Context: an optimization exercise on an open-source flow, tuned for small area. The choices shown serve that exercise and are no tape-out recipe. Where RTL was checked, it was by simulation tests only, not by an equivalence proof against the original. The series may have gaps, and a smaller design here may also do less where the tests do not look. Function not checked in runs 3, 5 and 6: the RTL went through the layout flow alone. The clock cells of run 9 come from the design's own scripts or RTL, not from TritonCTS. No driver is modelled on the clock port, so clock power and skew are understated where the tree is cut down; a real chip needs a root buffer or a tree.

`run.sh`:
```
#!/bin/bash
# synth_recipe.tcl (not shown) runs the flow's synth.tcl, then flattens the netlist and writes it again
# the make line also repeats each setting of config.mk as NAME=value (left out here)
make -C /OpenROAD-flow-scripts/flow DESIGN_CONFIG=/design/flow/config.mk WORK_HOME=/design/flow/orfs CLKGATE_MAP_FILE= SYNTH_SCRIPT=/design/flow/synth_recipe.tcl finish
```
`config.mk`:
```
export PLATFORM = sky130hd
export DESIGN_NAME = top_artyz7_nrf24_rx_singlefile
export DESIGN_NICKNAME = top_artyz7_nrf24_rx_singlefile
export VERILOG_FILES = /design/flow/design.v
export SDC_FILE = /design/flow/constraint.sdc
export NUM_CORES = 4
export LEC_CHECK = 0
export CAP_MARGIN = 20
export CORE_MARGIN = 2
export CORE_UTILIZATION = 40
export SLEW_MARGIN = 20
```
`constraint.sdc`:
```
create_clock -name core_clock -period 8.0 [get_ports {clk_125mhz}]
set_input_delay 1.6000 -clock core_clock [delete_from_list [all_inputs] [get_ports {clk_125mhz}]]
set_output_delay 1.6000 -clock core_clock [all_outputs]
set_load 0.01 [all_outputs]
```
`design.v`:
```
`timescale 1ns / 1ps
module PWM_Generator #(
    parameter integer DIV = 25
)(
    input  wire       clk,
    input  wire       reset,      
    input  wire [8:0] duty,       
    output reg        pwm_out
);
    reg [15:0] div_cnt;
    reg [8:0]  counter;           
    always @(posedge clk or posedge reset) begin
        if (reset) begin
            div_cnt <= 16'd0;
            counter <= 9'd0;
            pwm_out <= 1'b0;
        end else begin
            if (div_cnt == DIV-1) begin
                div_cnt <= 16'd0;
                counter <= counter + 9'd1;    
            end else begin
                div_cnt <= div_cnt + 16'd1;
            end
            pwm_out <= (counter < duty);
        end
    end
endmodule
module Motor_Controller(
    input  wire       clk,
    input  wire       reset,         
    input  wire [3:0] cmd_nibble,     
    output reg        motor_in1,
    output reg        motor_in2,
    output reg        motor_in3,
    output reg        motor_in4,
    output wire       motor_pwm_a,    
    output wire       motor_pwm_b     
);
    wire [1:0] speed2 = cmd_nibble[3:2];
    wire [1:0] steer2 = cmd_nibble[1:0];
    reg [8:0] base_duty;
    always @(*) begin
        case (speed2)
            2'b00: base_duty = 9'd0;     
            2'b01: base_duty = 9'd400;   
            2'b10: base_duty = 9'd510;
            2'b11: base_duty = 9'd510;  
            default: base_duty = 9'd0;
        endcase
    end
    reg [8:0] duty_a, duty_b;
    always @(*) begin
        if (base_duty == 0) begin
            duty_a = 9'd0;
            duty_b = 9'd0;
        end else begin
            case (steer2)
                2'b00: begin  
                    duty_a = base_duty;
                    duty_b = base_duty;
                end
                2'b10: begin  
                    duty_a = 9'd0;
                    duty_b = base_duty;
                end
                2'b01: begin  
                    duty_a = base_duty;
                    duty_b = 9'd0;
                end
                default: begin
                    duty_a = base_duty;
                    duty_b = base_duty;
                end
            endcase
        end
    end
    always @(posedge clk or posedge reset) begin
        if (reset) begin
            motor_in1 <= 1'b0; motor_in2 <= 1'b0;
            motor_in3 <= 1'b0; motor_in4 <= 1'b0;
        end else begin
            if (cmd_nibble[3:2] == 2'b11) begin
                motor_in1 <= 1'b0; motor_in2 <= 1'b1;
                motor_in3 <= 1'b0; motor_in4 <= 1'b1;
            end else begin
                motor_in1 <= 1'b1; motor_in2 <= 1'b0;  
                motor_in3 <= 1'b1; motor_in4 <= 1'b0;  
            end
        end
    end
    PWM_Generator #(.DIV(25)) u_pwm_a (
        .clk(clk), .reset(reset), .duty(duty_a), .pwm_out(motor_pwm_a)
    );
    PWM_Generator #(.DIV(25)) u_pwm_b (
        .clk(clk), .reset(reset), .duty(duty_b), .pwm_out(motor_pwm_b)
    );
endmodule
`timescale 1ns/1ps
module spi_byte_master #(
    parameter integer CLK_HZ = 125_000_000,
    parameter integer SCK_HZ = 5_000_000
)(
    input  wire       clk,
    input  wire       reset,       
    input  wire       start,       
    input  wire [7:0] tx_byte,
    output reg  [7:0] rx_byte,
    output reg        busy,
    output reg        done,        
    output reg        sck,
    output reg        mosi,
    input  wire       miso
);
    localparam integer HALF_DIV = (CLK_HZ/(2*SCK_HZ) < 1) ? 1 : (CLK_HZ/(2*SCK_HZ));
    reg [15:0] div_cnt;
    reg [7:0]  sh_tx;
    reg [7:0]  sh_rx;
    reg [2:0]  bit_cnt;
    always @(posedge clk or posedge reset) begin
        if (reset) begin
            div_cnt <= 0;
            sh_tx   <= 0;
            sh_rx   <= 0;
            bit_cnt <= 0;
            sck     <= 1'b0;
            mosi    <= 1'b0;
            rx_byte <= 8'h00;
            busy    <= 1'b0;
            done    <= 1'b0;
        end else begin
            done <= 1'b0;
            if (!busy) begin
                sck <= 1'b0;
                if (start) begin
                    busy    <= 1'b1;
                    div_cnt <= 0;
                    sh_tx   <= tx_byte;
                    sh_rx   <= 8'h00;
                    bit_cnt <= 3'd7;
                    mosi    <= tx_byte[7];   
                end
            end else begin
                if (div_cnt == HALF_DIV-1) begin
                    div_cnt <= 0;
                    sck <= ~sck;
                    if (sck == 1'b0) begin
                        sh_rx <= {sh_rx[6:0], miso};
                    end else begin
                        if (bit_cnt != 0) begin
                            bit_cnt <= bit_cnt - 1'b1;
                            mosi    <= sh_tx[bit_cnt-1];
                        end else begin
                            rx_byte <= sh_rx;
                            busy    <= 1'b0;
                            done    <= 1'b1;
                            sck     <= 1'b0;
                        end
                    end
                end else begin
                    div_cnt <= div_cnt + 1'b1;
                end
            end
        end
    end
endmodule
module top_artyz7_nrf24_rx_singlefile #(
    parameter integer CLK_HZ = 125_000_000,
    parameter [7:0]   RF_CH      = 8'd76,
    parameter integer PAYLOAD_W  = 32,                      
    parameter [39:0]  RX_ADDR_P0 = 40'h65646F4E31,
    parameter integer SPI_HZ     = 5_000_000
)(
    input  wire clk_125mhz,
    input  wire reset_btn,      
    output wire nrf_mosi,
    input  wire nrf_miso,
    output wire nrf_sck,
    output reg  nrf_csn,
    output reg  nrf_ce,
    output reg  [3:0] led,
    output wire       motor_in1,
    output wire       motor_in2,
    output wire       motor_in3,
    output wire       motor_in4,
    output wire       motor_pwm_a,   
    output wire       motor_pwm_b
);
    reg        spi_start;
    reg [7:0]  spi_tx;
    wire [7:0] spi_rx;
    wire       spi_busy;
    wire       spi_done;
    spi_byte_master #(
        .CLK_HZ(CLK_HZ),
        .SCK_HZ(SPI_HZ)
    ) u_spi (
        .clk    (clk_125mhz),
        .reset  (reset_btn),
        .start  (spi_start),
        .tx_byte(spi_tx),
        .rx_byte(spi_rx),
        .busy   (spi_busy),
        .done   (spi_done),
        .sck    (nrf_sck),
        .mosi   (nrf_mosi),
        .miso   (nrf_miso)
    );
    localparam [7:0] CMD_R_RX_PAYLOAD = 8'h61;
    localparam [7:0] CMD_FLUSH_RX     = 8'hE2;
    localparam [7:0] CMD_NOP          = 8'hFF;
    localparam [7:0] CMD_W_REGISTER   = 8'h20;
    localparam [7:0] REG_CONFIG       = 8'h00;
    localparam [7:0] REG_EN_AA        = 8'h01;
    localparam [7:0] REG_EN_RXADDR    = 8'h02;
    localparam [7:0] REG_SETUP_AW     = 8'h03;
    localparam [7:0] REG_RF_CH        = 8'h05;
    localparam [7:0] REG_RF_SETUP     = 8'h06;
    localparam [7:0] REG_STATUS       = 8'h07;
    localparam [7:0] REG_RX_ADDR_P0   = 8'h0A;
    localparam [7:0] REG_RX_PW_P0     = 8'h11;
    reg        frame_start;
    reg [5:0]  frame_len;
    reg [5:0]  frame_idx;
    reg [5:0]  frame_id;
    reg        frame_active;
    reg        frame_done_pulse;
    reg [7:0]  frame_rx_mem [0:40];
    localparam [5:0] F_W_EN_AA       = 6'd1;
    localparam [5:0] F_W_EN_RXADDR   = 6'd2;
    localparam [5:0] F_W_SETUP_AW    = 6'd3;
    localparam [5:0] F_W_RF_CH       = 6'd4;
    localparam [5:0] F_W_RF_SETUP    = 6'd5;
    localparam [5:0] F_W_RX_ADDR0    = 6'd6;
    localparam [5:0] F_W_RX_PW0      = 6'd7;
    localparam [5:0] F_W_CONFIG      = 6'd8;
    localparam [5:0] F_FLUSH_RX      = 6'd9;
    localparam [5:0] F_CLEAR_STATUS  = 6'd10;
    localparam [5:0] F_READ_STATUS   = 6'd11;
    localparam [5:0] F_READ_PAYLOAD  = 6'd12;
    function [7:0] tx_lookup;
        input [5:0] fid;
        input [5:0] idx;
        begin
            tx_lookup = CMD_NOP;
            case (fid)
                F_W_EN_AA: begin
                    if (idx==0) tx_lookup = CMD_W_REGISTER | REG_EN_AA;
                    else        tx_lookup = 8'h00;  
                end
                F_W_EN_RXADDR: begin
                    if (idx==0) tx_lookup = CMD_W_REGISTER | REG_EN_RXADDR;
                    else        tx_lookup = 8'h01;  
                end
                F_W_SETUP_AW: begin
                    if (idx==0) tx_lookup = CMD_W_REGISTER | REG_SETUP_AW;
                    else        tx_lookup = 8'h03;  
                end
                F_W_RF_CH: begin
                    if (idx==0) tx_lookup = CMD_W_REGISTER | REG_RF_CH;
                    else        tx_lookup = RF_CH;
                end
                F_W_RF_SETUP: begin
                    if (idx==0) tx_lookup = CMD_W_REGISTER | REG_RF_SETUP;
                    else        tx_lookup = 8'h03;
                end
                F_W_RX_ADDR0: begin
                    if (idx==0)      tx_lookup = CMD_W_REGISTER | REG_RX_ADDR_P0;
                    else if (idx==1) tx_lookup = RX_ADDR_P0[7:0];
                    else if (idx==2) tx_lookup = RX_ADDR_P0[15:8];
                    else if (idx==3) tx_lookup = RX_ADDR_P0[23:16];
                    else if (idx==4) tx_lookup = RX_ADDR_P0[31:24];
                    else             tx_lookup = RX_ADDR_P0[39:32];
                end
                F_W_RX_PW0: begin
                    if (idx==0) tx_lookup = CMD_W_REGISTER | REG_RX_PW_P0;
                    else        tx_lookup = PAYLOAD_W[7:0];
                end
                F_W_CONFIG: begin
                    if (idx==0) tx_lookup = CMD_W_REGISTER | REG_CONFIG;
                    else        tx_lookup = 8'h0F;
                end
                F_FLUSH_RX: begin
                    tx_lookup = CMD_FLUSH_RX;
                end
                F_CLEAR_STATUS: begin
                    if (idx==0) tx_lookup = CMD_W_REGISTER | REG_STATUS;
                    else        tx_lookup = 8'h70;  
                end
                F_READ_STATUS: begin
                    tx_lookup = CMD_NOP;  
                end
                F_READ_PAYLOAD: begin
                    if (idx==0) tx_lookup = CMD_R_RX_PAYLOAD;
                    else        tx_lookup = CMD_NOP;
                end
                default: tx_lookup = CMD_NOP;
            endcase
        end
    endfunction
    always @(posedge clk_125mhz or posedge reset_btn) begin
        if (reset_btn) begin
            frame_active     <= 1'b0;
            frame_done_pulse <= 1'b0;
            frame_idx        <= 0;
            spi_start        <= 1'b0;
            spi_tx           <= 8'h00;
            nrf_csn          <= 1'b1;
        end else begin
            frame_done_pulse <= 1'b0;
            spi_start        <= 1'b0;
            if (frame_start && !frame_active) begin
                frame_active <= 1'b1;
                frame_idx    <= 0;
                nrf_csn      <= 1'b0;
                spi_tx       <= tx_lookup(frame_id, 0);
                spi_start    <= 1'b1;
            end else if (frame_active) begin
                if (spi_done) begin
                    frame_rx_mem[frame_idx] <= spi_rx;
                    if (frame_idx == frame_len - 1) begin
                        frame_active     <= 1'b0;
                        frame_done_pulse <= 1'b1;
                        nrf_csn          <= 1'b1;
                    end else begin
                        frame_idx <= frame_idx + 1'b1;
                        spi_tx    <= tx_lookup(frame_id, frame_idx + 1'b1);
                        spi_start <= 1'b1;
                    end
                end
            end
        end
    end
    localparam [7:0] ST_RESET         = 8'd0;
    localparam [7:0] ST_STARTUP_DELAY = 8'd1;
    localparam [7:0] ST_DO_FRAME      = 8'd2;
    localparam [7:0] ST_WAIT_FRAME    = 8'd3;
    localparam [7:0] ST_PWRUP_DELAY   = 8'd4;
    localparam [7:0] ST_RUN           = 8'd5;
    reg [7:0] state;
    reg [7:0] state_after_frame;
    localparam integer STARTUP_MS  = 5;
    localparam integer PWRUP_MS    = 3;
    localparam integer STARTUP_CYC = (CLK_HZ/1000)*STARTUP_MS;
    localparam integer PWRUP_CYC   = (CLK_HZ/1000)*PWRUP_MS;
    reg [31:0] delay_cnt;
    localparam integer POLL_MS  = 1;
    localparam integer POLL_CYC = (CLK_HZ/1000)*POLL_MS;
    reg [31:0] poll_cnt;
    reg [7:0] status_byte;
    reg [7:0] payload [0:31];
    integer i;
    task automatic kick_frame;
        input [5:0] fid;
        input [5:0] flen;
        input [7:0] next_st;
        begin
            frame_id          <= fid;
            frame_len         <= flen;
            frame_start       <= 1'b1;
            state             <= ST_WAIT_FRAME;
            state_after_frame <= next_st;
        end
    endtask
    always @(posedge clk_125mhz or posedge reset_btn) begin
        if (reset_btn) begin
            state       <= ST_RESET;
            frame_start <= 1'b0;
            nrf_ce      <= 1'b0;
            led         <= 4'b0000;
            delay_cnt   <= 0;
            poll_cnt    <= 0;
            status_byte <= 8'h00;
            for (i=0; i<32; i=i+1) payload[i] <= 8'h00;
        end else begin
            frame_start <= 1'b0;
            case (state)
                ST_RESET: begin
                    nrf_ce    <= 1'b0;
                    delay_cnt <= 0;
                    poll_cnt  <= 0;
                    state     <= ST_STARTUP_DELAY;
                end
                ST_STARTUP_DELAY: begin
                    if (delay_cnt >= STARTUP_CYC) begin
                        delay_cnt <= 0;
                        kick_frame(F_W_EN_AA,      6'd2, ST_DO_FRAME);
                    end else begin
                        delay_cnt <= delay_cnt + 1'b1;
                    end
                end
                ST_DO_FRAME: begin
                    case (frame_id)
                        F_W_EN_AA:     kick_frame(F_W_EN_RXADDR,  6'd2, ST_DO_FRAME);
                        F_W_EN_RXADDR: kick_frame(F_W_SETUP_AW,   6'd2, ST_DO_FRAME);
                        F_W_SETUP_AW:  kick_frame(F_W_RF_CH,      6'd2, ST_DO_FRAME);
                        F_W_RF_CH:     kick_frame(F_W_RF_SETUP,   6'd2, ST_DO_FRAME);
                        F_W_RF_SETUP:  kick_frame(F_W_RX_ADDR0,   6'd6, ST_DO_FRAME);
                        F_W_RX_ADDR0:  kick_frame(F_W_RX_PW0,     6'd2, ST_DO_FRAME);
                        F_W_RX_PW0:    kick_frame(F_W_CONFIG,     6'd2, ST_DO_FRAME);
                        F_W_CONFIG:    kick_frame(F_FLUSH_RX,     6'd1, ST_DO_FRAME);
                        F_FLUSH_RX:    kick_frame(F_CLEAR_STATUS, 6'd2, ST_PWRUP_DELAY);
                        default:       state <= ST_PWRUP_DELAY;
                    endcase
                end
                ST_WAIT_FRAME: begin
                    if (frame_done_pulse) begin
                        case (frame_id)
                            F_READ_STATUS: begin
                                status_byte <= frame_rx_mem[0];
                                if (frame_rx_mem[0][6]) begin
                                    kick_frame(F_READ_PAYLOAD, (6'd1 + PAYLOAD_W[5:0]), ST_WAIT_FRAME);
                                end else begin
                                    state <= ST_RUN;
                                end
                            end
                            F_READ_PAYLOAD: begin
                                for (i=0; i<32; i=i+1) begin
                                    if (i < PAYLOAD_W) payload[i] <= frame_rx_mem[i+1];
                                end
                                led <= frame_rx_mem[1][3:0];  
                                kick_frame(F_CLEAR_STATUS, 6'd2, ST_RUN);
                            end
                            default: begin
                                state <= state_after_frame;
                            end
                        endcase
                    end
                end
                ST_PWRUP_DELAY: begin
                    if (delay_cnt >= PWRUP_CYC) begin
                        delay_cnt <= 0;
                        nrf_ce    <= 1'b1;    
                        poll_cnt  <= 0;
                        state     <= ST_RUN;
                    end else begin
                        delay_cnt <= delay_cnt + 1'b1;
                    end
                end
                ST_RUN: begin
                    if (poll_cnt >= POLL_CYC) begin
                        poll_cnt <= 0;
                        kick_frame(F_READ_STATUS, 6'd1, ST_RUN);
                    end else begin
                        poll_cnt <= poll_cnt + 1'b1;
                    end
                end
                default: state <= ST_RESET;
            endcase
        end
    end
        Motor_Controller u_motor (
        .clk        (clk_125mhz),
        .reset      (reset_btn),
        .cmd_nibble (led),
        .motor_in1  (motor_in1),
        .motor_in2  (motor_in2),
        .motor_in3  (motor_in3),
        .motor_in4  (motor_in4),
        .motor_pwm_a(motor_pwm_a),
        .motor_pwm_b(motor_pwm_b)
    );
endmodule
```
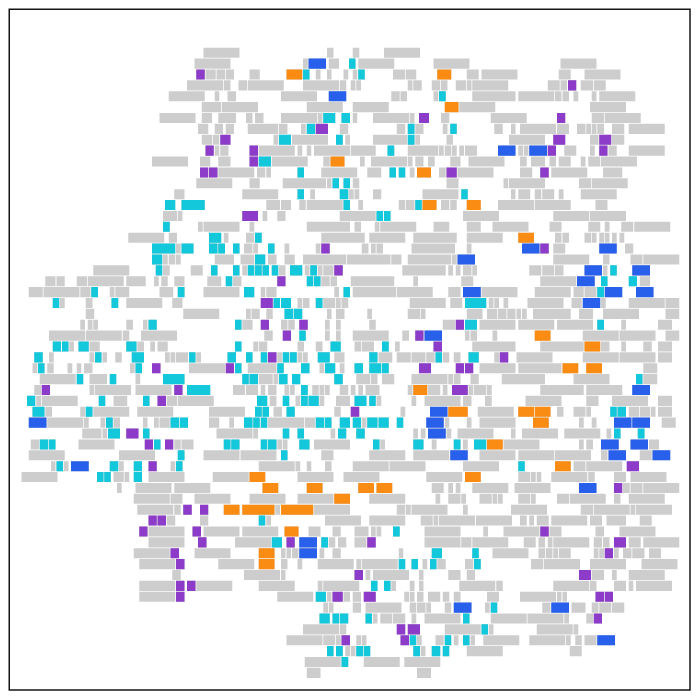
Run 1: gate-type map
(4 px per um)
colour	family	cells
cyan	aoi and oai cells	202
blue	fa/ha/maj cells	34
purple	and/or cells	75
orange	mux cells	32
Finished Layout Cells: 1493
multi-input gate share of total cell area: 0.445
most common cell after layout, fill and taps aside: dfrtp_1

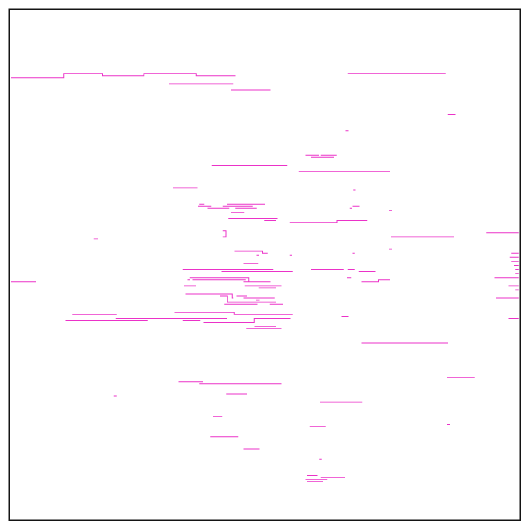
Run 1: signal wires on met3
(3 px per um)
share of all routed wire	4.1%
longest straight run	36.8 um
main direction	horizontal
GRT met3 Usage: 0.0243
total number of vias: 8344
final wirelength: 23.2 mm

==> flow_summary_export.csv, run 1 <==
group,metric,value,unit
cells_and_area,n_antenna_cell,0,
cells_and_area,comb.multi_input.count,839,
synth,synth_area,11000,sq um
setup_path,cp.arrival,3760,ps
floorplan,taps,341,
floorplan,die_h,170,um
flow_run,cap_viol_max_count,0,
setup_path,required,8520,ps
timing,tns,0,ps
setup_path,critPathMaxFanout,112,
detailed_routing,drc_errors,0,
timing,rsz0062_at_grt,"false",
floorplan,rows,60,
cells_and_area,seq_area_frac,0.425,
detailed_routing,top_layer,"met4",
cells_and_area,layout_common_cells,"dfrtp_1, nand2_1, nor2_1",
placement,globalplace.congestion,0.827,
timing,worst_slew_pin_slew,1050,ps
cells_and_area,multiInputGateArea,5420,sq um
cells_and_area,syn_to_final_growth,10.9,%
timing,finalCritPeriodShare,0.405,
cells_and_area,buffers,23,
grt,grt_use_met1,0.236,
setup_path,end_kind,"async pin",
cells_and_area,fin_area,12200,sq um
synth,netlist_instances,1135,
min_path,hold_end,"frame_rx_mem[1][1]",
synth,synth_common_cells,"dfrtp_1, nand2_1, nor2_1",
grt,grt-busiest-layer,"met2",
setup_path,cp-endpoint,"u_motor.u_pwm_b.div_cnt[1]",
setup_path,worstPathCellList,"clkdlybuf4s50_1 -> inv_8 -> buf_4",
synth,synth_top_cell_area_share,0.426,
clocking,clkTransAtPathRegs,60,ps
detailed_routing,wl_met3,946,um
timing,slew_headroom,0.299,
setup_path,critPathSlowestCell,"buf_4",
grt,grt_pass1_vias,7968,
grt,grt_util_met2,0.258,
floorplan,die_width,170,um
clocking,h-tree-depth,1,
synth,ys_ff_latch,204,
grt,grt_max_degree,113,
setup_path,critPathMaxStageDelay,860,ps
setup_path,rr_startpoint,"frame_id[3]",
synth,synth_edf_count,16,
timing,slew_violations,0,
clocking,cts_tree,"built",
synth,synth_fp_nets,1172,
setup_path,path_class,"input pin to async pin",
grt,grt_use_total,0.164,
setup_path,r2r_slack,5100,ps
status,outcome,"finished clean",
grt,grt_pass1_wl,39.6,mm
setup_path,startpoint,"reset_btn",
floorplan,core-area,27000,sq um
detailed_routing,firstDrtPassIters,5,
clocking,cts_resized,0,
synth,synth_top_area_cell,"dfrtp_1",
synth,yosys_warnings,6,
synth,syn_avg_cell_area,9.69,sq um
cells_and_area,clkbuf_count,31,
detailed_routing,dr_wl_met2,10.3,mm
cells_and_area,fin_nets,1173,
synth,synth.area.top_cells,"dfrtp_1, edfxtp_1, ha_1",
cells_and_area,area.sequential,5190,sq um
synth,ys.flop_type,"dfrtp_1",
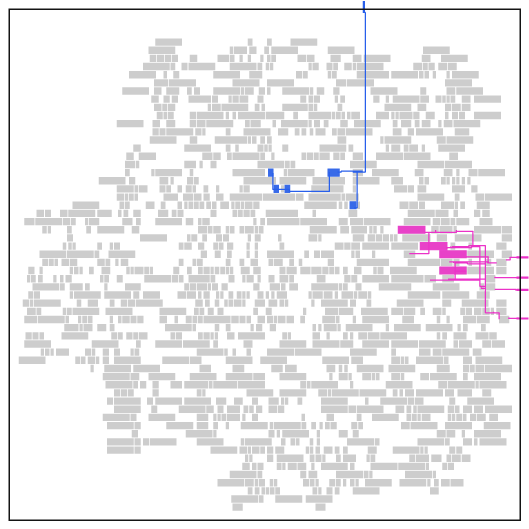
Run 1: wires at chosen ports, followed through buffers
(3 px per um)
colour	port	bits	direction	edge	end cells	buffers	wire
magenta	`led`	4	output	right	4	4	204 um
blue	`reset_btn`	1	input	top	5	1	112 um
PortBufs: 16
I/O pin cnt: 17

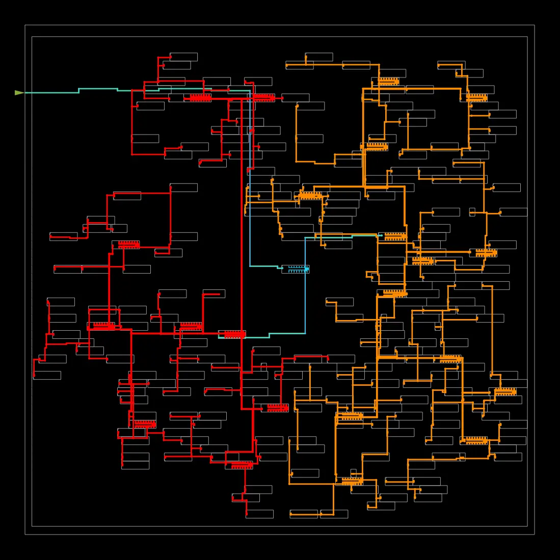
Run 1: clock tree after CTS
CTS buffer count: 23
seq_cells: 204
clk root buf: clkbuf_16
CTS Sinks: 204

==> run 1: sequential cells by signal (all words and copies together), names as in the netlist, 3 cells and up <==
register / cells
u_spi.bit_cnt: 3
u_motor.u_pwm_a.counter: 9
led: 4
u_motor.u_pwm_b.div_cnt: 16
u_spi.div_cnt: 16
u_motor.u_pwm_b.counter: 9
u_spi.sh_rx: 7
state_after_frame: 3
poll_cnt: 32
frame_len: 4
u_spi.rx_byte: 5
u_spi.sh_tx: 8
frame_idx: 6
spi_tx: 8
frame_id: 4
state: 3
frame_rx_mem: 5
delay_cnt: 32
u_motor.u_pwm_a.div_cnt: 16
==> run 1: metrics by stage <==
stage | hold WS (ps) | instances | setup slack (ps)
2_1_floorplan | 421 | 1135 | 1290
3_3_place_gp | 442 | 1452 | 4080
3_5_place_dp | 436 | 1452 | 4060
4_1_cts | 450 | 1493 | 4620
5_1_grt | 460 | 1493 | 4370
6_report | 455 | 1493 | 4760
==> run 1: cell families after synthesis <==
family / share of synthesized area
AND/OR/NAND/NOR: 0.219
AO/OA/AOI/OAI: 0.156
flip-flops: 0.472
buffers and inverters: 0.0352
XOR/XNOR: 0.0454
adder cells (fa/ha/maj): 0.0387
multiplexers: 0.0341
==> run 2: a larger rewrite; changed files in full <==
==> design.v <==
`timescale 1ns / 1ps
module Motor_Controller(
    input  wire       clk,
    input  wire       reset,         
    input  wire [3:0] cmd_nibble,
    output wire       motor_in1,
    output wire       motor_in2,
    output wire       motor_in3,
    output wire       motor_in4,
    output reg        motor_pwm_a,
    output reg        motor_pwm_b
);
    reg       rev;
    reg [4:0] div_cnt;
    reg [8:0] ramp;
    wire [1:0] speed = cmd_nibble[3:2];
    wire [1:0] steer = cmd_nibble[1:0];
    wire lt400 = (ramp < 9'd400);
    wire lt510 = ~(&ramp[8:1]);
    wire run   = (speed == 2'b01) ? lt400 : (speed[1] & lt510);
    wire div_wrap = (div_cnt == 5'd24);
    always @(posedge clk or posedge reset) begin
        if (reset) begin
            rev         <= 1'b0;
            div_cnt     <= 5'd0;
            ramp        <= 9'd0;
            motor_pwm_a <= 1'b0;
            motor_pwm_b <= 1'b0;
        end else begin
            rev         <= &speed;
            div_cnt     <= div_wrap ? 5'd0 : div_cnt + 5'd1;
            if (div_wrap) ramp <= ramp + 9'd1;
            motor_pwm_a <= run & (steer != 2'b10);
            motor_pwm_b <= run & (steer != 2'b01);
        end
    end
    assign motor_in1 = ~rev;
    assign motor_in2 = rev;
    assign motor_in3 = ~rev;
    assign motor_in4 = rev;
endmodule
`timescale 1ns/1ps
module top_artyz7_nrf24_rx_singlefile (
    input  wire clk_125mhz,
    input  wire reset_btn,      
    output wire nrf_mosi,
    input  wire nrf_miso,
    output wire nrf_sck,
    output reg  nrf_csn,
    output reg  nrf_ce,
    output reg  [3:0] led,
    output wire       motor_in1,
    output wire       motor_in2,
    output wire       motor_in3,
    output wire       motor_in4,
    output wire       motor_pwm_a,
    output wire       motor_pwm_b
);
    localparam [3:0] P_STARTUP  = 4'd0;
    localparam [3:0] P_EN_AA    = 4'd1;
    localparam [3:0] P_EN_RXA   = 4'd2;
    localparam [3:0] P_SETUP_AW = 4'd3;
    localparam [3:0] P_RF_CH    = 4'd4;
    localparam [3:0] P_RF_SETUP = 4'd5;
    localparam [3:0] P_RX_ADDR0 = 4'd6;
    localparam [3:0] P_RX_PW0   = 4'd7;
    localparam [3:0] P_CONFIG   = 4'd8;
    localparam [3:0] P_FLUSH    = 4'd9;
    localparam [3:0] P_CLEAR    = 4'd10;    
    localparam [3:0] P_PWRUP    = 4'd11;
    localparam [3:0] P_RUN      = 4'd12;
    localparam [3:0] P_STATUS   = 4'd13;
    localparam [3:0] P_STAT_RX  = 4'd14;    
    localparam [3:0] P_PAYLOAD  = 4'd15;
    localparam integer N_STARTUP = 625001;   
    localparam integer N_PWRUP   = 375000;
    localparam integer N_POLL    = 125000;
    function [19:0] mr;   
        input integer n;
        integer r;
        begin
            r = n % 194;
            if (r < 14) mr = (n / 194) * 256 + r;
            else        mr = (n / 194) * 256 + ((r - 14) / 12 + 1) * 16 + (r - 14) % 12;
        end
    endfunction
    localparam [19:0] C_STARTUP = mr(N_STARTUP);
    localparam [19:0] C_PWRUP   = mr(N_PWRUP);
    localparam [19:0] C_POLL    = mr(N_POLL);
    reg [3:0]  D;
    reg [3:0]  H;
    reg [11:0] B;
    reg [3:0]  ph;
    reg        mosi;
    reg [3:0]  nib;       
    wire [19:0] cnt = {B, H, D};
    function [7:0] tx_byte;
        input [3:0] p;
        input [5:0] b;
        begin
            case (p)
                P_EN_AA:    tx_byte = (b == 0) ? 8'h21 : 8'h00;
                P_EN_RXA:   tx_byte = (b == 0) ? 8'h22 : 8'h01;
                P_SETUP_AW: tx_byte = (b == 0) ? 8'h23 : 8'h03;
                P_RF_CH:    tx_byte = (b == 0) ? 8'h25 : 8'h4C;
                P_RF_SETUP: tx_byte = (b == 0) ? 8'h26 : 8'h03;
                P_RX_ADDR0: case (b)
                                6'd0:    tx_byte = 8'h2A;
                                6'd1:    tx_byte = 8'h31;
                                6'd2:    tx_byte = 8'h4E;
                                6'd3:    tx_byte = 8'h6F;
                                6'd4:    tx_byte = 8'h64;
                                default: tx_byte = 8'h65;
                            endcase
                P_RX_PW0:   tx_byte = (b == 0) ? 8'h31 : 8'h20;
                P_CONFIG:   tx_byte = (b == 0) ? 8'h20 : 8'h0F;
                P_FLUSH:    tx_byte = 8'hE2;
                P_CLEAR:    tx_byte = (b == 0) ? 8'h27 : 8'h70;
                P_PAYLOAD:  tx_byte = (b == 0) ? 8'h61 : 8'hFF;
                default:    tx_byte = 8'hFF;
            endcase
        end
    endfunction
    function [5:0] frame_len;
        input [3:0] p;
        begin
            case (p)
                P_RX_ADDR0: frame_len = 6'd6;
                P_FLUSH:    frame_len = 6'd1;
                P_STATUS:   frame_len = 6'd1;
                P_STAT_RX:  frame_len = 6'd1;
                P_PAYLOAD:  frame_len = 6'd33;
                default:    frame_len = 6'd2;
            endcase
        end
    endfunction
    wire in_frame = (ph != P_STARTUP) && (ph != P_PWRUP) && (ph != P_RUN);
    wire h0    = (H == 4'd0);
    wire dwrap = h0 ? (D == 4'd13) : (D == 4'd11);
    wire at_len = (B[5:0] == frame_len(ph)) & h0;
    wire [2:0] bsel = h0 ? 3'd7 : (3'd6 - H[3:1]);
    wire [7:0] txb  = tx_byte(ph, B[5:0]);
    wire mosi_ld = ~nrf_csn & ((h0 & (D == 4'd1)) | (H[0] & dwrap & (H != 4'd15)));
    wire init_chain = (ph >= P_EN_AA) && (ph <= P_FLUSH);
    wire fr_end = in_frame & at_len & (D == (init_chain ? 4'd2 : 4'd1));
    wire dl_end = (ph == P_STARTUP) ? (cnt == C_STARTUP) :
                  (ph == P_PWRUP)   ? (cnt == C_PWRUP)   :
                  (ph == P_RUN)     ? (cnt == C_POLL)    : 1'b0;
    wire clr = fr_end | dl_end;
    always @(posedge clk_125mhz or posedge reset_btn) begin
        if (reset_btn) begin
            D       <= 4'd0;
            H       <= 4'd0;
            B       <= 12'd0;
            ph      <= P_STARTUP;
            nrf_csn <= 1'b1;
            nrf_ce  <= 1'b0;
            mosi    <= 1'b0;
            led     <= 4'd0;
        end else begin
            if (clr) begin
                D <= 4'd0; H <= 4'd0; B <= 12'd0;
            end else begin
                D <= dwrap ? 4'd0 : D + 4'd1;
                if (dwrap) H <= H + 4'd1;
                if (dwrap && H == 4'd15) B <= B + 12'd1;
            end
            if (in_frame && h0 && D == 4'd0)
                nrf_csn <= at_len;
            if (mosi_ld) mosi <= txb[bsel];
            if (ph == P_STATUS && B[5:0] == 6'd0 && H == 4'd2 && dwrap && nrf_miso)
                ph <= P_STAT_RX;
            if (fr_end) begin
                case (ph)
                    P_CLEAR:   ph <= nrf_ce ? P_RUN : P_PWRUP;
                    P_STATUS:  ph <= P_RUN;
                    P_STAT_RX: ph <= P_PAYLOAD;
                    P_PAYLOAD: begin ph <= P_CLEAR; led <= nib; end
                    default:   ph <= ph + 4'd1;
                endcase
            end
            if (dl_end) begin
                case (ph)
                    P_STARTUP: ph <= P_EN_AA;
                    P_PWRUP:   begin ph <= P_RUN; nrf_ce <= 1'b1; end
                    default:   ph <= P_STATUS;
                endcase
            end
        end
    end
    always @(posedge clk_125mhz) begin
        if (dwrap && ~H[0] && B[5:0] == 6'd1)
            nib <= {nib[2:0], nrf_miso};
    end
    assign nrf_sck  = H[0] & ~nrf_csn;
    assign nrf_mosi = mosi;
    Motor_Controller u_motor (
        .clk        (clk_125mhz),
        .reset      (reset_btn),
        .cmd_nibble (led),
        .motor_in1  (motor_in1),
        .motor_in2  (motor_in2),
        .motor_in3  (motor_in3),
        .motor_in4  (motor_in4),
        .motor_pwm_a(motor_pwm_a),
        .motor_pwm_b(motor_pwm_b)
    );
endmodule
==> flow_summary_export.csv, run 2 <==
group,metric,value,unit
status,outcome,"finished clean",
floorplan,die_h,99.5,um
synth,synth_common_cells,"dfrtp_1, nand2_1, nor2_1",
cells_and_area,seq_cell_count,52,
synth,synth_top_family_by_area,"simple AND/OR/NAND/NOR gates",
cells_and_area,seq_area_frac,0.338,
clocking,cts_resized,0,
timing,rsz0062_at_grt,"false",
setup_path,end_kind,"flop",
setup_path,required,8210,ps
grt,grt_use_total,0.188,
timing,worst_slew_pin_slew,1050,ps
floorplan,rows,34,
grt,grt_pass1_wl,14.9,mm
flow_run,cap_viol_max_count,0,
placement,globalplace.congestion,0.981,
synth,synth_edf_count,4,
timing,finalCritPeriodShare,0.413,
setup_path,critPathMaxFanout,22,
cells_and_area,layout_commonest_cell,"dfrtp_1",
setup_path,crit_path_start_kind,"flop",
cells_and_area,final_cells,516,
cells_and_area,clkbuf_count,5,
cells_and_area,fin_nets,431,
synth,synth_top_cell_area_share,0.322,
grt,grt_max_degree,49,
detailed_routing,top_layer,"met4",
cells_and_area,multiInputGateArea,2110,sq um
timing,fin_crit,3310,ps
synth,synth.area.top_cells,"dfrtp_1, ha_1, nand2_1",
clocking,clockRootBuffer,"clkbuf_8",
grt,grt_pass1_vias,2949,
synth,synthMuxAreaShare,0.0435,
cells_and_area,comb.multi_input.count,306,
placement,dp.cells,508,
floorplan,taps,108,
clocking,cts-buffers-inserted,5,
synth,synth_top_area_cell,"dfrtp_1",
floorplan,core-area,8810,sq um
floorplan,num_io_pins,17,
cells_and_area,n_antenna_cell,0,
clocking,h-tree-depth,2,
synth,ys_ff_latch,52,
cells_and_area,top_regs,"B x12, u_motor.ramp x9, u_motor.div_cnt x5",
cells_and_area,layout_common_cells,"dfrtp_1, nand2_1, nor2_1",
timing,slew_headroom,0.301,
setup_path,r2r_slack,4690,ps
cells_and_area,buffers,16,
detailed_routing,dr_wl_met2,4.21,mm
cells_and_area,multi_input_area_share,0.538,
synth,synth_compound_area_frac,0.142,
setup_path,rr_startpoint,"ph[0]",
cells_and_area,top_register,"B",
setup_path,startpoint,"ph[0]",
clocking,cts_sinks,52,
detailed_routing,wl_met3,566,um
synth,synth_fp_nets,434,
clocking,clkTransAtPathRegs,100,ps
synth,netlist_instances,410,
synth,synth_simple_gate_area_frac,0.252,
timing,finalWorstSetupSlack,4690,ps
cells_and_area,area.sequential,1320,sq um
placement,pre_cts_slack,4770,ps
cells_and_area,largest_reg_flops,12,
synth,yosys_warnings,2,
synth,synthXorXnorAreaFrac,0.0672,
cells_and_area,syn_to_final_growth,7.27,%
placement,io_buffers,16,
synth,synth_adder_area_share,0.0720,
setup_path,cp.arrival,3520,ps
clocking,cts_tree,"built",
setup_path,path_class,"flop to flop",
min_path,hold_end,"nib[3]",
timing,hold_violations,0,
floorplan,die_width,99.5,um
synth,ys.flop_type,"dfrtp_1",
timing,tns,0,ps
timing,slew_violations,0,
detailed_routing,firstDrtPassIters,4,
==> run 2: cell types whose count changed in the layout (fill, tap and decap cells not counted), sizes merged, moves of 18 or more <==
cell and change:
o21ai -54, nor3 -22, dfrtp -140, inv -18
clkbuf -26, a21oi -41, xnor2 -22, nor2 -59
nand2 -66, a31oi -27, nand3 -44, and2 -31
==> run 2: layer usage <==
layer,up-vias,global-route usage
met5,-,0
met4,0,0.0443
met3,11,0.0436
met2,108,0.310
met1,1538,0.253
li1,1454,-
==> run 2: through the flow <==
stage	area (sq um)	hold WS, ps
floorplan	3650	422
global placement	3820	446
detailed placement	3820	443
CTS	3910	464
global route	3920	483
finish	3920	462
==> run 2: worst max-delay path, cell delays in order (launching register included) <==
cell	delay [ps]
dfrtp_1	430
inv_1	150
ha_1	400
or3b_2	490
a2111oi_0	440
a311o_1	200
and4_1	270
or2_2	420
mux2_2	390
==> run 2: kinds of logic (layout without fill, tap and decap cells) <==
group	after synthesis	count (layout)
fa+ha+maj	21	21
flops	52	52
mux	15	15
compound gates	75	75
simple gates	167	167
buf+inv	52	50
xor+xnor	28	28
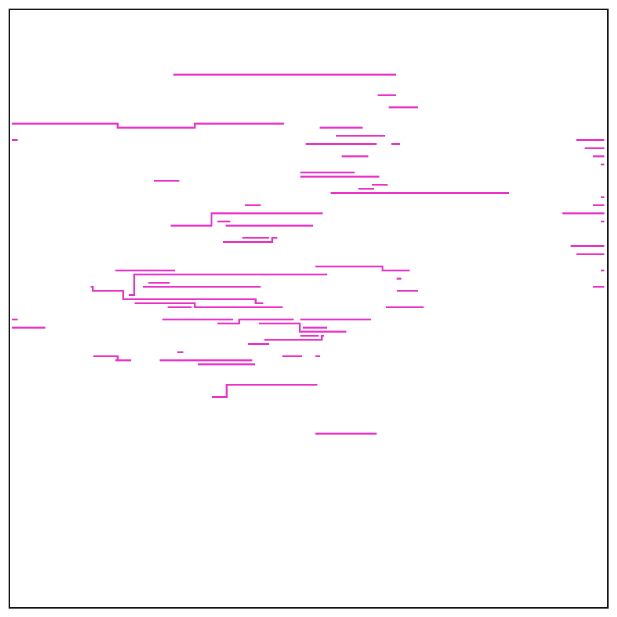
Run 2: signal wires on met3
(6 px per um)
main direction	horizontal
share of all routed wire	6.3%
total number of vias: 3111
GRT met3 Usage: 0.0436
final wirelength: 8.94 mm

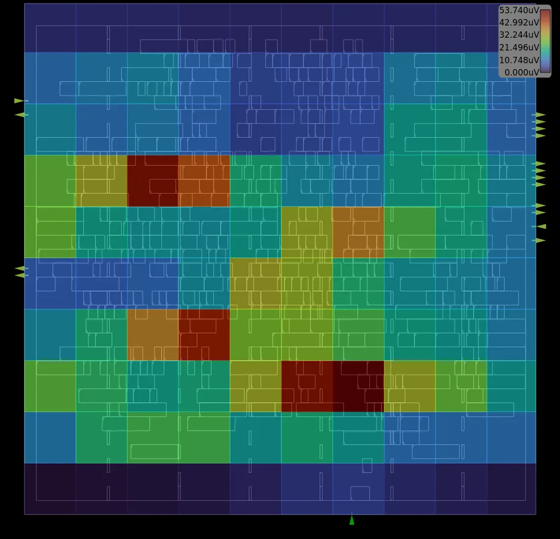
Run 2: IR drop map

==> run 3, diff against run 2 <==
--- a/design.v
+++ b/design.v
@@ -138,18 +138,25 @@
     wire h0    = (H == 4'd0);
-    wire dwrap = h0 ? (D == 4'd13) : (D == 4'd11);
-    wire at_len = (B[5:0] == frame_len(ph)) & h0;
+    wire dwrap = h0 ? (D[3] & D[2] & D[0]) : (D[3] & D[1] & D[0]);    
+    wire [5:0] flen = frame_len(ph);
+    wire at_len = ((B[5:0] & flen) == flen) & h0;
     wire [2:0] bsel = h0 ? 3'd7 : (3'd6 - H[3:1]);
     wire [7:0] txb  = tx_byte(ph, B[5:0]);
-    wire mosi_ld = ~nrf_csn & ((h0 & (D == 4'd1)) | (H[0] & dwrap & (H != 4'd15)));
+    wire mosi_ld = ~nrf_csn & ((h0 & D[0]) | (H[0] & dwrap & (H != 4'd15)));
     wire init_chain = (ph >= P_EN_AA) && (ph <= P_FLUSH);
-    wire fr_end = in_frame & at_len & (D == (init_chain ? 4'd2 : 4'd1));
-    wire dl_end = (ph == P_STARTUP) ? (cnt == C_STARTUP) :
-                  (ph == P_PWRUP)   ? (cnt == C_PWRUP)   :
-                  (ph == P_RUN)     ? (cnt == C_POLL)    : 1'b0;
+    wire fr_end = in_frame & at_len & (init_chain ? D[1] : D[0]);
+    wire dl_end = (ph == P_STARTUP) ? ((cnt & C_STARTUP) == C_STARTUP) :
+                  (ph == P_PWRUP)   ? ((cnt & C_PWRUP)   == C_PWRUP)   :
+                  (ph == P_RUN)     ? ((cnt & C_POLL)    == C_POLL)    : 1'b0;
     wire clr = fr_end | dl_end;
+    always @(posedge clk_125mhz) begin
+        if (clr | reset_btn) begin
+            D <= 4'd0; H <= 4'd0; B <= 12'd0;
+        end else begin
+            D <= dwrap ? 4'd0 : D + 4'd1;
+            if (dwrap) H <= H + 4'd1;
+            if (dwrap && H == 4'd15) B <= B + 12'd1;
+        end
+    end
     always @(posedge clk_125mhz or posedge reset_btn) begin
         if (reset_btn) begin
-            D       <= 4'd0;
-            H       <= 4'd0;
-            B       <= 12'd0;
             ph      <= P_STARTUP;
@@ -160,9 +167,2 @@
         end else begin
-            if (clr) begin
-                D <= 4'd0; H <= 4'd0; B <= 12'd0;
-            end else begin
-                D <= dwrap ? 4'd0 : D + 4'd1;
-                if (dwrap) H <= H + 4'd1;
-                if (dwrap && H == 4'd15) B <= B + 12'd1;
-            end
             if (in_frame && h0 && D == 4'd0)
@@ -170,3 +170,3 @@
             if (mosi_ld) mosi <= txb[bsel];
-            if (ph == P_STATUS && B[5:0] == 6'd0 && H == 4'd2 && dwrap && nrf_miso)
+            if (ph == P_STATUS && ~B[0] && H == 4'd2 && dwrap && nrf_miso)
                 ph <= P_STAT_RX;
@@ -191,3 +191,3 @@
     always @(posedge clk_125mhz) begin
-        if (dwrap && ~H[0] && B[5:0] == 6'd1)
+        if (dwrap && ~H[0] && B[5:1] == 5'd0)    
             nib <= {nib[2:0], nrf_miso};
==> flow/run.sh (new file) <==
#!/bin/bash
# Own layout flow: the standard ORFS flow with three changes
#  - ABC maps the logic for area (flow/abc_area.script) instead of speed;
#    the register mapping (dfflibmap) is untouched
#  - ports are buffered with the smallest buffer (buf_1)
#  - CTS adds no dummy loads
# Each tool's log is kept in orfs/logs; make's output in make.log.
set -euo pipefail
here=$(pwd)
rm -rf "$here/scripts_mod"
cp -r "$FLOW_HOME/scripts" "$here/scripts_mod"
cp "$here/flow/abc_area.script" "$here/scripts_mod/abc_speed.script"

# The standard flow's make line (standard.sh), with the overrides appended
mk=$(grep -m1 '^make -C' standard.sh | sed 's/ "\${@:-finish}"$//')
eval "$mk" \
  SCRIPTS_DIR="$here/scripts_mod" \
  BUFFER_PORTS_ARGS=\"-buffer_cell sky130_fd_sc_hd__buf_1\" \
  CTS_ARGS=\"-sink_clustering_enable -repair_clock_nets -dont_use_dummy_load\" \
  finish > "$here/make.log" 2>&1

odb=$(ls "$here"/orfs/results/*/top_artyz7_nrf24_rx_singlefile/base/6_final.odb)
: # left out here: write the final layout as DEF
==> flow/abc_area.script (new file) <==
strash
dch -f
amap
topo
==> standard.sh (new file) <==
#!/bin/bash
# synth_recipe.tcl (not shown) runs the flow's synth.tcl, then flattens the netlist and writes it again
# the make line also repeats each setting of config.mk as NAME=value (left out here)
make -C /OpenROAD-flow-scripts/flow DESIGN_CONFIG=/design/flow/config.mk WORK_HOME=/design/flow/orfs CLKGATE_MAP_FILE= SYNTH_SCRIPT=/design/flow/synth_recipe.tcl "${@:-finish}"
removed: run.sh
==> flow_summary_export.csv, run 3 <==
group,metric,value,unit
status,outcome,"finished clean",
floorplan,die_h,90.3,um
synth,synth.area.top_cells,"dfrtp_1, dfxtp_1, nor2_1",
cells_and_area,top_register,"B",
grt,grt_use_met1,0.260,
grt,grt_use_total,0.170,
clocking,clkTransAtPathRegs,70,ps
timing,worst_slew_pin_slew,957,ps
cells_and_area,fin_nets,416,
clocking,cts_tree,"built",
detailed_routing,top_layer,"met4",
grt,grt_pass1_wl,11.5,mm
floorplan,num_io_pins,17,
synth,synth_top_area_cell,"dfrtp_1",
floorplan,core-area,7250,sq um
setup_path,critPathSlowestCell,"dfxtp_1",
detailed_routing,dr_wl_met2,2.76,mm
synth,ys_ff_latch,52,
setup_path,cp.arrival,4000,ps
cells_and_area,area.sequential,1220,sq um
setup_path,path_common_cell,"clkinv_1",
placement,placed_area,3160,sq um
detailed_routing,antenna_left,0,
synth,synth_top_cell_area_share,0.227,
setup_path,r2r_slack,4190,ps
timing,slew_headroom,0.357,
synth,synth_common_cells,"nor2_1, clkinv_1, dfrtp_1",
cells_and_area,layout_common_cells,"nor2_1, clkinv_1, dfrtp_1",
grt,grt_pass1_vias,2395,
grt,grt_util_met2,0.242,
cells_and_area,fin_area,3230,sq um
floorplan,rows,31,
synth,yosys_warnings,2,
synth,synth_fp_nets,393,
cells_and_area,largest_reg_flops,12,
grt,grt-busiest-layer,"met1",
setup_path,cp_top_family,"simple AND/OR/NAND/NOR gates",
setup_path,rr_startpoint,"H[1]",
setup_path,critPathMaxStageDelay,440,ps
setup_path,worstPathCellList,"clkinv_1 -> ha_1 -> nand3_1 -> or2_0 -> o2111ai_1 -> nor2_1 -> clkinv_1 -> nor2_1 -> clkinv_1 -> nor3_1 -> clkinv_1 -> nor3_1 -> clkinv_1 -> nor3_1 -> a21oi_1 -> a311oi_1",
cells_and_area,n_antenna_cell,0,
setup_path,required,8190,ps
min_path,hold_end,"B[6]",
timing,hold_violations,0,
synth,ys.flop_type,"dfrtp_1",
detailed_routing,drt_wl_total,6.68,mm
detailed_routing,route.vias.total,2620,
detailed_routing,wl_met3,361,um
flow_run,cap_viol_max_count,0,
cells_and_area,syn_to_final_growth,8.48,%
timing,slew_violations,0,
timing,rsz0062_at_grt,"false",
synth,netlist_instances,373,
setup_path,path_class,"flop to flop",
cells_and_area,multiInputGateArea,1510,sq um
setup_path,crit_path_start_kind,"flop",
setup_path,worstSetupPathDepth,16,
timing,tns,0,ps
placement,globalplace.congestion,0.917,
floorplan,die_width,90.3,um
synth,synth_edf_count,4,
run 3: cell types whose count changed in the layout (fill, tap and decap cells not counted), sizes merged, moves of 18 or more:
cell    previous run  this run
dfxtp              0        20
inv               27         0
clkinv             2        63
buf                0        18
dfrtp             47        27
nor2              34        72
run 3: worst max path at each step:
stage                          from     to  slack [ps]
after floorplan           reset_btn   D[3]        4730
after global placement         H[1]  B[10]        4410
after detailed placement       H[1]  B[10]        4250
after CTS                      H[1]  B[10]        4220
after global routing           H[1]  B[10]        3680
final                          H[1]  B[10]        4190
run 3: layout make-up:
class	count	area share
timing repair buffer	18	0.0232
inverter	63	0.0731
multi-input combinational	256	0.466
tap	99	0.0383
sequential	52	0.378
clock buffer	5	0.0213
run 3: kinds of logic after synthesis:
family,share of synthesized area
AND/OR/NAND/NOR,0.241
buffers and inverters,0.0844
flip-flops,0.410
AO/OA/AOI/OAI,0.193
adder cells (fa/ha/maj),0.0714
run 3: through the flow:
stage | hold slack [ps] | setup slack [ps] | cells
6_report | 461 | 4190 | 493
5_1_grt | 491 | 3680 | 493
4_1_cts | 466 | 4220 | 493
3_5_place_dp | 441 | 4250 | 488
3_3_place_gp | 442 | 4410 | 488
2_1_floorplan | 427 | 4730 | 373
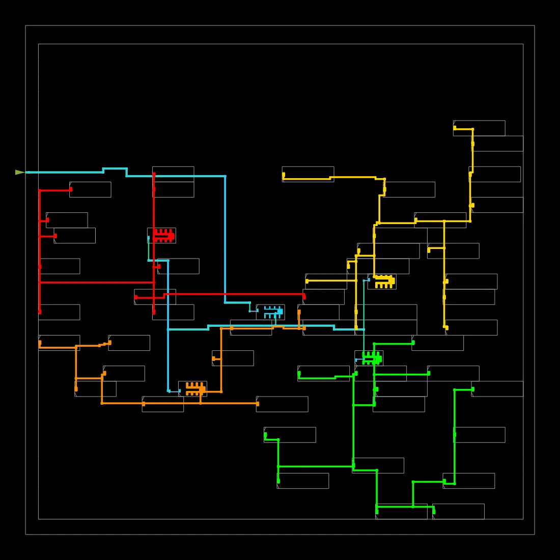
Run 3: clock tree after CTS
CTS buffer count: 5
H-tree depth: 2
clk root buf: clkbuf_8
seq_cells: 52
CTS Sinks: 52

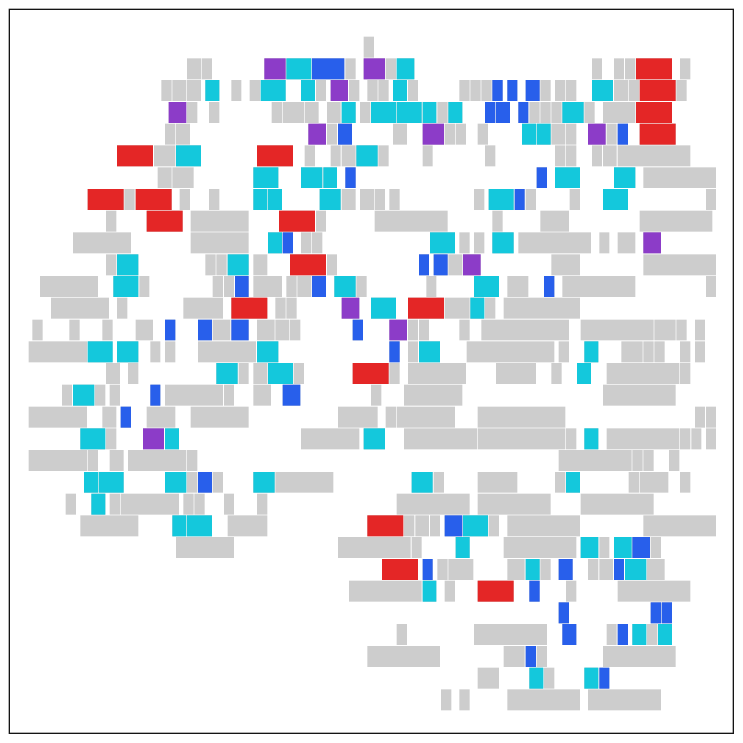
Run 3: gate-type map
(8 px per um)
colour	family	cells
blue	nand cells	40
purple	and/or cells	12
cyan	aoi and oai cells	70
red	fa/ha/maj cells	17
most common cell after layout, fill and taps aside: nor2_1
Finished Layout Cells: 493
multi-input gate share of total cell area: 0.466

==> run 4, diff against run 3 <==
--- a/design.v
+++ b/design.v
@@ -21,3 +21,3 @@
     wire div_wrap = (div_cnt == 5'd24);
-    always @(posedge clk or posedge reset) begin
+    always @(posedge clk) begin
         if (reset) begin
@@ -49,3 +49,3 @@
     output reg  nrf_csn,
-    output reg  nrf_ce,
+    output wire nrf_ce,
     output reg  [3:0] led,
@@ -68,3 +68,3 @@
     localparam [3:0] P_FLUSH    = 4'd9;
-    localparam [3:0] P_CLEAR    = 4'd10;    
+    localparam [3:0] P_CLEAR    = 4'd10;
     localparam [3:0] P_PWRUP    = 4'd11;
@@ -72,4 +72,4 @@
     localparam [3:0] P_STATUS   = 4'd13;
-    localparam [3:0] P_STAT_RX  = 4'd14;    
-    localparam [3:0] P_PAYLOAD  = 4'd15;
+    localparam [3:0] P_PAYLOAD  = 4'd14;
+    localparam [3:0] P_CLEAR2   = 4'd15;    
     localparam integer N_STARTUP = 625001;   
@@ -94,3 +94,4 @@
     reg        mosi;
-    reg [3:0]  nib;       
+    reg [3:0]  nib;
+    reg        rx_dr;     
     wire [19:0] cnt = {B, H, D};
@@ -117,3 +118,4 @@
                 P_FLUSH:    tx_byte = 8'hE2;
-                P_CLEAR:    tx_byte = (b == 0) ? 8'h27 : 8'h70;
+                P_CLEAR,
+                P_CLEAR2:   tx_byte = (b == 0) ? 8'h27 : 8'h70;
                 P_PAYLOAD:  tx_byte = (b == 0) ? 8'h61 : 8'hFF;
@@ -130,3 +132,2 @@
                 P_STATUS:   frame_len = 6'd1;
-                P_STAT_RX:  frame_len = 6'd1;
                 P_PAYLOAD:  frame_len = 6'd33;
@@ -144,3 +145,5 @@
     wire mosi_ld = ~nrf_csn & ((h0 & D[0]) | (H[0] & dwrap & (H != 4'd15)));
-    wire init_chain = (ph >= P_EN_AA) && (ph <= P_FLUSH);
+    wire init_chain = (ph == P_EN_AA) || (ph == P_EN_RXA) || (ph == P_SETUP_AW) ||
+                      (ph == P_RF_CH) || (ph == P_RF_SETUP) || (ph == P_RX_ADDR0) ||
+                      (ph == P_RX_PW0) || (ph == P_CONFIG) || (ph == P_FLUSH);
     wire fr_end = in_frame & at_len & (init_chain ? D[1] : D[0]);
@@ -159,3 +162,3 @@
     end
-    always @(posedge clk_125mhz or posedge reset_btn) begin
+    always @(posedge clk_125mhz) begin
         if (reset_btn) begin
@@ -163,3 +166,2 @@
             nrf_csn <= 1'b1;
-            nrf_ce  <= 1'b0;
             mosi    <= 1'b0;
@@ -170,20 +172,9 @@
             if (mosi_ld) mosi <= txb[bsel];
-            if (ph == P_STATUS && ~B[0] && H == 4'd2 && dwrap && nrf_miso)
-                ph <= P_STAT_RX;
-            if (fr_end) begin
-                case (ph)
-                    P_CLEAR:   ph <= nrf_ce ? P_RUN : P_PWRUP;
-                    P_STATUS:  ph <= P_RUN;
-                    P_STAT_RX: ph <= P_PAYLOAD;
-                    P_PAYLOAD: begin ph <= P_CLEAR; led <= nib; end
-                    default:   ph <= ph + 4'd1;
-                endcase
+            if (fr_end | dl_end) begin
+                if ((ph == P_STATUS && !rx_dr) || ph == P_CLEAR2)
+                    ph <= P_RUN;
+                else
+                    ph <= ph + 4'd1;
             end
-            if (dl_end) begin
-                case (ph)
-                    P_STARTUP: ph <= P_EN_AA;
-                    P_PWRUP:   begin ph <= P_RUN; nrf_ce <= 1'b1; end
-                    default:   ph <= P_STATUS;
-                endcase
-            end
+            if (fr_end && ph == P_PAYLOAD) led <= nib;
         end
@@ -193,4 +184,7 @@
             nib <= {nib[2:0], nrf_miso};
+        if (dwrap && H == 4'd2 && ~B[0])
+            rx_dr <= nrf_miso;
     end
     assign nrf_sck  = H[0] & ~nrf_csn;
+    assign nrf_ce   = ph[3] & ph[2];     
     assign nrf_mosi = mosi;
==> flow/abc_area.script (replaced) <==
strash
dc2
dch -f
amap
strash
dc2
dch -f
amap
strash
dc2
dch -f
amap
topo
==> flow_summary_export.csv, run 4 <==
group,metric,value,unit
setup_path,crit_path_start_kind,"flop",
synth,synthXorXnorAreaFrac,0,
detailed_routing,antenna_left,0,
setup_path,critPathMaxFanout,16,
timing,tns,0,ps
setup_path,critPathMaxStageDelay,540,ps
synth,yosys_warnings,2,
setup_path,critPathSlowestCell,"clkinv_1",
placement,dp.cells,451,
cells_and_area,n_antenna_cell,0,
grt,grt_pass1_vias,2341,
setup_path,end_kind,"flop",
synth,synth_top_area_cell,"dfxtp_1",
setup_path,path_common_cell,"clkinv_1",
setup_path,r2r_slack,4470,ps
floorplan,die_h,86.9,um
synth,synth_compound_area_frac,0.214,
detailed_routing,wl_met3,288,um
floorplan,rows,30,
synth,synth_edf_count,5,
grt,grt-busiest-layer,"met2",
synth,synth_common_cells,"nor2_1, clkinv_1, dfxtp_1",
flow_run,cap_viol_max_count,0,
synth,synth_simple_gate_area_frac,0.237,
synth,synth_top_cell_area_share,0.342,
placement,pre_cts_slack,4530,ps
cells_and_area,layout_commonest_cell,"nor2_1",
synth,ys.flop_type,"dfxtp_1",
cells_and_area,fin_area,2960,sq um
cells_and_area,largest_reg_flops,12,
synth,synth_adder_area_share,0.0774,
clocking,cts-buffers-inserted,5,
setup_path,r2r_cells,12,
timing,finalWorstSetupSlack,4470,ps
placement,globalplace.congestion,0.874,
timing,worst_slew_pin_slew,945,ps
status,outcome,"finished clean",
grt,grt_pass1_wl,10.5,mm
grt,grt_use_total,0.170,
detailed_routing,route.vias.total,2491,
timing,hold_violations,0,
clocking,cts_tree,"built",
floorplan,num_io_pins,17,
cells_and_area,final_cells,456,
cells_and_area,top_register,"B",
timing,slew_headroom,0.364,
clocking,h-tree-depth,2,
cells_and_area,layout_common_cells,"nor2_1, clkinv_1, dfxtp_1",
timing,holdWs,424,ps
clocking,clkTransAtPathRegs,110,ps
grt,grt_use_met1,0.223,
detailed_routing,dr_wl_met2,2.86,mm
placement,placed_area,2890,sq um
floorplan,die_width,86.9,um
detailed_routing,top_layer,"met4",
setup_path,rr_startpoint,"ph[2]",
synth,synth_fp_nets,377,
setup_path,path_class,"flop to flop",
setup_path,cp.arrival,3730,ps
placement,place_hpwl,4.65,mm
cells_and_area,syn_to_final_growth,7.78,%
setup_path,worstPathCellList,"clkinv_1 -> nor2_1 -> clkinv_1 -> nor2_1 -> clkinv_1 -> o221ai_1 -> a2111oi_0 -> o211ai_1 -> o221ai_1 -> nor2_1 -> clkinv_1 -> a311oi_1",
clocking,clockRootBuffer,"clkbuf_8",
setup_path,required,8200,ps
clocking,cts_sinks,52,
synth,netlist_instances,357,
synth,synthMuxAreaShare,0,
timing,slew_violations,0,
min_path,hold_end,"nib[1]",
synth,synth_top_family_by_area,"simple AND/OR/NAND/NOR gates",
timing,setup_viol,0,
floorplan,core-area,6720,sq um
cells_and_area,fin_nets,398,
detailed_routing,drt_wl_total,6.05,mm
timing,rsz0062_at_grt,"false",
synth,synth.most_common_cell,"nor2_1",
synth,synth.area.top_cells,"dfxtp_1, nor2_1, ha_1",
grt,grt_util_met2,0.294,
synth,ys_ff_latch,52,
detailed_routing,wl_met1,2.85,mm
run 4: kinds of logic (layout without fill, tap and decap cells):
family | count (synthesis) | in the layout
simple gates | 147 | 147
compound gates | 88 | 88
buf+inv | 53 | 72
flops | 52 | 52
fa+ha+maj | 17 | 17
run 4: worst max-delay path by stage:
stage / from / to / slack (ps)
2_1_floorplan: ph[2] / ph[3] / 5100
3_3_place_gp: H[0] / B[11] / 4440
3_5_place_dp: H[0] / B[11] / 4530
4_1_cts: H[0] / B[11] / 4490
5_1_grt: H[0] / B[11] / 3910
6_report: ph[2] / B[8] / 4470
run 4: critical path, delay by kind of cell, from the launching register on:
family | cells | cell delay (ps)
AOI/OAI and AO/OA | 5 | 1130
buffers and inverters | 4 | 1110
and+or+nand+nor | 3 | 770
DFF | 1 | 410
run 4: final cells by class:
type | count | area [sq um] | area share
well taps | 80 | 100 | 0.0338
inverters | 51 | 191 | 0.0646
multi-input cells | 252 | 1450 | 0.490
repair buffers | 16 | 60.1 | 0.0203
flip-flops and latches | 52 | 1090 | 0.368
clock buffers | 5 | 68.8 | 0.0232
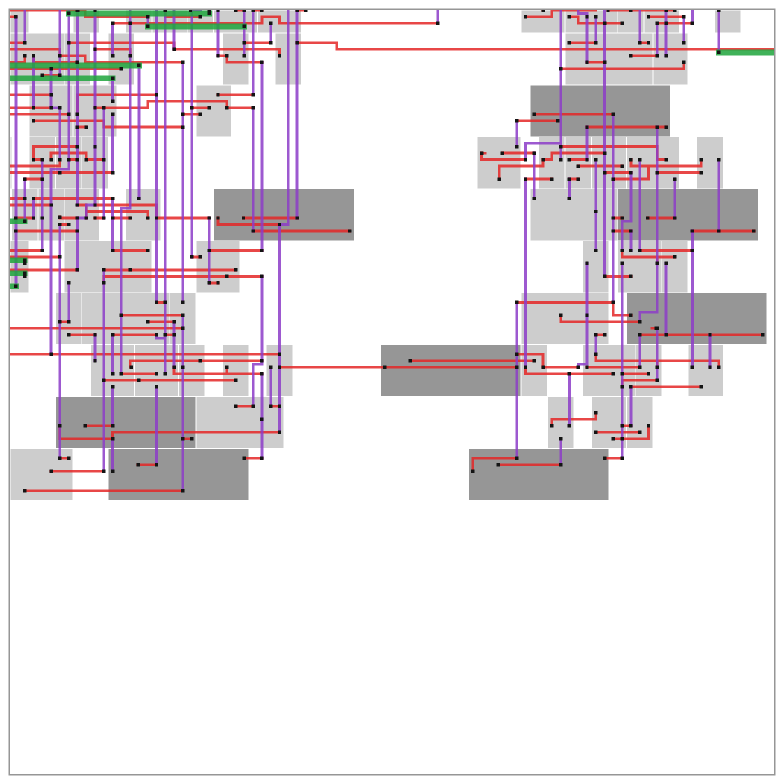
Run 4: zoomed window
Region (45, 2) to (85, 42) um. Cells in grey, sequential cells in the stronger grey; small squares are vias.
colour	layer
purple	M2
green	M3
red	M1
most frequent	clkinv_1 (11), dfxtp_1 (8), ha_1 (7)
cells with their middle in the window	55
netlist names of flops here include	`u_motor.div_cnt` (5), `ph` (3)
sequential cells in the window	8

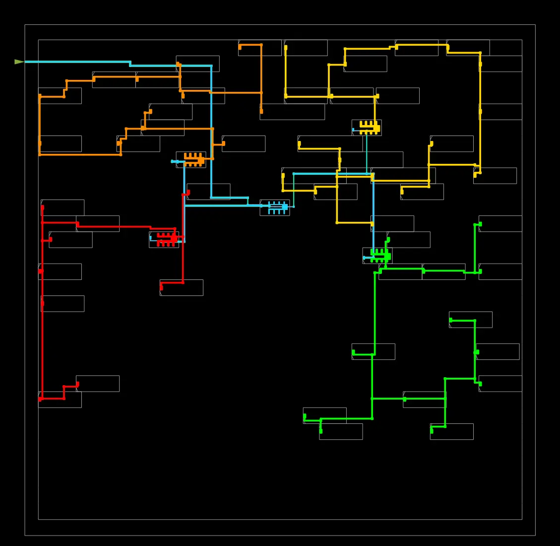
Run 4: clock tree after CTS

==> run 5, diff against run 4 <==
--- a/design.v
+++ b/design.v
@@ -48,3 +48,3 @@
     output wire nrf_sck,
-    output reg  nrf_csn,
+    output wire nrf_csn,
     output wire nrf_ce,
@@ -95,3 +95,2 @@
     reg [3:0]  nib;
-    reg        rx_dr;     
     wire [19:0] cnt = {B, H, D};
@@ -142,4 +141,40 @@
     wire at_len = ((B[5:0] & flen) == flen) & h0;
+    wire cnt0 = (B[5:0] == 6'd0) & (H == 4'd0) & (D == 4'd0);
+    assign nrf_csn = ~in_frame | cnt0 | (at_len & (D[1] | D[0]));
     wire [2:0] bsel = h0 ? 3'd7 : (3'd6 - H[3:1]);
     wire [7:0] txb  = tx_byte(ph, B[5:0]);
+    wire rom_bit =
+        (H[1] & H[2] & B[0] & ~ph[0] & ~ph[1]) |
+        (~ph[1] & ph[2] & ph[3]) |
+        (H[1] & H[3] & ph[0] & ~ph[1] & ph[2]) |
+        (H[2] & H[3] & B[0] & ph[0] & ~ph[1] & ph[2]) |
+        (H[0] & ~H[2] & ~H[3] & ~ph[0] & ph[2] & ph[3]) |
+        (H[3] & ~B[0] & ph[1] & ~ph[2] & ph[3]) |
+        (B[0] & ~ph[0] & ph[2] & ph[3]) |
+        (~H[1] & H[2] & B[0] & ~B[1] & ~B[2] & ~ph[0] & ph[1] & ph[2]) |
+        (B[1] & ph[3]) |
+        (H[0] & ~H[1] & ~H[2] & B[1]) |
+        (B[2] & ph[3]) |
+        (~H[1] & H[2] & ~B[0] & ph[0] & ph[1] & ph[2] & ~ph[3]) |
+        (H[1] & H[3] & ph[0] & ph[1] & ~ph[2]) |
+        (H[1] & ~H[2] & ~H[3] & ~B[0] & ~B[1]) |
+        (H[1] & ~H[2] & ~H[3] & B[0] & ph[1] & ph[2]) |
+        (H[0] & ~H[1] & ~H[2] & B[2]) |
+        (H[0] & ~H[1] & ~H[3] & B[0] & ph[1] & ph[3]) |
+        (H[3] & B[0] & ~ph[1] & ph[3]) |
+        (H[3] & ~B[0] & ph[0] & ph[2] & ph[3]) |
+        (H[2] & H[3] & B[0] & ~ph[0] & ph[1] & ~ph[3]) |
+        (H[1] & H[3] & ~B[0] & ~B[2] & ~ph[0] & ph[1] & ~ph[3]) |
+        (H[1] & B[0] & B[1]) |
+        (H[2] & H[3] & ph[0] & ph[1] & ~ph[2]) |
+        (~H[2] & ~H[3] & ph[0] & ~ph[2] & ph[3]) |
+        (~H[1] & ~H[2] & H[3] & ~B[0] & ~ph[1] & ph[2]) |
+        (H[0] & ~H[1] & ~H[2] & B[0] & ~ph[0] & ~ph[1] & ~ph[3]) |
+        (H[1] & H[2] & ~B[0] & ~B[2] & ~ph[0] & ph[1] & ph[2] & ~ph[3]) |
+        (H[2] & H[3] & ~B[0] & ph[2] & ph[3]) |
+        (H[1] & ~H[2] & ~B[0] & ph[0] & ph[3]) |
+        (H[1] & ~H[2] & ~H[3] & ph[1] & ph[3]) |
+        (H[2] & H[3] & ~B[0] & ~ph[0] & ~ph[1] & ~ph[3]) |
+        (H[2] & H[3] & ~B[0] & ph[0] & ~ph[2] & ~ph[3]) |
+        ((ph == P_PAYLOAD) & (B[5:3] != 3'd0));
     wire mosi_ld = ~nrf_csn & ((h0 & D[0]) | (H[0] & dwrap & (H != 4'd15)));
@@ -165,3 +200,2 @@
             ph      <= P_STARTUP;
-            nrf_csn <= 1'b1;
             mosi    <= 1'b0;
@@ -169,7 +203,5 @@
         end else begin
-            if (in_frame && h0 && D == 4'd0)
-                nrf_csn <= at_len;
-            if (mosi_ld) mosi <= txb[bsel];
+            if (mosi_ld) mosi <= rom_bit;
             if (fr_end | dl_end) begin
-                if ((ph == P_STATUS && !rx_dr) || ph == P_CLEAR2)
+                if ((ph == P_STATUS && !nib[0]) || ph == P_CLEAR2)
                     ph <= P_RUN;
@@ -182,8 +214,6 @@
     always @(posedge clk_125mhz) begin
-        if (dwrap && ~H[0] && B[5:1] == 5'd0)    
+        if (dwrap && ~H[0] && B[5:1] == 5'd0 && (B[0] || H[3:2] == 2'd0))
             nib <= {nib[2:0], nrf_miso};
-        if (dwrap && H == 4'd2 && ~B[0])
-            rx_dr <= nrf_miso;
-    end
-    assign nrf_sck  = H[0] & ~nrf_csn;
+    end
+    assign nrf_sck  = H[0] & in_frame;    
     assign nrf_ce   = ph[3] & ph[2];     
--- a/flow/run.sh
+++ b/flow/run.sh
@@ -18,3 +18,3 @@
   BUFFER_PORTS_ARGS=\"-buffer_cell sky130_fd_sc_hd__buf_1\" \
-  CTS_ARGS=\"-sink_clustering_enable -repair_clock_nets -dont_use_dummy_load\" \
+  CTS_ARGS=\"-sink_clustering_enable -repair_clock_nets -dont_use_dummy_load -buf_list sky130_fd_sc_hd__clkbuf_8 -sink_clustering_size 30 -sink_clustering_max_diameter 300\" \
   finish > "$here/make.log" 2>&1
==> flow_summary_export.csv, run 5 <==
group,metric,value,unit
status,outcome,"finished clean",
cells_and_area,fin_nets,378,
floorplan,die_width,84.0,um
detailed_routing,wl_met1,2.98,mm
placement,globalplace.congestion,0.922,
setup_path,worstPathCellList,"clkinv_1 -> ha_1 -> nand2_1 -> o21ai_0 -> a21oi_1 -> o21ai_0 -> o21ai_0 -> buf_1",
timing,tns,0,ps
cells_and_area,layout_common_cells,"nor2_1, dfxtp_1, clkinv_1",
flow_run,cap_viol_max_count,0,
grt,grt_util_met2,0.276,
cells_and_area,syn_to_final_growth,8.50,%
timing,rsz0062_at_grt,"false",
floorplan,num_io_pins,17,
floorplan,die_h,84.0,um
synth,synth_fp_nets,356,
synth,netlist_instances,339,
grt,grt-busiest-layer,"met2",
timing,slew_violations,0,
cells_and_area,fin_area,2780,sq um
setup_path,cp_top_family,"compound AO/OA/AOI/OAI gates",
setup_path,critPathMaxFanout,11,
grt,grt_use_total,0.173,
setup_path,critPathMaxStageDelay,570,ps
synth,synth.most_common_cell,"nor2_1",
placement,place_hpwl,4.43,mm
clocking,cts-buffers-inserted,5,
setup_path,crit_path_start_kind,"flop",
cells_and_area,multiInputGateArea,1340,sq um
timing,worst_slew_pin_slew,609,ps
setup_path,path_class,"flop to output port",
cells_and_area,n_antenna_cell,0,
synth,synth_top_area_cell,"dfxtp_1",
cells_and_area,top_register,"B",
synth,synth_top_cell_area_share,0.360,
clocking,cts_tree,"built",
grt,grt_pass1_vias,2192,
setup_path,cp.arrival,2410,ps
clocking,clkTransAtPathRegs,90,ps
clocking,h-tree-depth,2,
detailed_routing,wl_met3,285,um
grt,grt_use_met1,0.239,
timing,hold_violations,0,
detailed_routing,antenna_left,0,
setup_path,r2r_cells,15,
floorplan,rows,29,
setup_path,path_common_cell,"o21ai_0",
setup_path,end_kind,"output port",
setup_path,worstSetupPathDepth,8,
synth,yosys_warnings,2,
synth,ys_ff_latch,50,
floorplan,core-area,6280,sq um
timing,holdWs,437,ps
detailed_routing,route.vias.total,2338,
clocking,clockRootBuffer,"clkbuf_8",
cells_and_area,area.sequential,1040,sq um
## run 5: changes by cell type after synthesis, sizes merged, moves of 6 or more
cell    change
nand3       -7
a211oi      -8
o21ai      +10
nand2       +6
clkinv      -8
## run 5: final cells by class
class,count,area share
clock buffers,5,0.0248
multi-input cells,244,0.484
well taps,77,0.0347
flip-flops and latches,50,0.375
repair buffers,17,0.0243
inverters,43,0.0581
## run 5: kinds of logic after synthesis
| family | share of synthesized area |
|---|---|
| XOR/XNOR | 0.00342 |
| flip-flops | 0.406 |
| buffers and inverters | 0.0689 |
| AO/OA/AOI/OAI | 0.206 |
| adder cells (fa/ha/maj) | 0.0684 |
| AND/OR/NAND/NOR | 0.247 |
## run 5: final timing paths
path / from / to / slack (ps)
worst max register to register: H[1] / B[11] / 4020
worst max-delay path: ph[0] / nrf_csn / 3990
worst min register to register: nib[2] / nib[3] / 440
worst min-delay path: nib[2] / nib[3] / 440
## run 5: through the flow
step                utilization  worst slack (ps)  instances
floorplan                     -              4680        339
global placement          0.432              4260        431
detailed placement        0.432              4060        431
CTS                       0.443              4040        436
global route              0.443              3540        436
finish                    0.443              3990        436
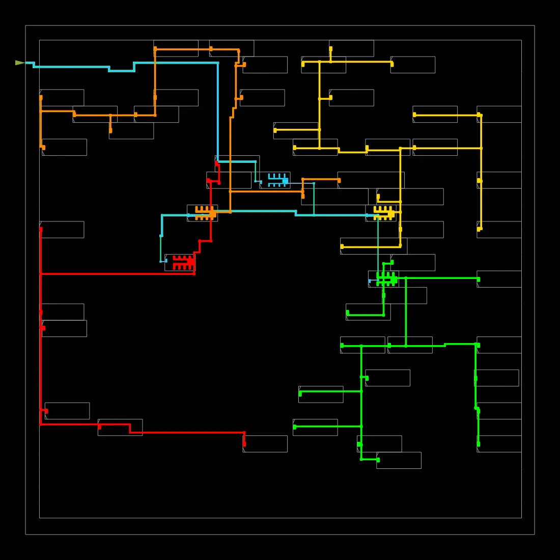
Run 5: clock tree after CTS
seq_cells: 50
CTS Sinks: 50

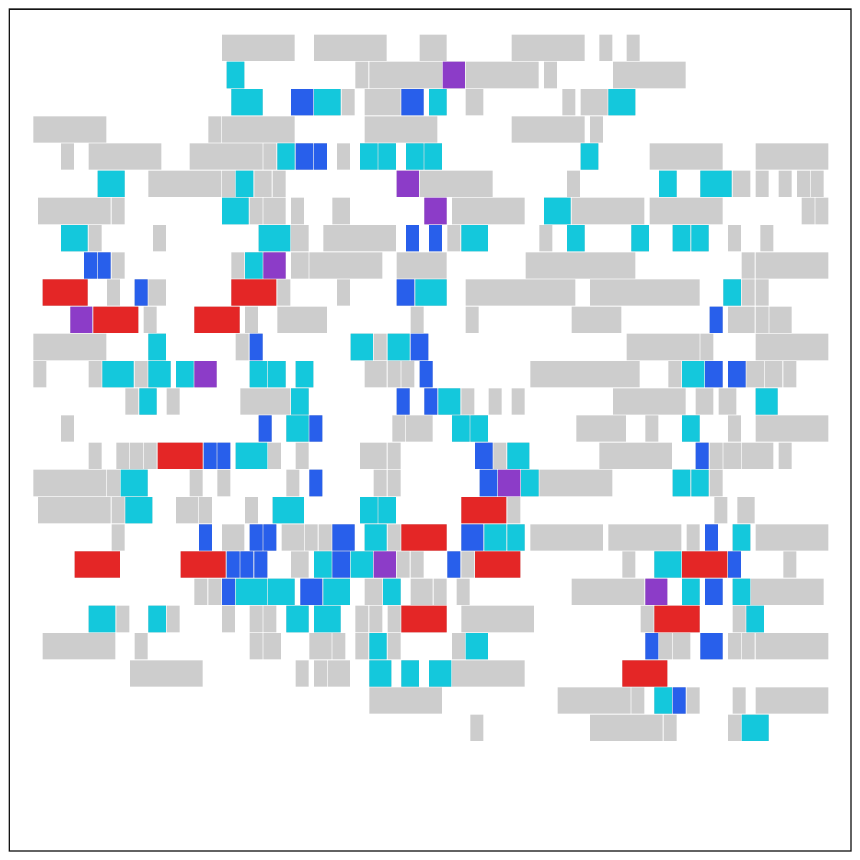
Run 5: gate-type map
(10 px per um)
Finished Layout Cells: 436
multi-input gate share of total cell area: 0.484

==> run 6, diff against run 5 <==
--- a/flow/run.sh
+++ b/flow/run.sh
@@ -18,3 +18,3 @@
   BUFFER_PORTS_ARGS=\"-buffer_cell sky130_fd_sc_hd__buf_1\" \
-  CTS_ARGS=\"-sink_clustering_enable -repair_clock_nets -dont_use_dummy_load -buf_list sky130_fd_sc_hd__clkbuf_8 -sink_clustering_size 30 -sink_clustering_max_diameter 300\" \
+  CTS_ARGS=\"-sink_clustering_enable -repair_clock_nets -dont_use_dummy_load -buf_list sky130_fd_sc_hd__clkbuf_16 -sink_clustering_size 60 -sink_clustering_max_diameter 300\" \
   finish > "$here/make.log" 2>&1
==> flow_summary_export.csv, run 6 <==
group,metric,value,unit
status,outcome,"finished clean",
synth,netlist_instances,339,
setup_path,path_class,"flop to flop",
floorplan,die_h,84.0,um
detailed_routing,viasPerCell,5.44,
floorplan,core-area,6280,sq um
setup_path,cp_top_family,"simple AND/OR/NAND/NOR gates",
timing,fin_crit,3990,ps
cells_and_area,fin_nets,378,
grt,grt_pass1_wl,10.1,mm
synth,synth_top_area_cell,"dfxtp_1",
setup_path,cp_num_buf_inv,3,
timing,holdWs,434,ps
synth,synth_top_family_by_area,"simple AND/OR/NAND/NOR gates",
synth,async_reset_ff_frac,0,
cells_and_area,area.sequential,1040,sq um
synth,synth_fp_nets,356,
detailed_routing,drc_errors,0,
clocking,cts_sinks,50,
cells_and_area,drive_gt1_frac,0.0167,
clocking,h-tree-depth,2,
synth,syn_avg_cell_area,7.56,sq um
synth,ys_ff_latch,50,
setup_path,critPathMaxFanout,9,
placement,dp.cells,431,
detailed_routing,antenna_left,0,
clocking,clkTransAtPathRegs,70,ps
cells_and_area,multiInputGateArea,1340,sq um
timing,worst_slew_pin_slew,599,ps
flow_run,cap_viol_max_count,0,
timing,hold_violations,0,
cells_and_area,n_antenna_cell,0,
synth,synthXorXnorAreaFrac,0.00342,
floorplan,rows,29,
cells_and_area,top_register,"B",
setup_path,cp.arrival,4180,ps
timing,finalWorstSetupSlack,4010,ps
clocking,cts-buffers-inserted,5,
setup_path,startpoint,"H[1]",
clocking,cts_tree,"built",
setup_path,path_common_cell,"nor2_1",
cells_and_area,syn_to_final_growth,10.7,%
timing,slew_violations,0,
synth,synth_simple_gate_area_frac,0.247,
setup_path,rr_startpoint,"H[1]",
setup_path,end_kind,"flop",
synth,synth_adder_area_share,0.0684,
cells_and_area,fin_area,2840,sq um
grt,grt_pass1_vias,2191,
synth,synth.most_common_cell,"nor2_1",
detailed_routing,wl_per_cell,13.7,um
timing,finalCritPeriodShare,0.499,
synth,synth_compound_area_frac,0.206,
min_path,holdCritStartpoint,"nib[2]",
synth,yosys_warnings,2,
grt,grt_use_total,0.176,
timing,slew_headroom,0.590,
cells_and_area,layout_commonest_cell,"nor2_1",
synth,synth_common_cells,"nor2_1, dfxtp_1, clkinv_1",
setup_path,crit_path_start_kind,"flop",
floorplan,die_width,84.0,um
synth,synthMuxAreaShare,0,
placement,place_hpwl,4.43,mm
synth,synth_top_cell_area_share,0.360,
placement,globalplace.congestion,0.922,
clocking,clockRootBuffer,"clkbuf_16",
setup_path,worstPathCellList,"clkinv_1 -> ha_1 -> nand2_1 -> nor2_1 -> a2111oi_0 -> clkinv_1 -> nor2_1 -> clkinv_1 -> nor4_1 -> nand3_1 -> nor2_1 -> and3_1 -> and3_1 -> nor2_1 -> a211oi_1",
placement,pre_cts_slack,4060,ps
floorplan,num_io_pins,17,
cells_and_area,layout_common_cells,"nor2_1, dfxtp_1, clkinv_1",
cells_and_area,final_cells,436,
clocking,clkLatencyLatePin,280,ps
timing,tns,0,ps
grt,grt_overflow,0,
cells_and_area,utilization,0.452,
timing,rsz0062_at_grt,"false",
setup_path,critPathMaxStageDelay,490,ps
run 6: cell count changes in the layout (fill, tap and decap cells not counted):
cell and delta:
clkbuf_16 +5, clkbuf_8 -5
run 6: routing by layer:
layer | routed length [um] | global-route usage
met3 | 302 | 0.0396
met1 | 2900 | 0.239
met5 | 0 | 0
met4 | 68 | 0.0572
met2 | 2680 | 0.276
run 6: final cells by class:
type,instances,area share
timing repair buffer,17,0.0238
tap,77,0.0340
inverter,43,0.0569
sequential,50,0.367
clock buffer,5,0.0441
multi-input combinational,244,0.474
run 6: logic make-up after synthesis:
family          count (synthesis)
xor+xnor                        1
flops                          50
fa+ha+maj                      14
simple gates                  144
compound gates                 85
buf+inv                        45
run 6: worst paths after layout:
kind,depth (start not counted),end,slack [ps]
max,15,B[11],4010
min,0,nib[3],430
max reg2reg,15,B[11],4010
min reg2reg,0,nib[3],430
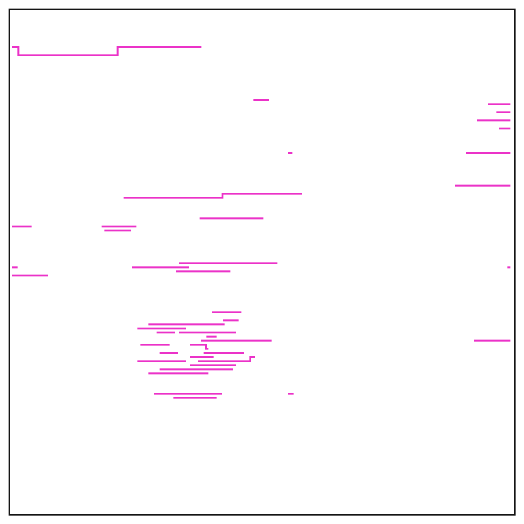
Run 6: signal wires on met3
(6 px per um)
final wirelength: 5.96 mm
GRT met3 Usage: 0.0396
total number of vias: 2371

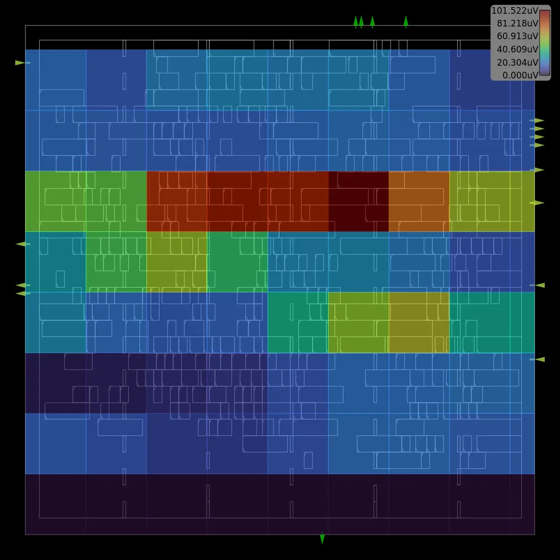
Run 6: IR drop map

==> run 7, diff against run 6 <==
--- a/design.v
+++ b/design.v
@@ -58,18 +58,18 @@
 );
-    localparam [3:0] P_STARTUP  = 4'd0;
-    localparam [3:0] P_EN_AA    = 4'd1;
-    localparam [3:0] P_EN_RXA   = 4'd2;
-    localparam [3:0] P_SETUP_AW = 4'd3;
-    localparam [3:0] P_RF_CH    = 4'd4;
-    localparam [3:0] P_RF_SETUP = 4'd5;
-    localparam [3:0] P_RX_ADDR0 = 4'd6;
-    localparam [3:0] P_RX_PW0   = 4'd7;
-    localparam [3:0] P_CONFIG   = 4'd8;
-    localparam [3:0] P_FLUSH    = 4'd9;
-    localparam [3:0] P_CLEAR    = 4'd10;
-    localparam [3:0] P_PWRUP    = 4'd11;
-    localparam [3:0] P_RUN      = 4'd12;
-    localparam [3:0] P_STATUS   = 4'd13;
-    localparam [3:0] P_PAYLOAD  = 4'd14;
-    localparam [3:0] P_CLEAR2   = 4'd15;    
+    localparam [3:0] P_STARTUP  = 4'd8;
+    localparam [3:0] P_EN_AA    = 4'd9;
+    localparam [3:0] P_EN_RXA   = 4'd10;
+    localparam [3:0] P_SETUP_AW = 4'd11;
+    localparam [3:0] P_RF_CH    = 4'd12;
+    localparam [3:0] P_RF_SETUP = 4'd13;
+    localparam [3:0] P_RX_ADDR0 = 4'd14;
+    localparam [3:0] P_RX_PW0   = 4'd15;
+    localparam [3:0] P_CONFIG   = 4'd0;
+    localparam [3:0] P_FLUSH    = 4'd1;
+    localparam [3:0] P_CLEAR    = 4'd2;
+    localparam [3:0] P_PWRUP    = 4'd3;
+    localparam [3:0] P_RUN      = 4'd4;
+    localparam [3:0] P_STATUS   = 4'd5;
+    localparam [3:0] P_PAYLOAD  = 4'd6;
+    localparam [3:0] P_CLEAR2   = 4'd7;    
     localparam integer N_STARTUP = 625001;   
@@ -147,13 +147,13 @@
         (H[1] & H[2] & B[0] & ~ph[0] & ~ph[1]) |
-        (~ph[1] & ph[2] & ph[3]) |
+        (~ph[1] & ph[2] & ~ph[3]) |
         (H[1] & H[3] & ph[0] & ~ph[1] & ph[2]) |
         (H[2] & H[3] & B[0] & ph[0] & ~ph[1] & ph[2]) |
-        (H[0] & ~H[2] & ~H[3] & ~ph[0] & ph[2] & ph[3]) |
-        (H[3] & ~B[0] & ph[1] & ~ph[2] & ph[3]) |
-        (B[0] & ~ph[0] & ph[2] & ph[3]) |
+        (H[0] & ~H[2] & ~H[3] & ~ph[0] & ph[2] & ~ph[3]) |
+        (H[3] & ~B[0] & ph[1] & ~ph[2] & ~ph[3]) |
+        (B[0] & ~ph[0] & ph[2] & ~ph[3]) |
         (~H[1] & H[2] & B[0] & ~B[1] & ~B[2] & ~ph[0] & ph[1] & ph[2]) |
-        (B[1] & ph[3]) |
+        (B[1] & ~ph[3]) |
         (H[0] & ~H[1] & ~H[2] & B[1]) |
-        (B[2] & ph[3]) |
-        (~H[1] & H[2] & ~B[0] & ph[0] & ph[1] & ph[2] & ~ph[3]) |
+        (B[2] & ~ph[3]) |
+        (~H[1] & H[2] & ~B[0] & ph[0] & ph[1] & ph[2] & ph[3]) |
         (H[1] & H[3] & ph[0] & ph[1] & ~ph[2]) |
@@ -162,18 +162,19 @@
         (H[0] & ~H[1] & ~H[2] & B[2]) |
-        (H[0] & ~H[1] & ~H[3] & B[0] & ph[1] & ph[3]) |
-        (H[3] & B[0] & ~ph[1] & ph[3]) |
-        (H[3] & ~B[0] & ph[0] & ph[2] & ph[3]) |
-        (H[2] & H[3] & B[0] & ~ph[0] & ph[1] & ~ph[3]) |
-        (H[1] & H[3] & ~B[0] & ~B[2] & ~ph[0] & ph[1] & ~ph[3]) |
+        (H[0] & ~H[1] & ~H[3] & B[0] & ph[1] & ~ph[3]) |
+        (H[3] & B[0] & ~ph[1] & ~ph[3]) |
+        (H[3] & ~B[0] & ph[0] & ph[1] & ~ph[3]) |
+        (H[2] & H[3] & B[0] & ~ph[0] & ph[1] & ph[3]) |
+        (H[1] & H[3] & ~B[0] & ~B[2] & ~ph[0] & ph[1] & ph[3]) |
         (H[1] & B[0] & B[1]) |
+        (~H[2] & ~H[3] & ph[0] & ~ph[1] & ~ph[3]) |
         (H[2] & H[3] & ph[0] & ph[1] & ~ph[2]) |
-        (~H[2] & ~H[3] & ph[0] & ~ph[2] & ph[3]) |
+        (~H[1] & ~H[2] & H[3] & ~ph[0] & ~ph[1] & ph[3]) |
+        (H[1] & H[2] & ~B[0] & ~B[2] & ~ph[0] & ph[1] & ph[2] & ph[3]) |
+        (H[1] & ~H[2] & ph[0] & ~ph[2] & ~ph[3]) |
+        (H[2] & H[3] & ~B[0] & ph[2] & ~ph[3]) |
+        (H[1] & ~H[2] & ~H[3] & ph[1] & ~ph[3]) |
         (~H[1] & ~H[2] & H[3] & ~B[0] & ~ph[1] & ph[2]) |
-        (H[0] & ~H[1] & ~H[2] & B[0] & ~ph[0] & ~ph[1] & ~ph[3]) |
-        (H[1] & H[2] & ~B[0] & ~B[2] & ~ph[0] & ph[1] & ph[2] & ~ph[3]) |
-        (H[2] & H[3] & ~B[0] & ph[2] & ph[3]) |
-        (H[1] & ~H[2] & ~B[0] & ph[0] & ph[3]) |
-        (H[1] & ~H[2] & ~H[3] & ph[1] & ph[3]) |
-        (H[2] & H[3] & ~B[0] & ~ph[0] & ~ph[1] & ~ph[3]) |
-        (H[2] & H[3] & ~B[0] & ph[0] & ~ph[2] & ~ph[3]) |
+        (H[2] & H[3] & ~B[0] & ph[0] & ~ph[2] & ph[3]) |
+        (H[2] & H[3] & ~B[0] & ~ph[0] & ~ph[1] & ph[2]) |
+        (H[0] & ~H[1] & ~H[2] & B[0] & ~ph[0] & ~ph[1] & ph[2]) |
         ((ph == P_PAYLOAD) & (B[5:3] != 3'd0));
@@ -218,3 +219,4 @@
     assign nrf_sck  = H[0] & in_frame;    
-    assign nrf_ce   = ph[3] & ph[2];     
+    wire [3:0] ph_rel = ph - P_RUN;
+    assign nrf_ce   = (ph_rel[3:2] == 2'b00);     
     assign nrf_mosi = mosi;
--- a/flow/run.sh
+++ b/flow/run.sh
@@ -18,3 +18,3 @@
   BUFFER_PORTS_ARGS=\"-buffer_cell sky130_fd_sc_hd__buf_1\" \
-  CTS_ARGS=\"-sink_clustering_enable -repair_clock_nets -dont_use_dummy_load -buf_list sky130_fd_sc_hd__clkbuf_16 -sink_clustering_size 60 -sink_clustering_max_diameter 300\" \
+  CTS_ARGS=\"-sink_clustering_enable -repair_clock_nets -dont_use_dummy_load\" \
   finish > "$here/make.log" 2>&1
==> flow_summary_export.csv, run 7 <==
group,metric,value,unit
synth,synth_compound_area_frac,0.218,
clocking,h-tree-depth,2,
cells_and_area,multi_input_area_share,0.482,
cells_and_area,area.sequential,1040,sq um
synth,synth_fp_nets,340,
setup_path,critPathMaxFanout,12,
cells_and_area,nNonClkInverters,39,
synth,synth_adder_area_share,0.0694,
cells_and_area,fin_nets,362,
clocking,cts_tree,"built",
timing,slew_headroom,0.442,
cells_and_area,layout_common_cells,"nor2_1, dfxtp_1, clkinv_1",
setup_path,r2r_slack,4500,ps
cells_and_area,layout_commonest_cell,"nor2_1",
setup_path,crit_path_start_kind,"flop",
grt,grt_overflow,0,
floorplan,core-area,5990,sq um
grt,grt_pass1_vias,2076,
synth,yosys_warnings,2,
clocking,clockRootBuffer,"clkbuf_8",
min_path,holdCritStartpoint,"u_motor.div_cnt[0]",
floorplan,num_io_pins,17,
floorplan,die_h,83.4,um
clocking,clkLatencyLatePin,300,ps
cells_and_area,multiInputGateArea,1320,sq um
synth,synth.most_common_cell,"nor2_1",
placement,place_hpwl,4.33,mm
timing,tns,0,ps
status,outcome,"finished clean",
setup_path,cp-endpoint,"nrf_csn",
setup_path,path_class,"flop to output port",
setup_path,cp_num_buf_inv,3,
setup_path,worstPathCellList,"clkinv_1 -> ha_1 -> clkinv_1 -> o21ai_0 -> a2111oi_0 -> o21ai_0 -> o21ai_0 -> buf_1",
setup_path,end_kind,"output port",
cells_and_area,seq_area_frac,0.380,
cells_and_area,syn_to_final_growth,8.53,%
min_path,worstHoldPathCells,1,
detailed_routing,drc_errors,0,
synth,syn_avg_cell_area,7.81,sq um
synth,async_reset_ff_frac,0,
timing,holdWs,460,ps
timing,hold_violations,0,
detailed_routing,route.vias.total,2315,
timing,worst_slew_pin_slew,827,ps
setup_path,rr_startpoint,"ph[1]",
setup_path,cp_top_family,"compound AO/OA/AOI/OAI gates",
placement,dp.cells,413,
cells_and_area,top_register,"B",
timing,rsz0062_at_grt,"false",
cells_and_area,final_cells,418,
synth,synth_simple_gate_area_frac,0.236,
setup_path,r2r_cells,13,
setup_path,timing.rr.end,"ph[3]",
synth,synth_top_cell_area_share,0.365,
cells_and_area,buffers,17,
detailed_routing,wl_per_cell,13.6,um
setup_path,startpoint,"ph[1]",
setup_path,cp.arrival,2580,ps
synth,synth_common_cells,"nor2_1, dfxtp_1, clkinv_1",
flow_run,cap_viol_max_count,0,
timing,finalCritPeriodShare,0.523,
cells_and_area,largestClassByArea,"multi-input combinational cells",
floorplan,die_width,83.4,um
min_path,hold_end,"u_motor.div_cnt[0]",
setup_path,critPathMaxStageDelay,470,ps
setup_path,path_common_cell,"o21ai_0",
synth,synth_top_family_by_area,"simple AND/OR/NAND/NOR gates",
detailed_routing,viasPerCell,5.54,
run 7: cell count changes after synthesis, moves of 4 or more:
cell      previous run  this run
clkinv_1            43        39
a31oi_1             11         5
o21ai_0             22        17
a211oi_1             7        14
nand2_1             29        24
run 7: routing by layer:
metal / share of wire / vias to the layer above / track usage
li1: - / 1195 / -
met1: 0.49 / 1041 / 0.221
met2: 0.45 / 74 / 0.269
met3: 0.054 / 5 / 0.0318
met4: 0.012 / 0 / 0.0484
met5: 0 / - / 0
run 7: metrics by stage:
step	utilization	setup slack (ps)
after global routing	0.457	3570
final	0.457	3820
after CTS	0.457	3820
after detailed placement	0.445	4130
after floorplan	-	4490
after global placement	0.445	4210
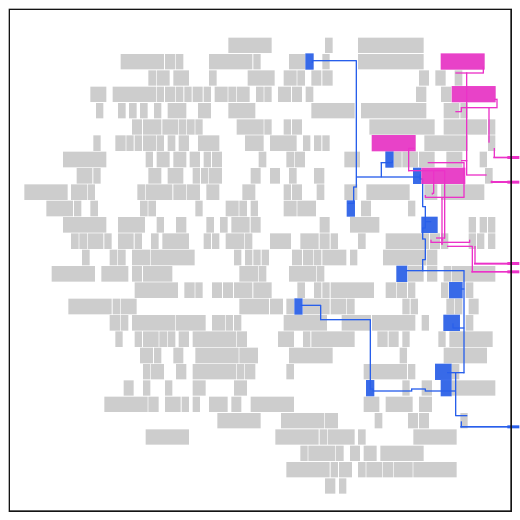
Run 7: wires at chosen ports, followed through buffers
(6 px per um)

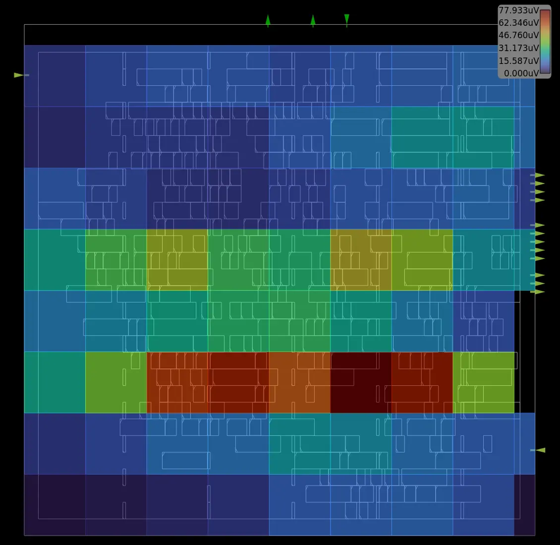
Run 7: IR drop map

==> run 8: a larger rewrite; changed files in full <==
==> design.v <==
`timescale 1ns / 1ps
module Motor_Controller(
    input  wire       clk,
    input  wire       reset,         
    input  wire [3:0] cmd_nibble,
    output wire       motor_in1,
    output wire       motor_in2,
    output wire       motor_in3,
    output wire       motor_in4,
    output reg        motor_pwm_a,
    output reg        motor_pwm_b
);
    reg       rev;
    reg [4:0] div_cnt;
    reg [8:0] ramp;
    wire [1:0] speed = cmd_nibble[3:2];
    wire [1:0] steer = cmd_nibble[1:0];
    wire lt400 = (ramp < 9'd400);
    wire lt510 = ~(&ramp[8:1]);
    wire run   = (speed == 2'b01) ? lt400 : (speed[1] & lt510);
    wire div_wrap = div_cnt[4] & div_cnt[3];    
    always @(posedge clk) begin
        if (reset) begin
            div_cnt <= 5'd0;
            ramp    <= 9'd0;
        end else begin
            div_cnt <= div_wrap ? 5'd0 : div_cnt + 5'd1;
            if (div_wrap) ramp <= ramp + 9'd1;
        end
    end
    always @(posedge clk) begin
        rev         <= &speed;
        motor_pwm_a <= run & (steer != 2'b10);
        motor_pwm_b <= run & (steer != 2'b01);
    end
    assign motor_in1 = ~rev;
    assign motor_in2 = rev;
    assign motor_in3 = ~rev;
    assign motor_in4 = rev;
endmodule
`timescale 1ns/1ps
module top_artyz7_nrf24_rx_singlefile (
    input  wire clk_125mhz,
    input  wire reset_btn,      
    output wire nrf_mosi,
    input  wire nrf_miso,
    output wire nrf_sck,
    output wire nrf_csn,
    output wire nrf_ce,
    output reg  [3:0] led,
    output wire       motor_in1,
    output wire       motor_in2,
    output wire       motor_in3,
    output wire       motor_in4,
    output wire       motor_pwm_a,
    output wire       motor_pwm_b
);
    localparam [3:0] P_STARTUP  = 4'd5;
    localparam [3:0] P_EN_AA    = 4'd11;
    localparam [3:0] P_EN_RXA   = 4'd7;
    localparam [3:0] P_SETUP_AW = 4'd15;
    localparam [3:0] P_RF_CH    = 4'd14;
    localparam [3:0] P_RF_SETUP = 4'd12;
    localparam [3:0] P_RX_ADDR0 = 4'd9;
    localparam [3:0] P_RX_PW0   = 4'd3;
    localparam [3:0] P_CONFIG   = 4'd6;
    localparam [3:0] P_FLUSH    = 4'd13;
    localparam [3:0] P_CLEAR    = 4'd10;
    localparam [3:0] P_PWRUP    = 4'd4;
    localparam [3:0] P_RUN      = 4'd8;
    localparam [3:0] P_STATUS   = 4'd0;
    localparam [3:0] P_PAYLOAD  = 4'd1;
    localparam [3:0] P_CLEAR2   = 4'd2;    
    localparam integer N_STARTUP = 625001;   
    localparam integer N_PWRUP   = 375000;
    localparam integer N_POLL    = 125000;
    function [19:0] mr;   
        input integer n;
        integer r;
        begin
            r = n % 194;
            if (r < 14) mr = (n / 194) * 256 + r;
            else        mr = (n / 194) * 256 + ((r - 14) / 12 + 1) * 16 + (r - 14) % 12;
        end
    endfunction
    localparam [19:0] C_STARTUP = mr(N_STARTUP);
    localparam [19:0] C_PWRUP   = mr(N_PWRUP);
    localparam [19:0] C_POLL    = mr(N_POLL);
    reg [3:0]  D;
    reg [3:0]  H;
    reg [11:0] B;
    reg [3:0]  ph;
    reg        mosi;
    reg [3:0]  nib;
    wire [19:0] cnt = {B, H, D};
    function [7:0] tx_byte;
        input [3:0] p;
        input [5:0] b;
        begin
            case (p)
                P_EN_AA:    tx_byte = (b == 0) ? 8'h21 : 8'h00;
                P_EN_RXA:   tx_byte = (b == 0) ? 8'h22 : 8'h01;
                P_SETUP_AW: tx_byte = (b == 0) ? 8'h23 : 8'h03;
                P_RF_CH:    tx_byte = (b == 0) ? 8'h25 : 8'h4C;
                P_RF_SETUP: tx_byte = (b == 0) ? 8'h26 : 8'h03;
                P_RX_ADDR0: case (b)
                                6'd0:    tx_byte = 8'h2A;
                                6'd1:    tx_byte = 8'h31;
                                6'd2:    tx_byte = 8'h4E;
                                6'd3:    tx_byte = 8'h6F;
                                6'd4:    tx_byte = 8'h64;
                                default: tx_byte = 8'h65;
                            endcase
                P_RX_PW0:   tx_byte = (b == 0) ? 8'h31 : 8'h20;
                P_CONFIG:   tx_byte = (b == 0) ? 8'h20 : 8'h0F;
                P_FLUSH:    tx_byte = 8'hE2;
                P_CLEAR,
                P_CLEAR2:   tx_byte = (b == 0) ? 8'h27 : 8'h70;
                P_PAYLOAD:  tx_byte = (b == 0) ? 8'h61 : 8'hFF;
                default:    tx_byte = 8'hFF;
            endcase
        end
    endfunction
    function [5:0] frame_len;
        input [3:0] p;
        begin
            case (p)
                P_RX_ADDR0: frame_len = 6'd6;
                P_FLUSH:    frame_len = 6'd1;
                P_STATUS:   frame_len = 6'd1;
                P_PAYLOAD:  frame_len = 6'd33;
                default:    frame_len = 6'd2;
            endcase
        end
    endfunction
    wire in_frame = (ph != P_STARTUP) && (ph != P_PWRUP) && (ph != P_RUN);
    wire h0    = (H == 4'd0);
    wire dwrap = h0 ? (D[3] & D[2] & D[0]) : (D[3] & D[1] & D[0]);    
    wire [5:0] flen = frame_len(ph);
    wire at_len = ((B[5:0] & flen) == flen) & h0;
    wire cnt0 = (B[5:0] == 6'd0) & (H == 4'd0) & (D == 4'd0);
    assign nrf_csn = ~in_frame | cnt0 | (at_len & (D[1] | D[0]));
    wire [2:0] bsel = h0 ? 3'd7 : (3'd6 - H[3:1]);
    wire [7:0] txb  = tx_byte(ph, B[5:0]);
    wire rom_bit =
        (H[2] & H[3] & B[0] & ~ph[1]) |
        (H[0] & ~H[2] & ~H[3] & ~ph[1] & ~ph[3]) |
        (~H[2] & ~H[3] & ph[0] & ~ph[1] & ph[2]) |
        (B[0] & ~ph[1] & ~ph[3]) |
        (B[1] & ~ph[3]) |
        (H[0] & ~H[1] & ~H[2] & B[1]) |
        (B[2] & ~ph[3]) |
        (H[3] & ~B[0] & ~ph[0] & ~ph[2]) |
        (H[1] & H[2] & B[0] & ~ph[0] & ph[1] & ph[2]) |
        (H[3] & B[0] & ~ph[0] & ph[2] & ~ph[3]) |
        (~H[1] & H[2] & ~B[0] & ph[0] & ph[1] & ~ph[2] & ~ph[3]) |
        (H[1] & ~H[2] & ~H[3] & ~ph[2] & ~ph[3]) |
        (H[1] & H[3] & ph[0] & ph[2] & ph[3]) |
        (H[1] & ~H[2] & ~H[3] & ~B[0] & ~B[1]) |
        (H[0] & ~H[1] & ~H[2] & B[2]) |
        (H[0] & ~H[1] & ~H[3] & B[0] & ~ph[0] & ~ph[2]) |
        (~ph[0] & ~ph[1] & ~ph[3]) |
        (H[1] & B[0] & B[1]) |
        (H[2] & H[3] & ~B[0] & ph[1] & ph[3]) |
        (H[1] & H[3] & ~B[0] & ~B[2] & ~ph[1] & ph[3]) |
        (H[2] & H[3] & B[0] & ph[0] & ph[2]) |
        (H[1] & ~H[2] & ~H[3] & B[0] & ~ph[1] & ~ph[2]) |
        (~H[1] & ~H[2] & H[3] & ~B[0] & ~ph[0] & ph[3]) |
        (H[1] & H[2] & ~B[0] & ~B[2] & ~ph[1] & ~ph[2] & ph[3]) |
        (H[0] & ~H[1] & ~H[2] & B[0] & ~ph[0] & ph[1] & ph[2] & ph[3]) |
        (H[1] & H[3] & ~ph[0] & ~ph[1]) |
        (H[2] & H[3] & ~ph[1] & ~ph[3]) |
        (H[1] & ~H[2] & ~B[0] & ph[0] & ph[2]) |
        (H[1] & ~H[2] & ~H[3] & ~ph[0] & ~ph[2]) |
        (~H[1] & H[2] & B[0] & ~B[1] & ~B[2] & ph[0] & ~ph[1]) |
        ((ph == P_PAYLOAD) & (B[5:3] != 3'd0));
    wire mosi_ld = ~nrf_csn & ((h0 & D[0]) | (H[0] & dwrap & (H != 4'd15)));
    wire init_chain = (ph == P_EN_AA) || (ph == P_EN_RXA) || (ph == P_SETUP_AW) ||
                      (ph == P_RF_CH) || (ph == P_RF_SETUP) || (ph == P_RX_ADDR0) ||
                      (ph == P_RX_PW0) || (ph == P_CONFIG) || (ph == P_FLUSH);
    wire fr_end = in_frame & at_len & (init_chain ? D[1] : D[0]);
    wire dl_end = (ph == P_STARTUP) ? ((cnt & C_STARTUP) == C_STARTUP) :
                  (ph == P_PWRUP)   ? ((cnt & C_PWRUP)   == C_PWRUP)   :
                  (ph == P_RUN)     ? ((cnt & C_POLL)    == C_POLL)    : 1'b0;
    wire clr = fr_end | dl_end;
    reg fb;
    always @(*) begin
        case (ph)
            4'd5: fb = 1'b1;
            4'd11: fb = 1'b1;
            4'd7: fb = 1'b1;
            4'd12: fb = 1'b1;
            4'd9: fb = 1'b1;
            4'd6: fb = 1'b1;
            4'd0: fb = 1'b1;
            4'd2: fb = 1'b1;
            default: fb = 1'b0;
        endcase
    end
    always @(posedge clk_125mhz) begin
        if (clr | reset_btn) begin
            D <= 4'd0; H <= 4'd0; B <= 12'd0;
        end else begin
            D <= dwrap ? 4'd0 : D + 4'd1;
            if (dwrap) H <= H + 4'd1;
            if (dwrap && H == 4'd15) B <= B + 12'd1;
        end
    end
    always @(posedge clk_125mhz) begin
        if (reset_btn) begin
            ph      <= P_STARTUP;
            mosi    <= 1'b0;
            led     <= 4'd0;
        end else begin
            if (mosi_ld) mosi <= rom_bit;
            if (fr_end | dl_end) begin
                if ((ph == P_STATUS && !nib[0]) || ph == P_CLEAR2)
                    ph <= P_RUN;
                else
                    ph <= {ph[2:0], fb};
            end
            if (fr_end && ph == P_PAYLOAD) led <= nib;
        end
    end
    always @(posedge clk_125mhz) begin
        if (dwrap && ~H[0] && B[5:1] == 5'd0 && (B[0] || H[3:2] == 2'd0))
            nib <= {nib[2:0], nrf_miso};
    end
    assign nrf_sck  = H[0] & in_frame;    
    assign nrf_ce   = (ph == P_RUN) | (ph == P_STATUS) | (ph == P_PAYLOAD) | (ph == P_CLEAR2);
    assign nrf_mosi = mosi;
    Motor_Controller u_motor (
        .clk        (clk_125mhz),
        .reset      (reset_btn),
        .cmd_nibble (led),
        .motor_in1  (motor_in1),
        .motor_in2  (motor_in2),
        .motor_in3  (motor_in3),
        .motor_in4  (motor_in4),
        .motor_pwm_a(motor_pwm_a),
        .motor_pwm_b(motor_pwm_b)
    );
endmodule
==> flow_summary_export.csv, run 8 <==
group,metric,value,unit
status,outcome,"finished clean",
clocking,clockRootBuffer,"clkbuf_8",
floorplan,die-area,6750,sq um
cells_and_area,layout_commonest_cell,"nor2_1",
placement,dp.cells,399,
synth,ys_ff_latch,51,
placement,pre_cts_slack,4320,ps
cells_and_area,largest_reg_flops,12,
detailed_routing,viasPerCell,5.64,
synth,synth_common_cells,"nor2_1, dfxtp_1, clkinv_1",
synth,async_reset_ff_frac,0,
placement,place_hpwl,4.21,mm
clocking,post_cts_buffers,0,
floorplan,die_width,82.1,um
floorplan,rows,28,
setup_path,r2r_cells,17,
setup_path,critPathMaxFanout,10,
min_path,holdCritStartpoint,"B[11]",
detailed_routing,drc_errors,0,
clocking,cts_sinks,51,
synth,synth.most_common_cell,"nor2_1",
timing,finalCritPeriodShare,0.509,
clocking,h-tree-depth,2,
cells_and_area,syn_to_final_growth,8.50,%
grt,grt_overflow,0,
flow_run,cap_viol_max_count,0,
timing,tns,0,ps
timing,rsz0062_at_grt,"false",
timing,worst_slew_pin_slew,888,ps
min_path,holdCritPathClass,"flop to flop",
cells_and_area,drive_gt1_frac,0.0152,
timing,fin_crit,4070,ps
setup_path,timing.rr.end,"B[11]",
setup_path,path_class,"flop to output port",
synth,synth_top_area_cell,"dfxtp_1",
synth,syn_avg_cell_area,7.88,sq um
detailed_routing,wl_per_cell,13.9,um
setup_path,r2r_slack,4380,ps
synth,synth_fp_nets,322,
setup_path,crit_path_start_kind,"flop",
cells_and_area,layout_common_cells,"nor2_1, dfxtp_1, clkinv_1",
timing,fin_worst_skew,25.8,ps
setup_path,cp-endpoint,"nrf_csn",
timing,max_freq,246,MHz
synth,netlist_instances,310,
setup_path,cp.arrival,2470,ps
timing,holdWs,460,ps
cells_and_area,fin_nets,343,
cells_and_area,utilization,0.448,
clocking,hold_buffers,0,
floorplan,die_h,82.1,um
cells_and_area,top_register,"B",
synth,ys_seq_area_frac,0.434,
synth,synth_area,2440,sq um
clocking,clkLatencyLatePin,310,ps
floorplan,num_io_pins,17,
setup_path,startpoint,"ph[0]",
timing,finalWorstSetupSlack,3930,ps
cells_and_area,fillCellCount,599,
timing,hold_violations,0,
timing,slew_headroom,0.400,
detailed_routing,route.vias.total,2278,
placement,placed_area,2580,sq um
min_path,hold_end,"B[11]",
grt,antenna_found_initial,0,
clocking,cts_tree,"built",
grt,grt_pass1_vias,2082,
synth,synth_top_cell_area_share,0.385,
setup_path,rr_startpoint,"H[1]",
synth,yosys_warnings,2,
min_path,worstHoldPathCells,2,
grt,grt_use_total,0.183,
setup_path,end_kind,"output port",
clocking,cts-buffers-inserted,5,
floorplan,core-area,5920,sq um
-- run 8: cell count changes after synthesis, moves of 3 or more --
| cell | change |
|---|---|
| a211oi_1 | -5 |
| or4_1 | +3 |
| ha_1 | -5 |
| o41ai_1 | -3 |
| nor4_1 | -5 |
| nor2_1 | -8 |
| nor3_1 | +3 |
| o221ai_1 | +3 |
-- run 8: worst max-delay path: stages (launching register included) --
cell	delay, ps
dfxtp_1	590
nand2_1	280
nor2_1	180
o21ai_0	150
a21oi_1	170
o221ai_1	160
o21ai_0	450
buf_1	210
-- run 8: layer usage --
layer,global-route usage,up-vias,share of wire
li1,-,1161,-
met1,0.253,1028,0.49
met2,0.280,76,0.43
met3,0.0402,13,0.067
met4,0.0650,0,0.014
met5,0,-,0
-- run 8: area by class of cell --
class | instances | area, sq um | share of cell area
Inverter | 40 | 150 | 0.0567
Tap cell | 75 | 93.8 | 0.0354
Multi-Input combinational cell | 217 | 1220 | 0.459
Timing Repair Buffer | 16 | 60.1 | 0.0227
Sequential cell | 51 | 1060 | 0.400
Clock buffer | 5 | 68.8 | 0.0260
-- run 8: cells by family after synthesis --
logic type	synth area share
fa+ha+maj	0.0461
simple gates	0.234
buf+inv	0.0676
compound gates	0.218
flops	0.434
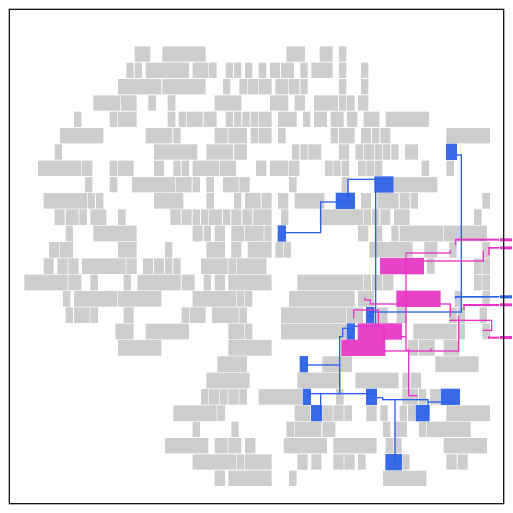
Run 8: wires at chosen ports, followed through buffers
(6 px per um)
colour	port	bits	direction	edge	end cells	buffers	wire
magenta	`led`	4	output	right	4	4	118 um
blue	`reset_btn`	1	input	right	13	1	165 um

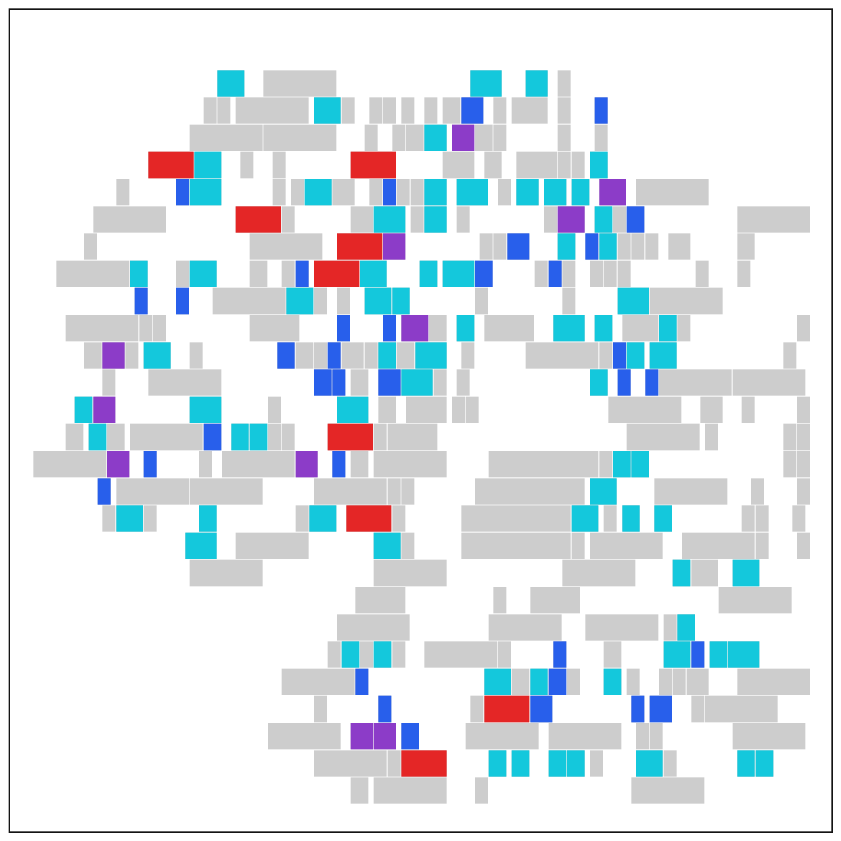
Run 8: gate-type map
(10 px per um)
Finished Layout Cells: 404
multi-input gate share of total cell area: 0.459

==> run 9, diff against run 8 <==
--- a/flow/run.sh
+++ b/flow/run.sh
@@ -1,3 +1,3 @@
 #!/bin/bash
-# Own layout flow: the standard ORFS flow with three changes
+# Own layout flow: the standard ORFS flow with these changes
 #  - ABC maps the logic for area (flow/abc_area.script) instead of speed;
@@ -5,3 +5,4 @@
 #  - ports are buffered with the smallest buffer (buf_1)
-#  - CTS adds no dummy loads
+#  - the clock tree is three clkbuf_8, each driving a third of the
+#    flip-flops (flow/manual_cts.tcl), instead of TritonCTS's tree
 # Each tool's log is kept in orfs/logs; make's output in make.log.
@@ -12,2 +13,7 @@
 cp "$here/flow/abc_area.script" "$here/scripts_mod/abc_speed.script"
+sed -i 's|^log_cmd clock_tree_synthesis {\*}\$cts_args|source $::env(MANUAL_CTS_TCL)|' "$here/scripts_mod/cts.tcl"
+grep -q MANUAL_CTS_TCL "$here/scripts_mod/cts.tcl"
+
+export MANUAL_CTS_TCL="$here/flow/manual_cts.tcl"
+export CTS_CLK_NET=clk_125mhz CTS_BUF=sky130_fd_sc_hd__clkbuf_8 CTS_K=3
 
@@ -18,3 +24,2 @@
   BUFFER_PORTS_ARGS=\"-buffer_cell sky130_fd_sc_hd__buf_1\" \
-  CTS_ARGS=\"-sink_clustering_enable -repair_clock_nets -dont_use_dummy_load\" \
   finish > "$here/make.log" 2>&1
==> flow/manual_cts.tcl (new file) <==
# Clock tree: the clock port drives CTS_K buffers (CTS_BUF); the flip-flops
# are split by x position into CTS_K equal groups, each driven by one
# buffer placed at its group's centre.  Replaces clock_tree_synthesis in
# ORFS's cts.tcl; the rest of that step (legalisation, hold repair) runs
# as usual.
set block [ord::get_db_block]
set clk_port_net [$block findNet $::env(CTS_CLK_NET)]
set master [[ord::get_db] findMaster $::env(CTS_BUF)]
set K $::env(CTS_K)
$clk_port_net setSigType CLOCK
set its {}
foreach it [$clk_port_net getITerms] {
  lappend its [list [lindex [[$it getInst] getLocation] 0] $it]
}
set its [lsort -integer -index 0 $its]
set n [llength $its]
puts "manual CTS: $n sinks, $K x $::env(CTS_BUF)"
for {set k 0} {$k < $K} {incr k} {
  set buf [odb::dbInst_create $block $master clkbuf_m$k]
  set net [odb::dbNet_create $block clknet_m$k]
  $net setSigType CLOCK
  set sx 0; set sy 0; set m 0
  for {set i [expr {$k * $n / $K}]} {$i < [expr {($k + 1) * $n / $K}]} {incr i} {
    set it [lindex $its $i 1]
    set loc [[$it getInst] getLocation]
    incr sx [lindex $loc 0]; incr sy [lindex $loc 1]; incr m
    $it disconnect
    $it connect $net
  }
  [$buf findITerm A] connect $clk_port_net
  [$buf findITerm X] connect $net
  $buf setLocation [expr {$sx / $m}] [expr {$sy / $m}]
  $buf setPlacementStatus PLACED
}
set_propagated_clock [all_clocks]
==> flow_summary_export.csv, run 9 <==
group,metric,value,unit
grt,grt_pass1_vias,2076,
floorplan,die_h,82.1,um
cells_and_area,area.sequential,1060,sq um
min_path,holdCritStartpoint,"nib[2]",
synth,netlist_instances,310,
placement,placed_area,2580,sq um
cells_and_area,utilization,0.443,
setup_path,critPathSlowestCell,"dfxtp_1",
timing,tns,0,ps
status,outcome,"finished clean",
synth,yosys_warnings,2,
cells_and_area,drive_gt1_frac,0.00917,
floorplan,num_io_pins,17,
synth,synth_fp_nets,322,
setup_path,rr_startpoint,"H[1]",
setup_path,cp_num_buf_inv,1,
synth,synth_top_family_by_area,"simple AND/OR/NAND/NOR gates",
synth,synth_common_cells,"nor2_1, dfxtp_1, clkinv_1",
setup_path,cp.arrival,2380,ps
timing,rsz0062_at_grt,"false",
detailed_routing,drc_errors,0,
floorplan,rows,28,
cells_and_area,fillCellCount,598,
setup_path,path_class,"flop to output port",
synth,synth.most_common_cell,"nor2_1",
timing,worst_slew_pin_slew,894,ps
timing,fin_crit,3980,ps
synth,synth.area.top_cells,"dfxtp_1, nor2_1, clkinv_1",
setup_path,path_common_cell,"o21ai_0",
setup_path,startpoint,"ph[0]",
synth,synth_top_area_cell,"dfxtp_1",
cells_and_area,largest_reg_flops,12,
cells_and_area,syn_to_final_growth,7.38,%
placement,place_hpwl,4.21,mm
setup_path,critPathMaxFanout,10,
detailed_routing,wl_per_cell,13.8,um
synth,synth_compound_area_frac,0.218,
grt,antenna_found_initial,0,
synth,synth_area,2440,sq um
grt,grt_overflow,0,
timing,hold_violations,0,
clocking,clkLatencyLatePin,160,ps
setup_path,worstSetupPathDepth,7,
grt,grt_use_total,0.171,
clocking,post_cts_buffers,0,
cells_and_area,fin_nets,341,
min_path,holdCritPathClass,"flop to flop",
floorplan,die_width,82.1,um
cells_and_area,multiInputGateArea,1220,sq um
setup_path,cp-endpoint,"nrf_csn",
setup_path,critPathMaxStageDelay,600,ps
synth,ys_ff_latch,51,
synth,ys_seq_area_frac,0.434,
min_path,worstHoldPathCells,0,
synth,synth_simple_gate_area_frac,0.234,
setup_path,crit_path_start_kind,"flop",
setup_path,worstPathCellList,"nand2_1 -> nor2_1 -> o21ai_0 -> a21oi_1 -> o221ai_1 -> o21ai_0 -> buf_1",
synth,syn_avg_cell_area,7.88,sq um
setup_path,r2r_slack,4380,ps
clocking,hold_buffers,0,
timing,holdWs,461,ps
synth,synth_adder_area_share,0.0461,
synth,async_reset_ff_frac,0,
setup_path,end_kind,"output port",
timing,fin_worst_skew,3.79,ps
synth,synthXorXnorAreaFrac,0,
floorplan,core-area,5920,sq um
cells_and_area,top_register,"B",
timing,finalCritPeriodShare,0.497,
cells_and_area,layout_commonest_cell,"nor2_1",
setup_path,cp_top_family,"compound AO/OA/AOI/OAI gates",
setup_path,r2r_cells,17,
synth,synth_top_cell_area_share,0.385,
==> run 9: cell counts after synthesis <==
Identical to the previous run, type by type.
==> run 9: stage by stage <==
step                      worst slack, ps  cells
after floorplan                      4900    310
after global placement               4240    399
after detailed placement             4320    399
after CTS                            4100    402
after global routing                 3800    402
final                                4020    402
==> run 9: layout make-up <==
class | count | share of cell area
tap | 75 | 0.0358
timing repair buffer | 16 | 0.0229
buffer | 3 | 0.0157
multi-input combinational | 217 | 0.464
sequential | 51 | 0.405
inverter | 40 | 0.0573
==> run 9: cell families (layout without fill, tap and decap cells) <==
group | count (synthesis) | in the layout
DFF | 51 | 51
AOI/OAI and AO/OA | 80 | 80
adders and majority gates | 9 | 9
and+or+nand+nor | 128 | 128
buffers and inverters | 42 | 59
==> run 9: layer usage <==
metal	GRT usage	routed length, um	share of wire
met3	0.0141	378	0.068
met1	0.247	2710	0.49
met5	0	0	0
met2	0.282	2360	0.43
met4	0.0283	88	0.016
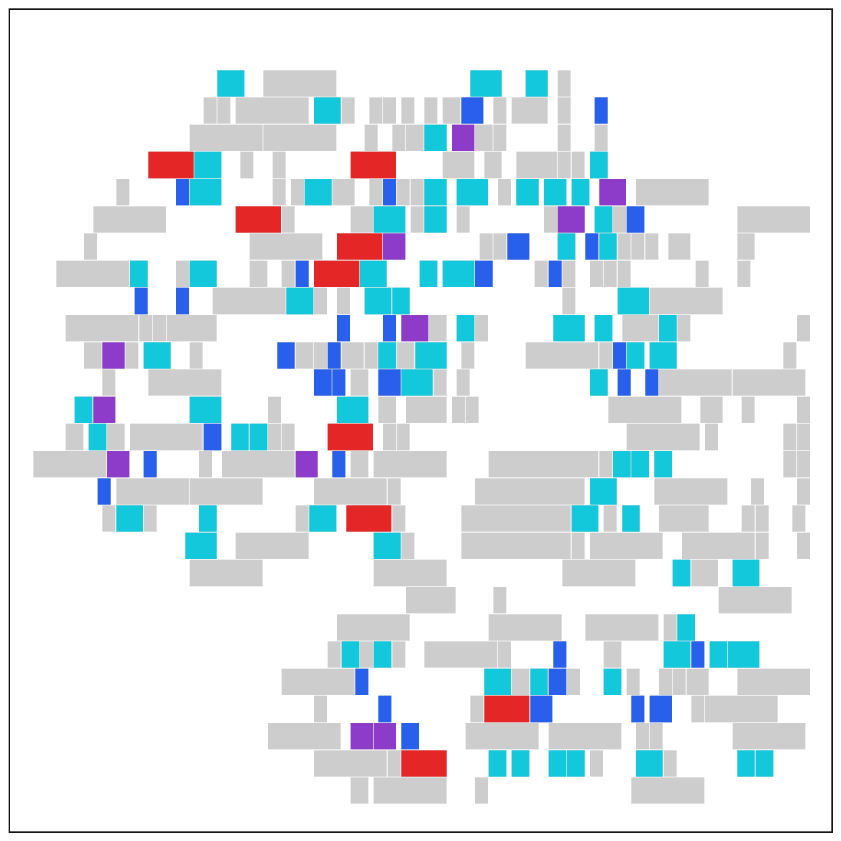
Run 9: gate-type map
(10 px per um)
colour	family	cells
purple	and/or cells	11
blue	nand cells	35
cyan	aoi and oai cells	74
red	fa/ha/maj cells	9
multi-input gate share of total cell area: 0.464
Finished Layout Cells: 402

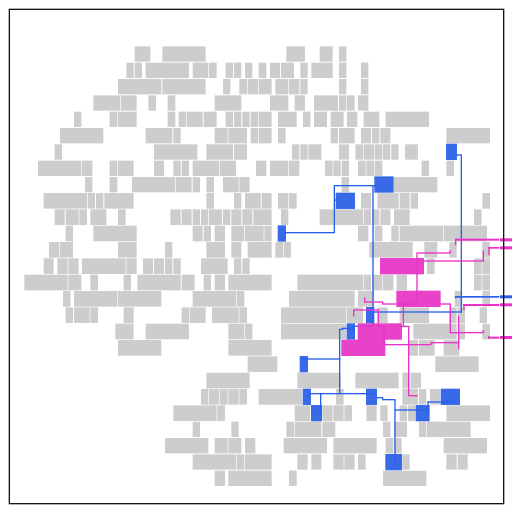
Run 9: wires at chosen ports, followed through buffers
(6 px per um)
colour	port	bits	direction	edge	end cells	buffers	wire
magenta	`led`	4	output	right	4	4	116 um
blue	`reset_btn`	1	input	right	13	1	160 um


==> layout pictures side by side <==
Gate-type map.
shot_01.png
(8 px per um)
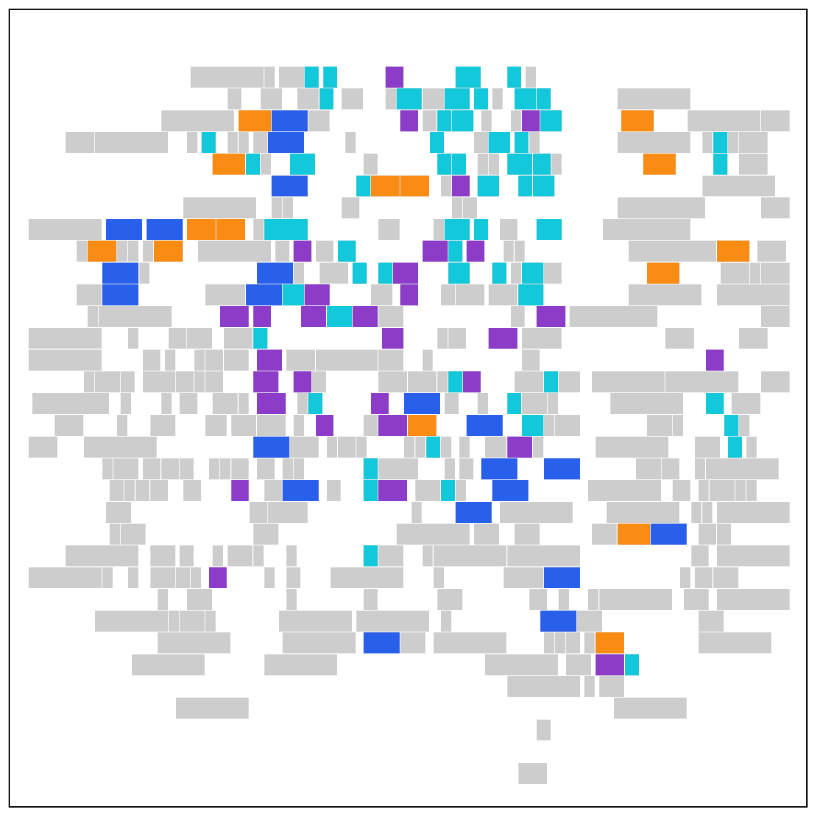
shot_02.png
(10 px per um)
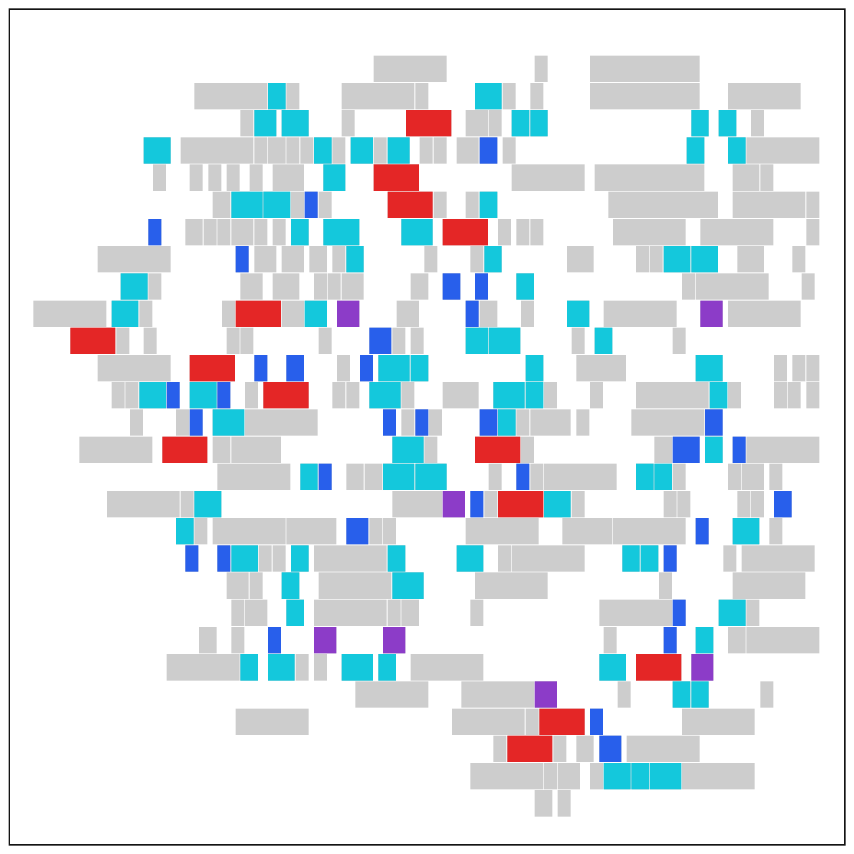
shot_03.png
(10 px per um)
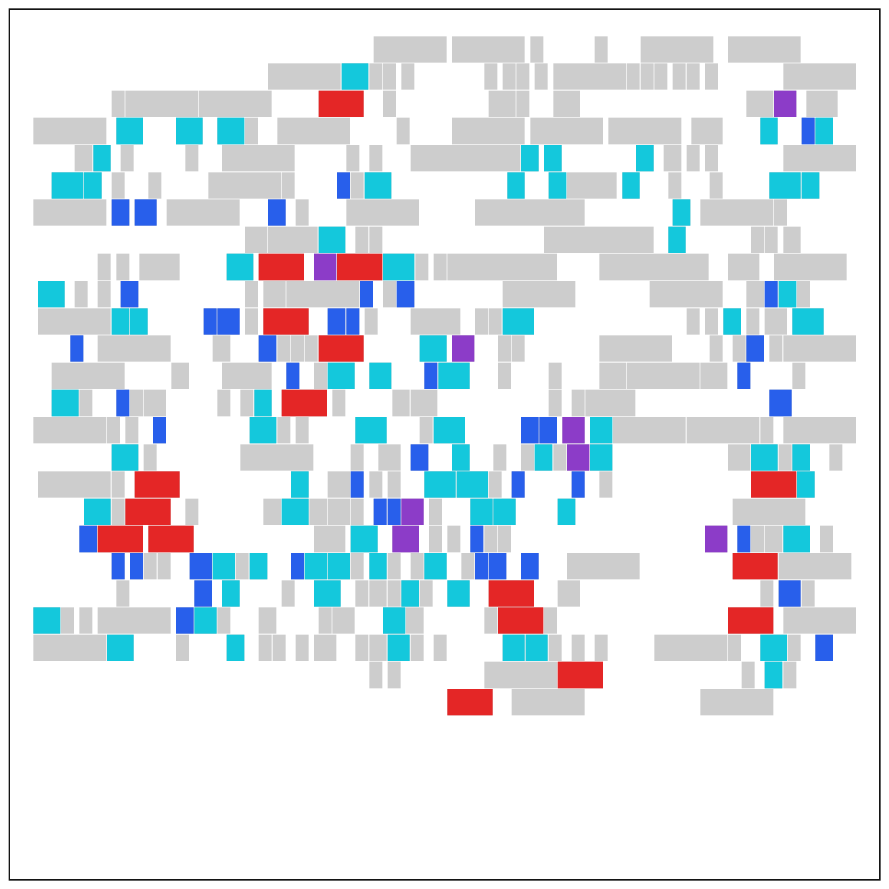
shot_04.png
(10 px per um)
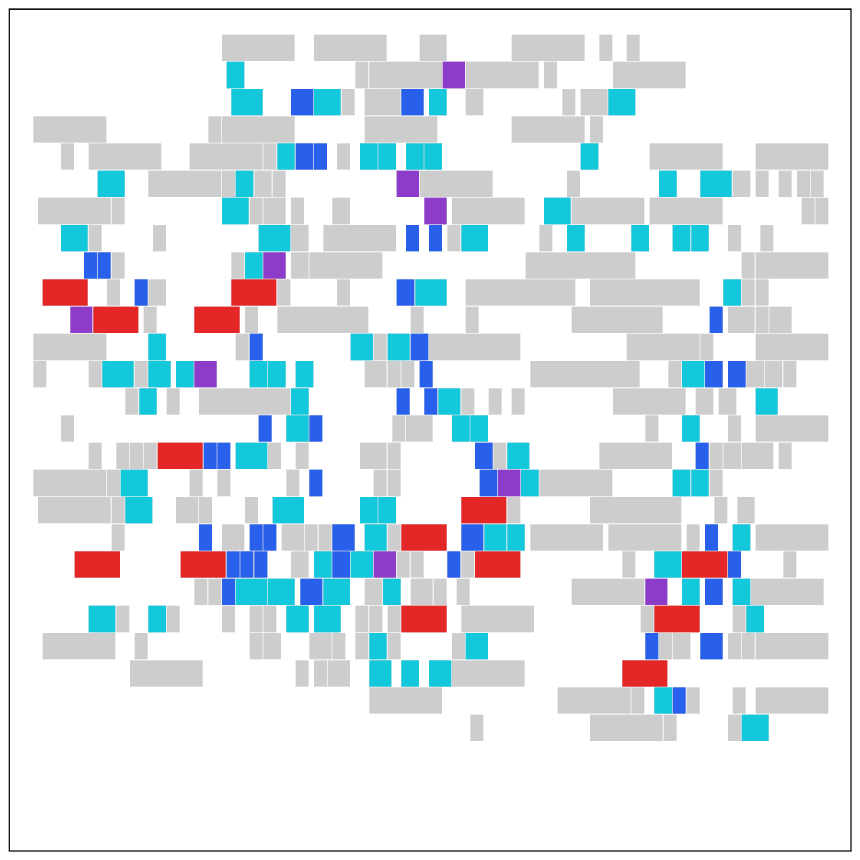
- shot_03.png = run 4
- shot_02.png = run 7
- shot_01.png = run 2
- shot_04.png = run 6

Key to shot_03.png:
colour	family	cells
red	fa/ha/maj cells	17
cyan	aoi and oai cells	77
purple	and/or cells	8
blue	nand cells	44


==> gallery <==
Signal wires on met3.
(6 px per um)
picture 1
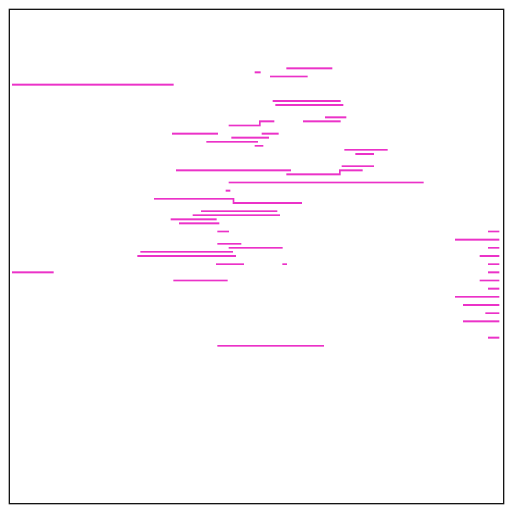
picture 2
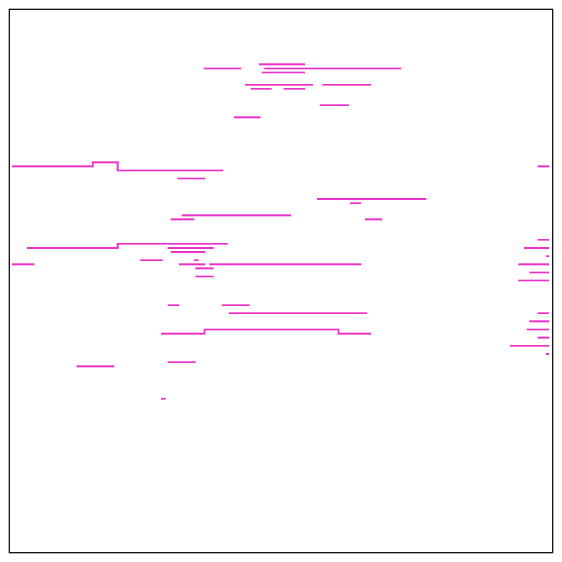
picture 3
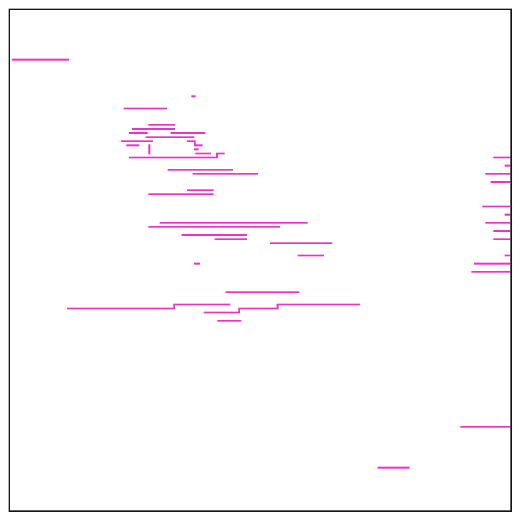
- largest die: picture 2
run 8: picture 1
run 3: picture 2
run 7: picture 3

## port drivers added, routing unchanged
The flow's constraints put no driver on any port. The routed layouts listed below were extracted and timed again, unchanged, in two steps.
Step 1 assumes that a clkbuf_16 drives the clock port and a buf_2 every other input.
Step 2 times the ports against the registers' clock, not the clock port: input delays grow and output delays shrink by t, the midpoint of the rising clock arrivals with the driver on.
Three values: no drivers, after step 1, after step 2; two values: the first two.
run	t (ns)	setup slack, ns	latest minus earliest clock arrival (ns)	cell pins on the clock port's net
run 1	0.571	4.758 / 4.739 / 4.188	0.012 / 0.012	1
run 2	0.354	4.692 / 4.692 / 4.692	0.012 / 0.011	1
run 3	0.321	4.187 / 4.187 / 4.187	0.022 / 0.022	1
run 4	0.327	4.471 / 4.471 / 4.471	0.038 / 0.037	1
run 5	0.315	3.994 / 3.968 / 4.016	0.018 / 0.017	1
run 6	0.309	4.011 / 3.977 / 4.011	0.013 / 0.013	1
run 7	0.315	3.816 / 3.787 / 4.101	0.019 / 0.019	1
run 8	0.326	3.932 / 3.902 / 4.228	0.026 / 0.026	1
run 9	0.204	4.024 / 3.975 / 4.179	0.003 / 0.004	3
After both steps setup and hold are still met in every run listed. The setup slack of run 1, which loses most, moves by -0.019 ns with the drivers and by -0.570 ns with both steps. The worst setup slack also covers recovery checks on asynchronous resets.
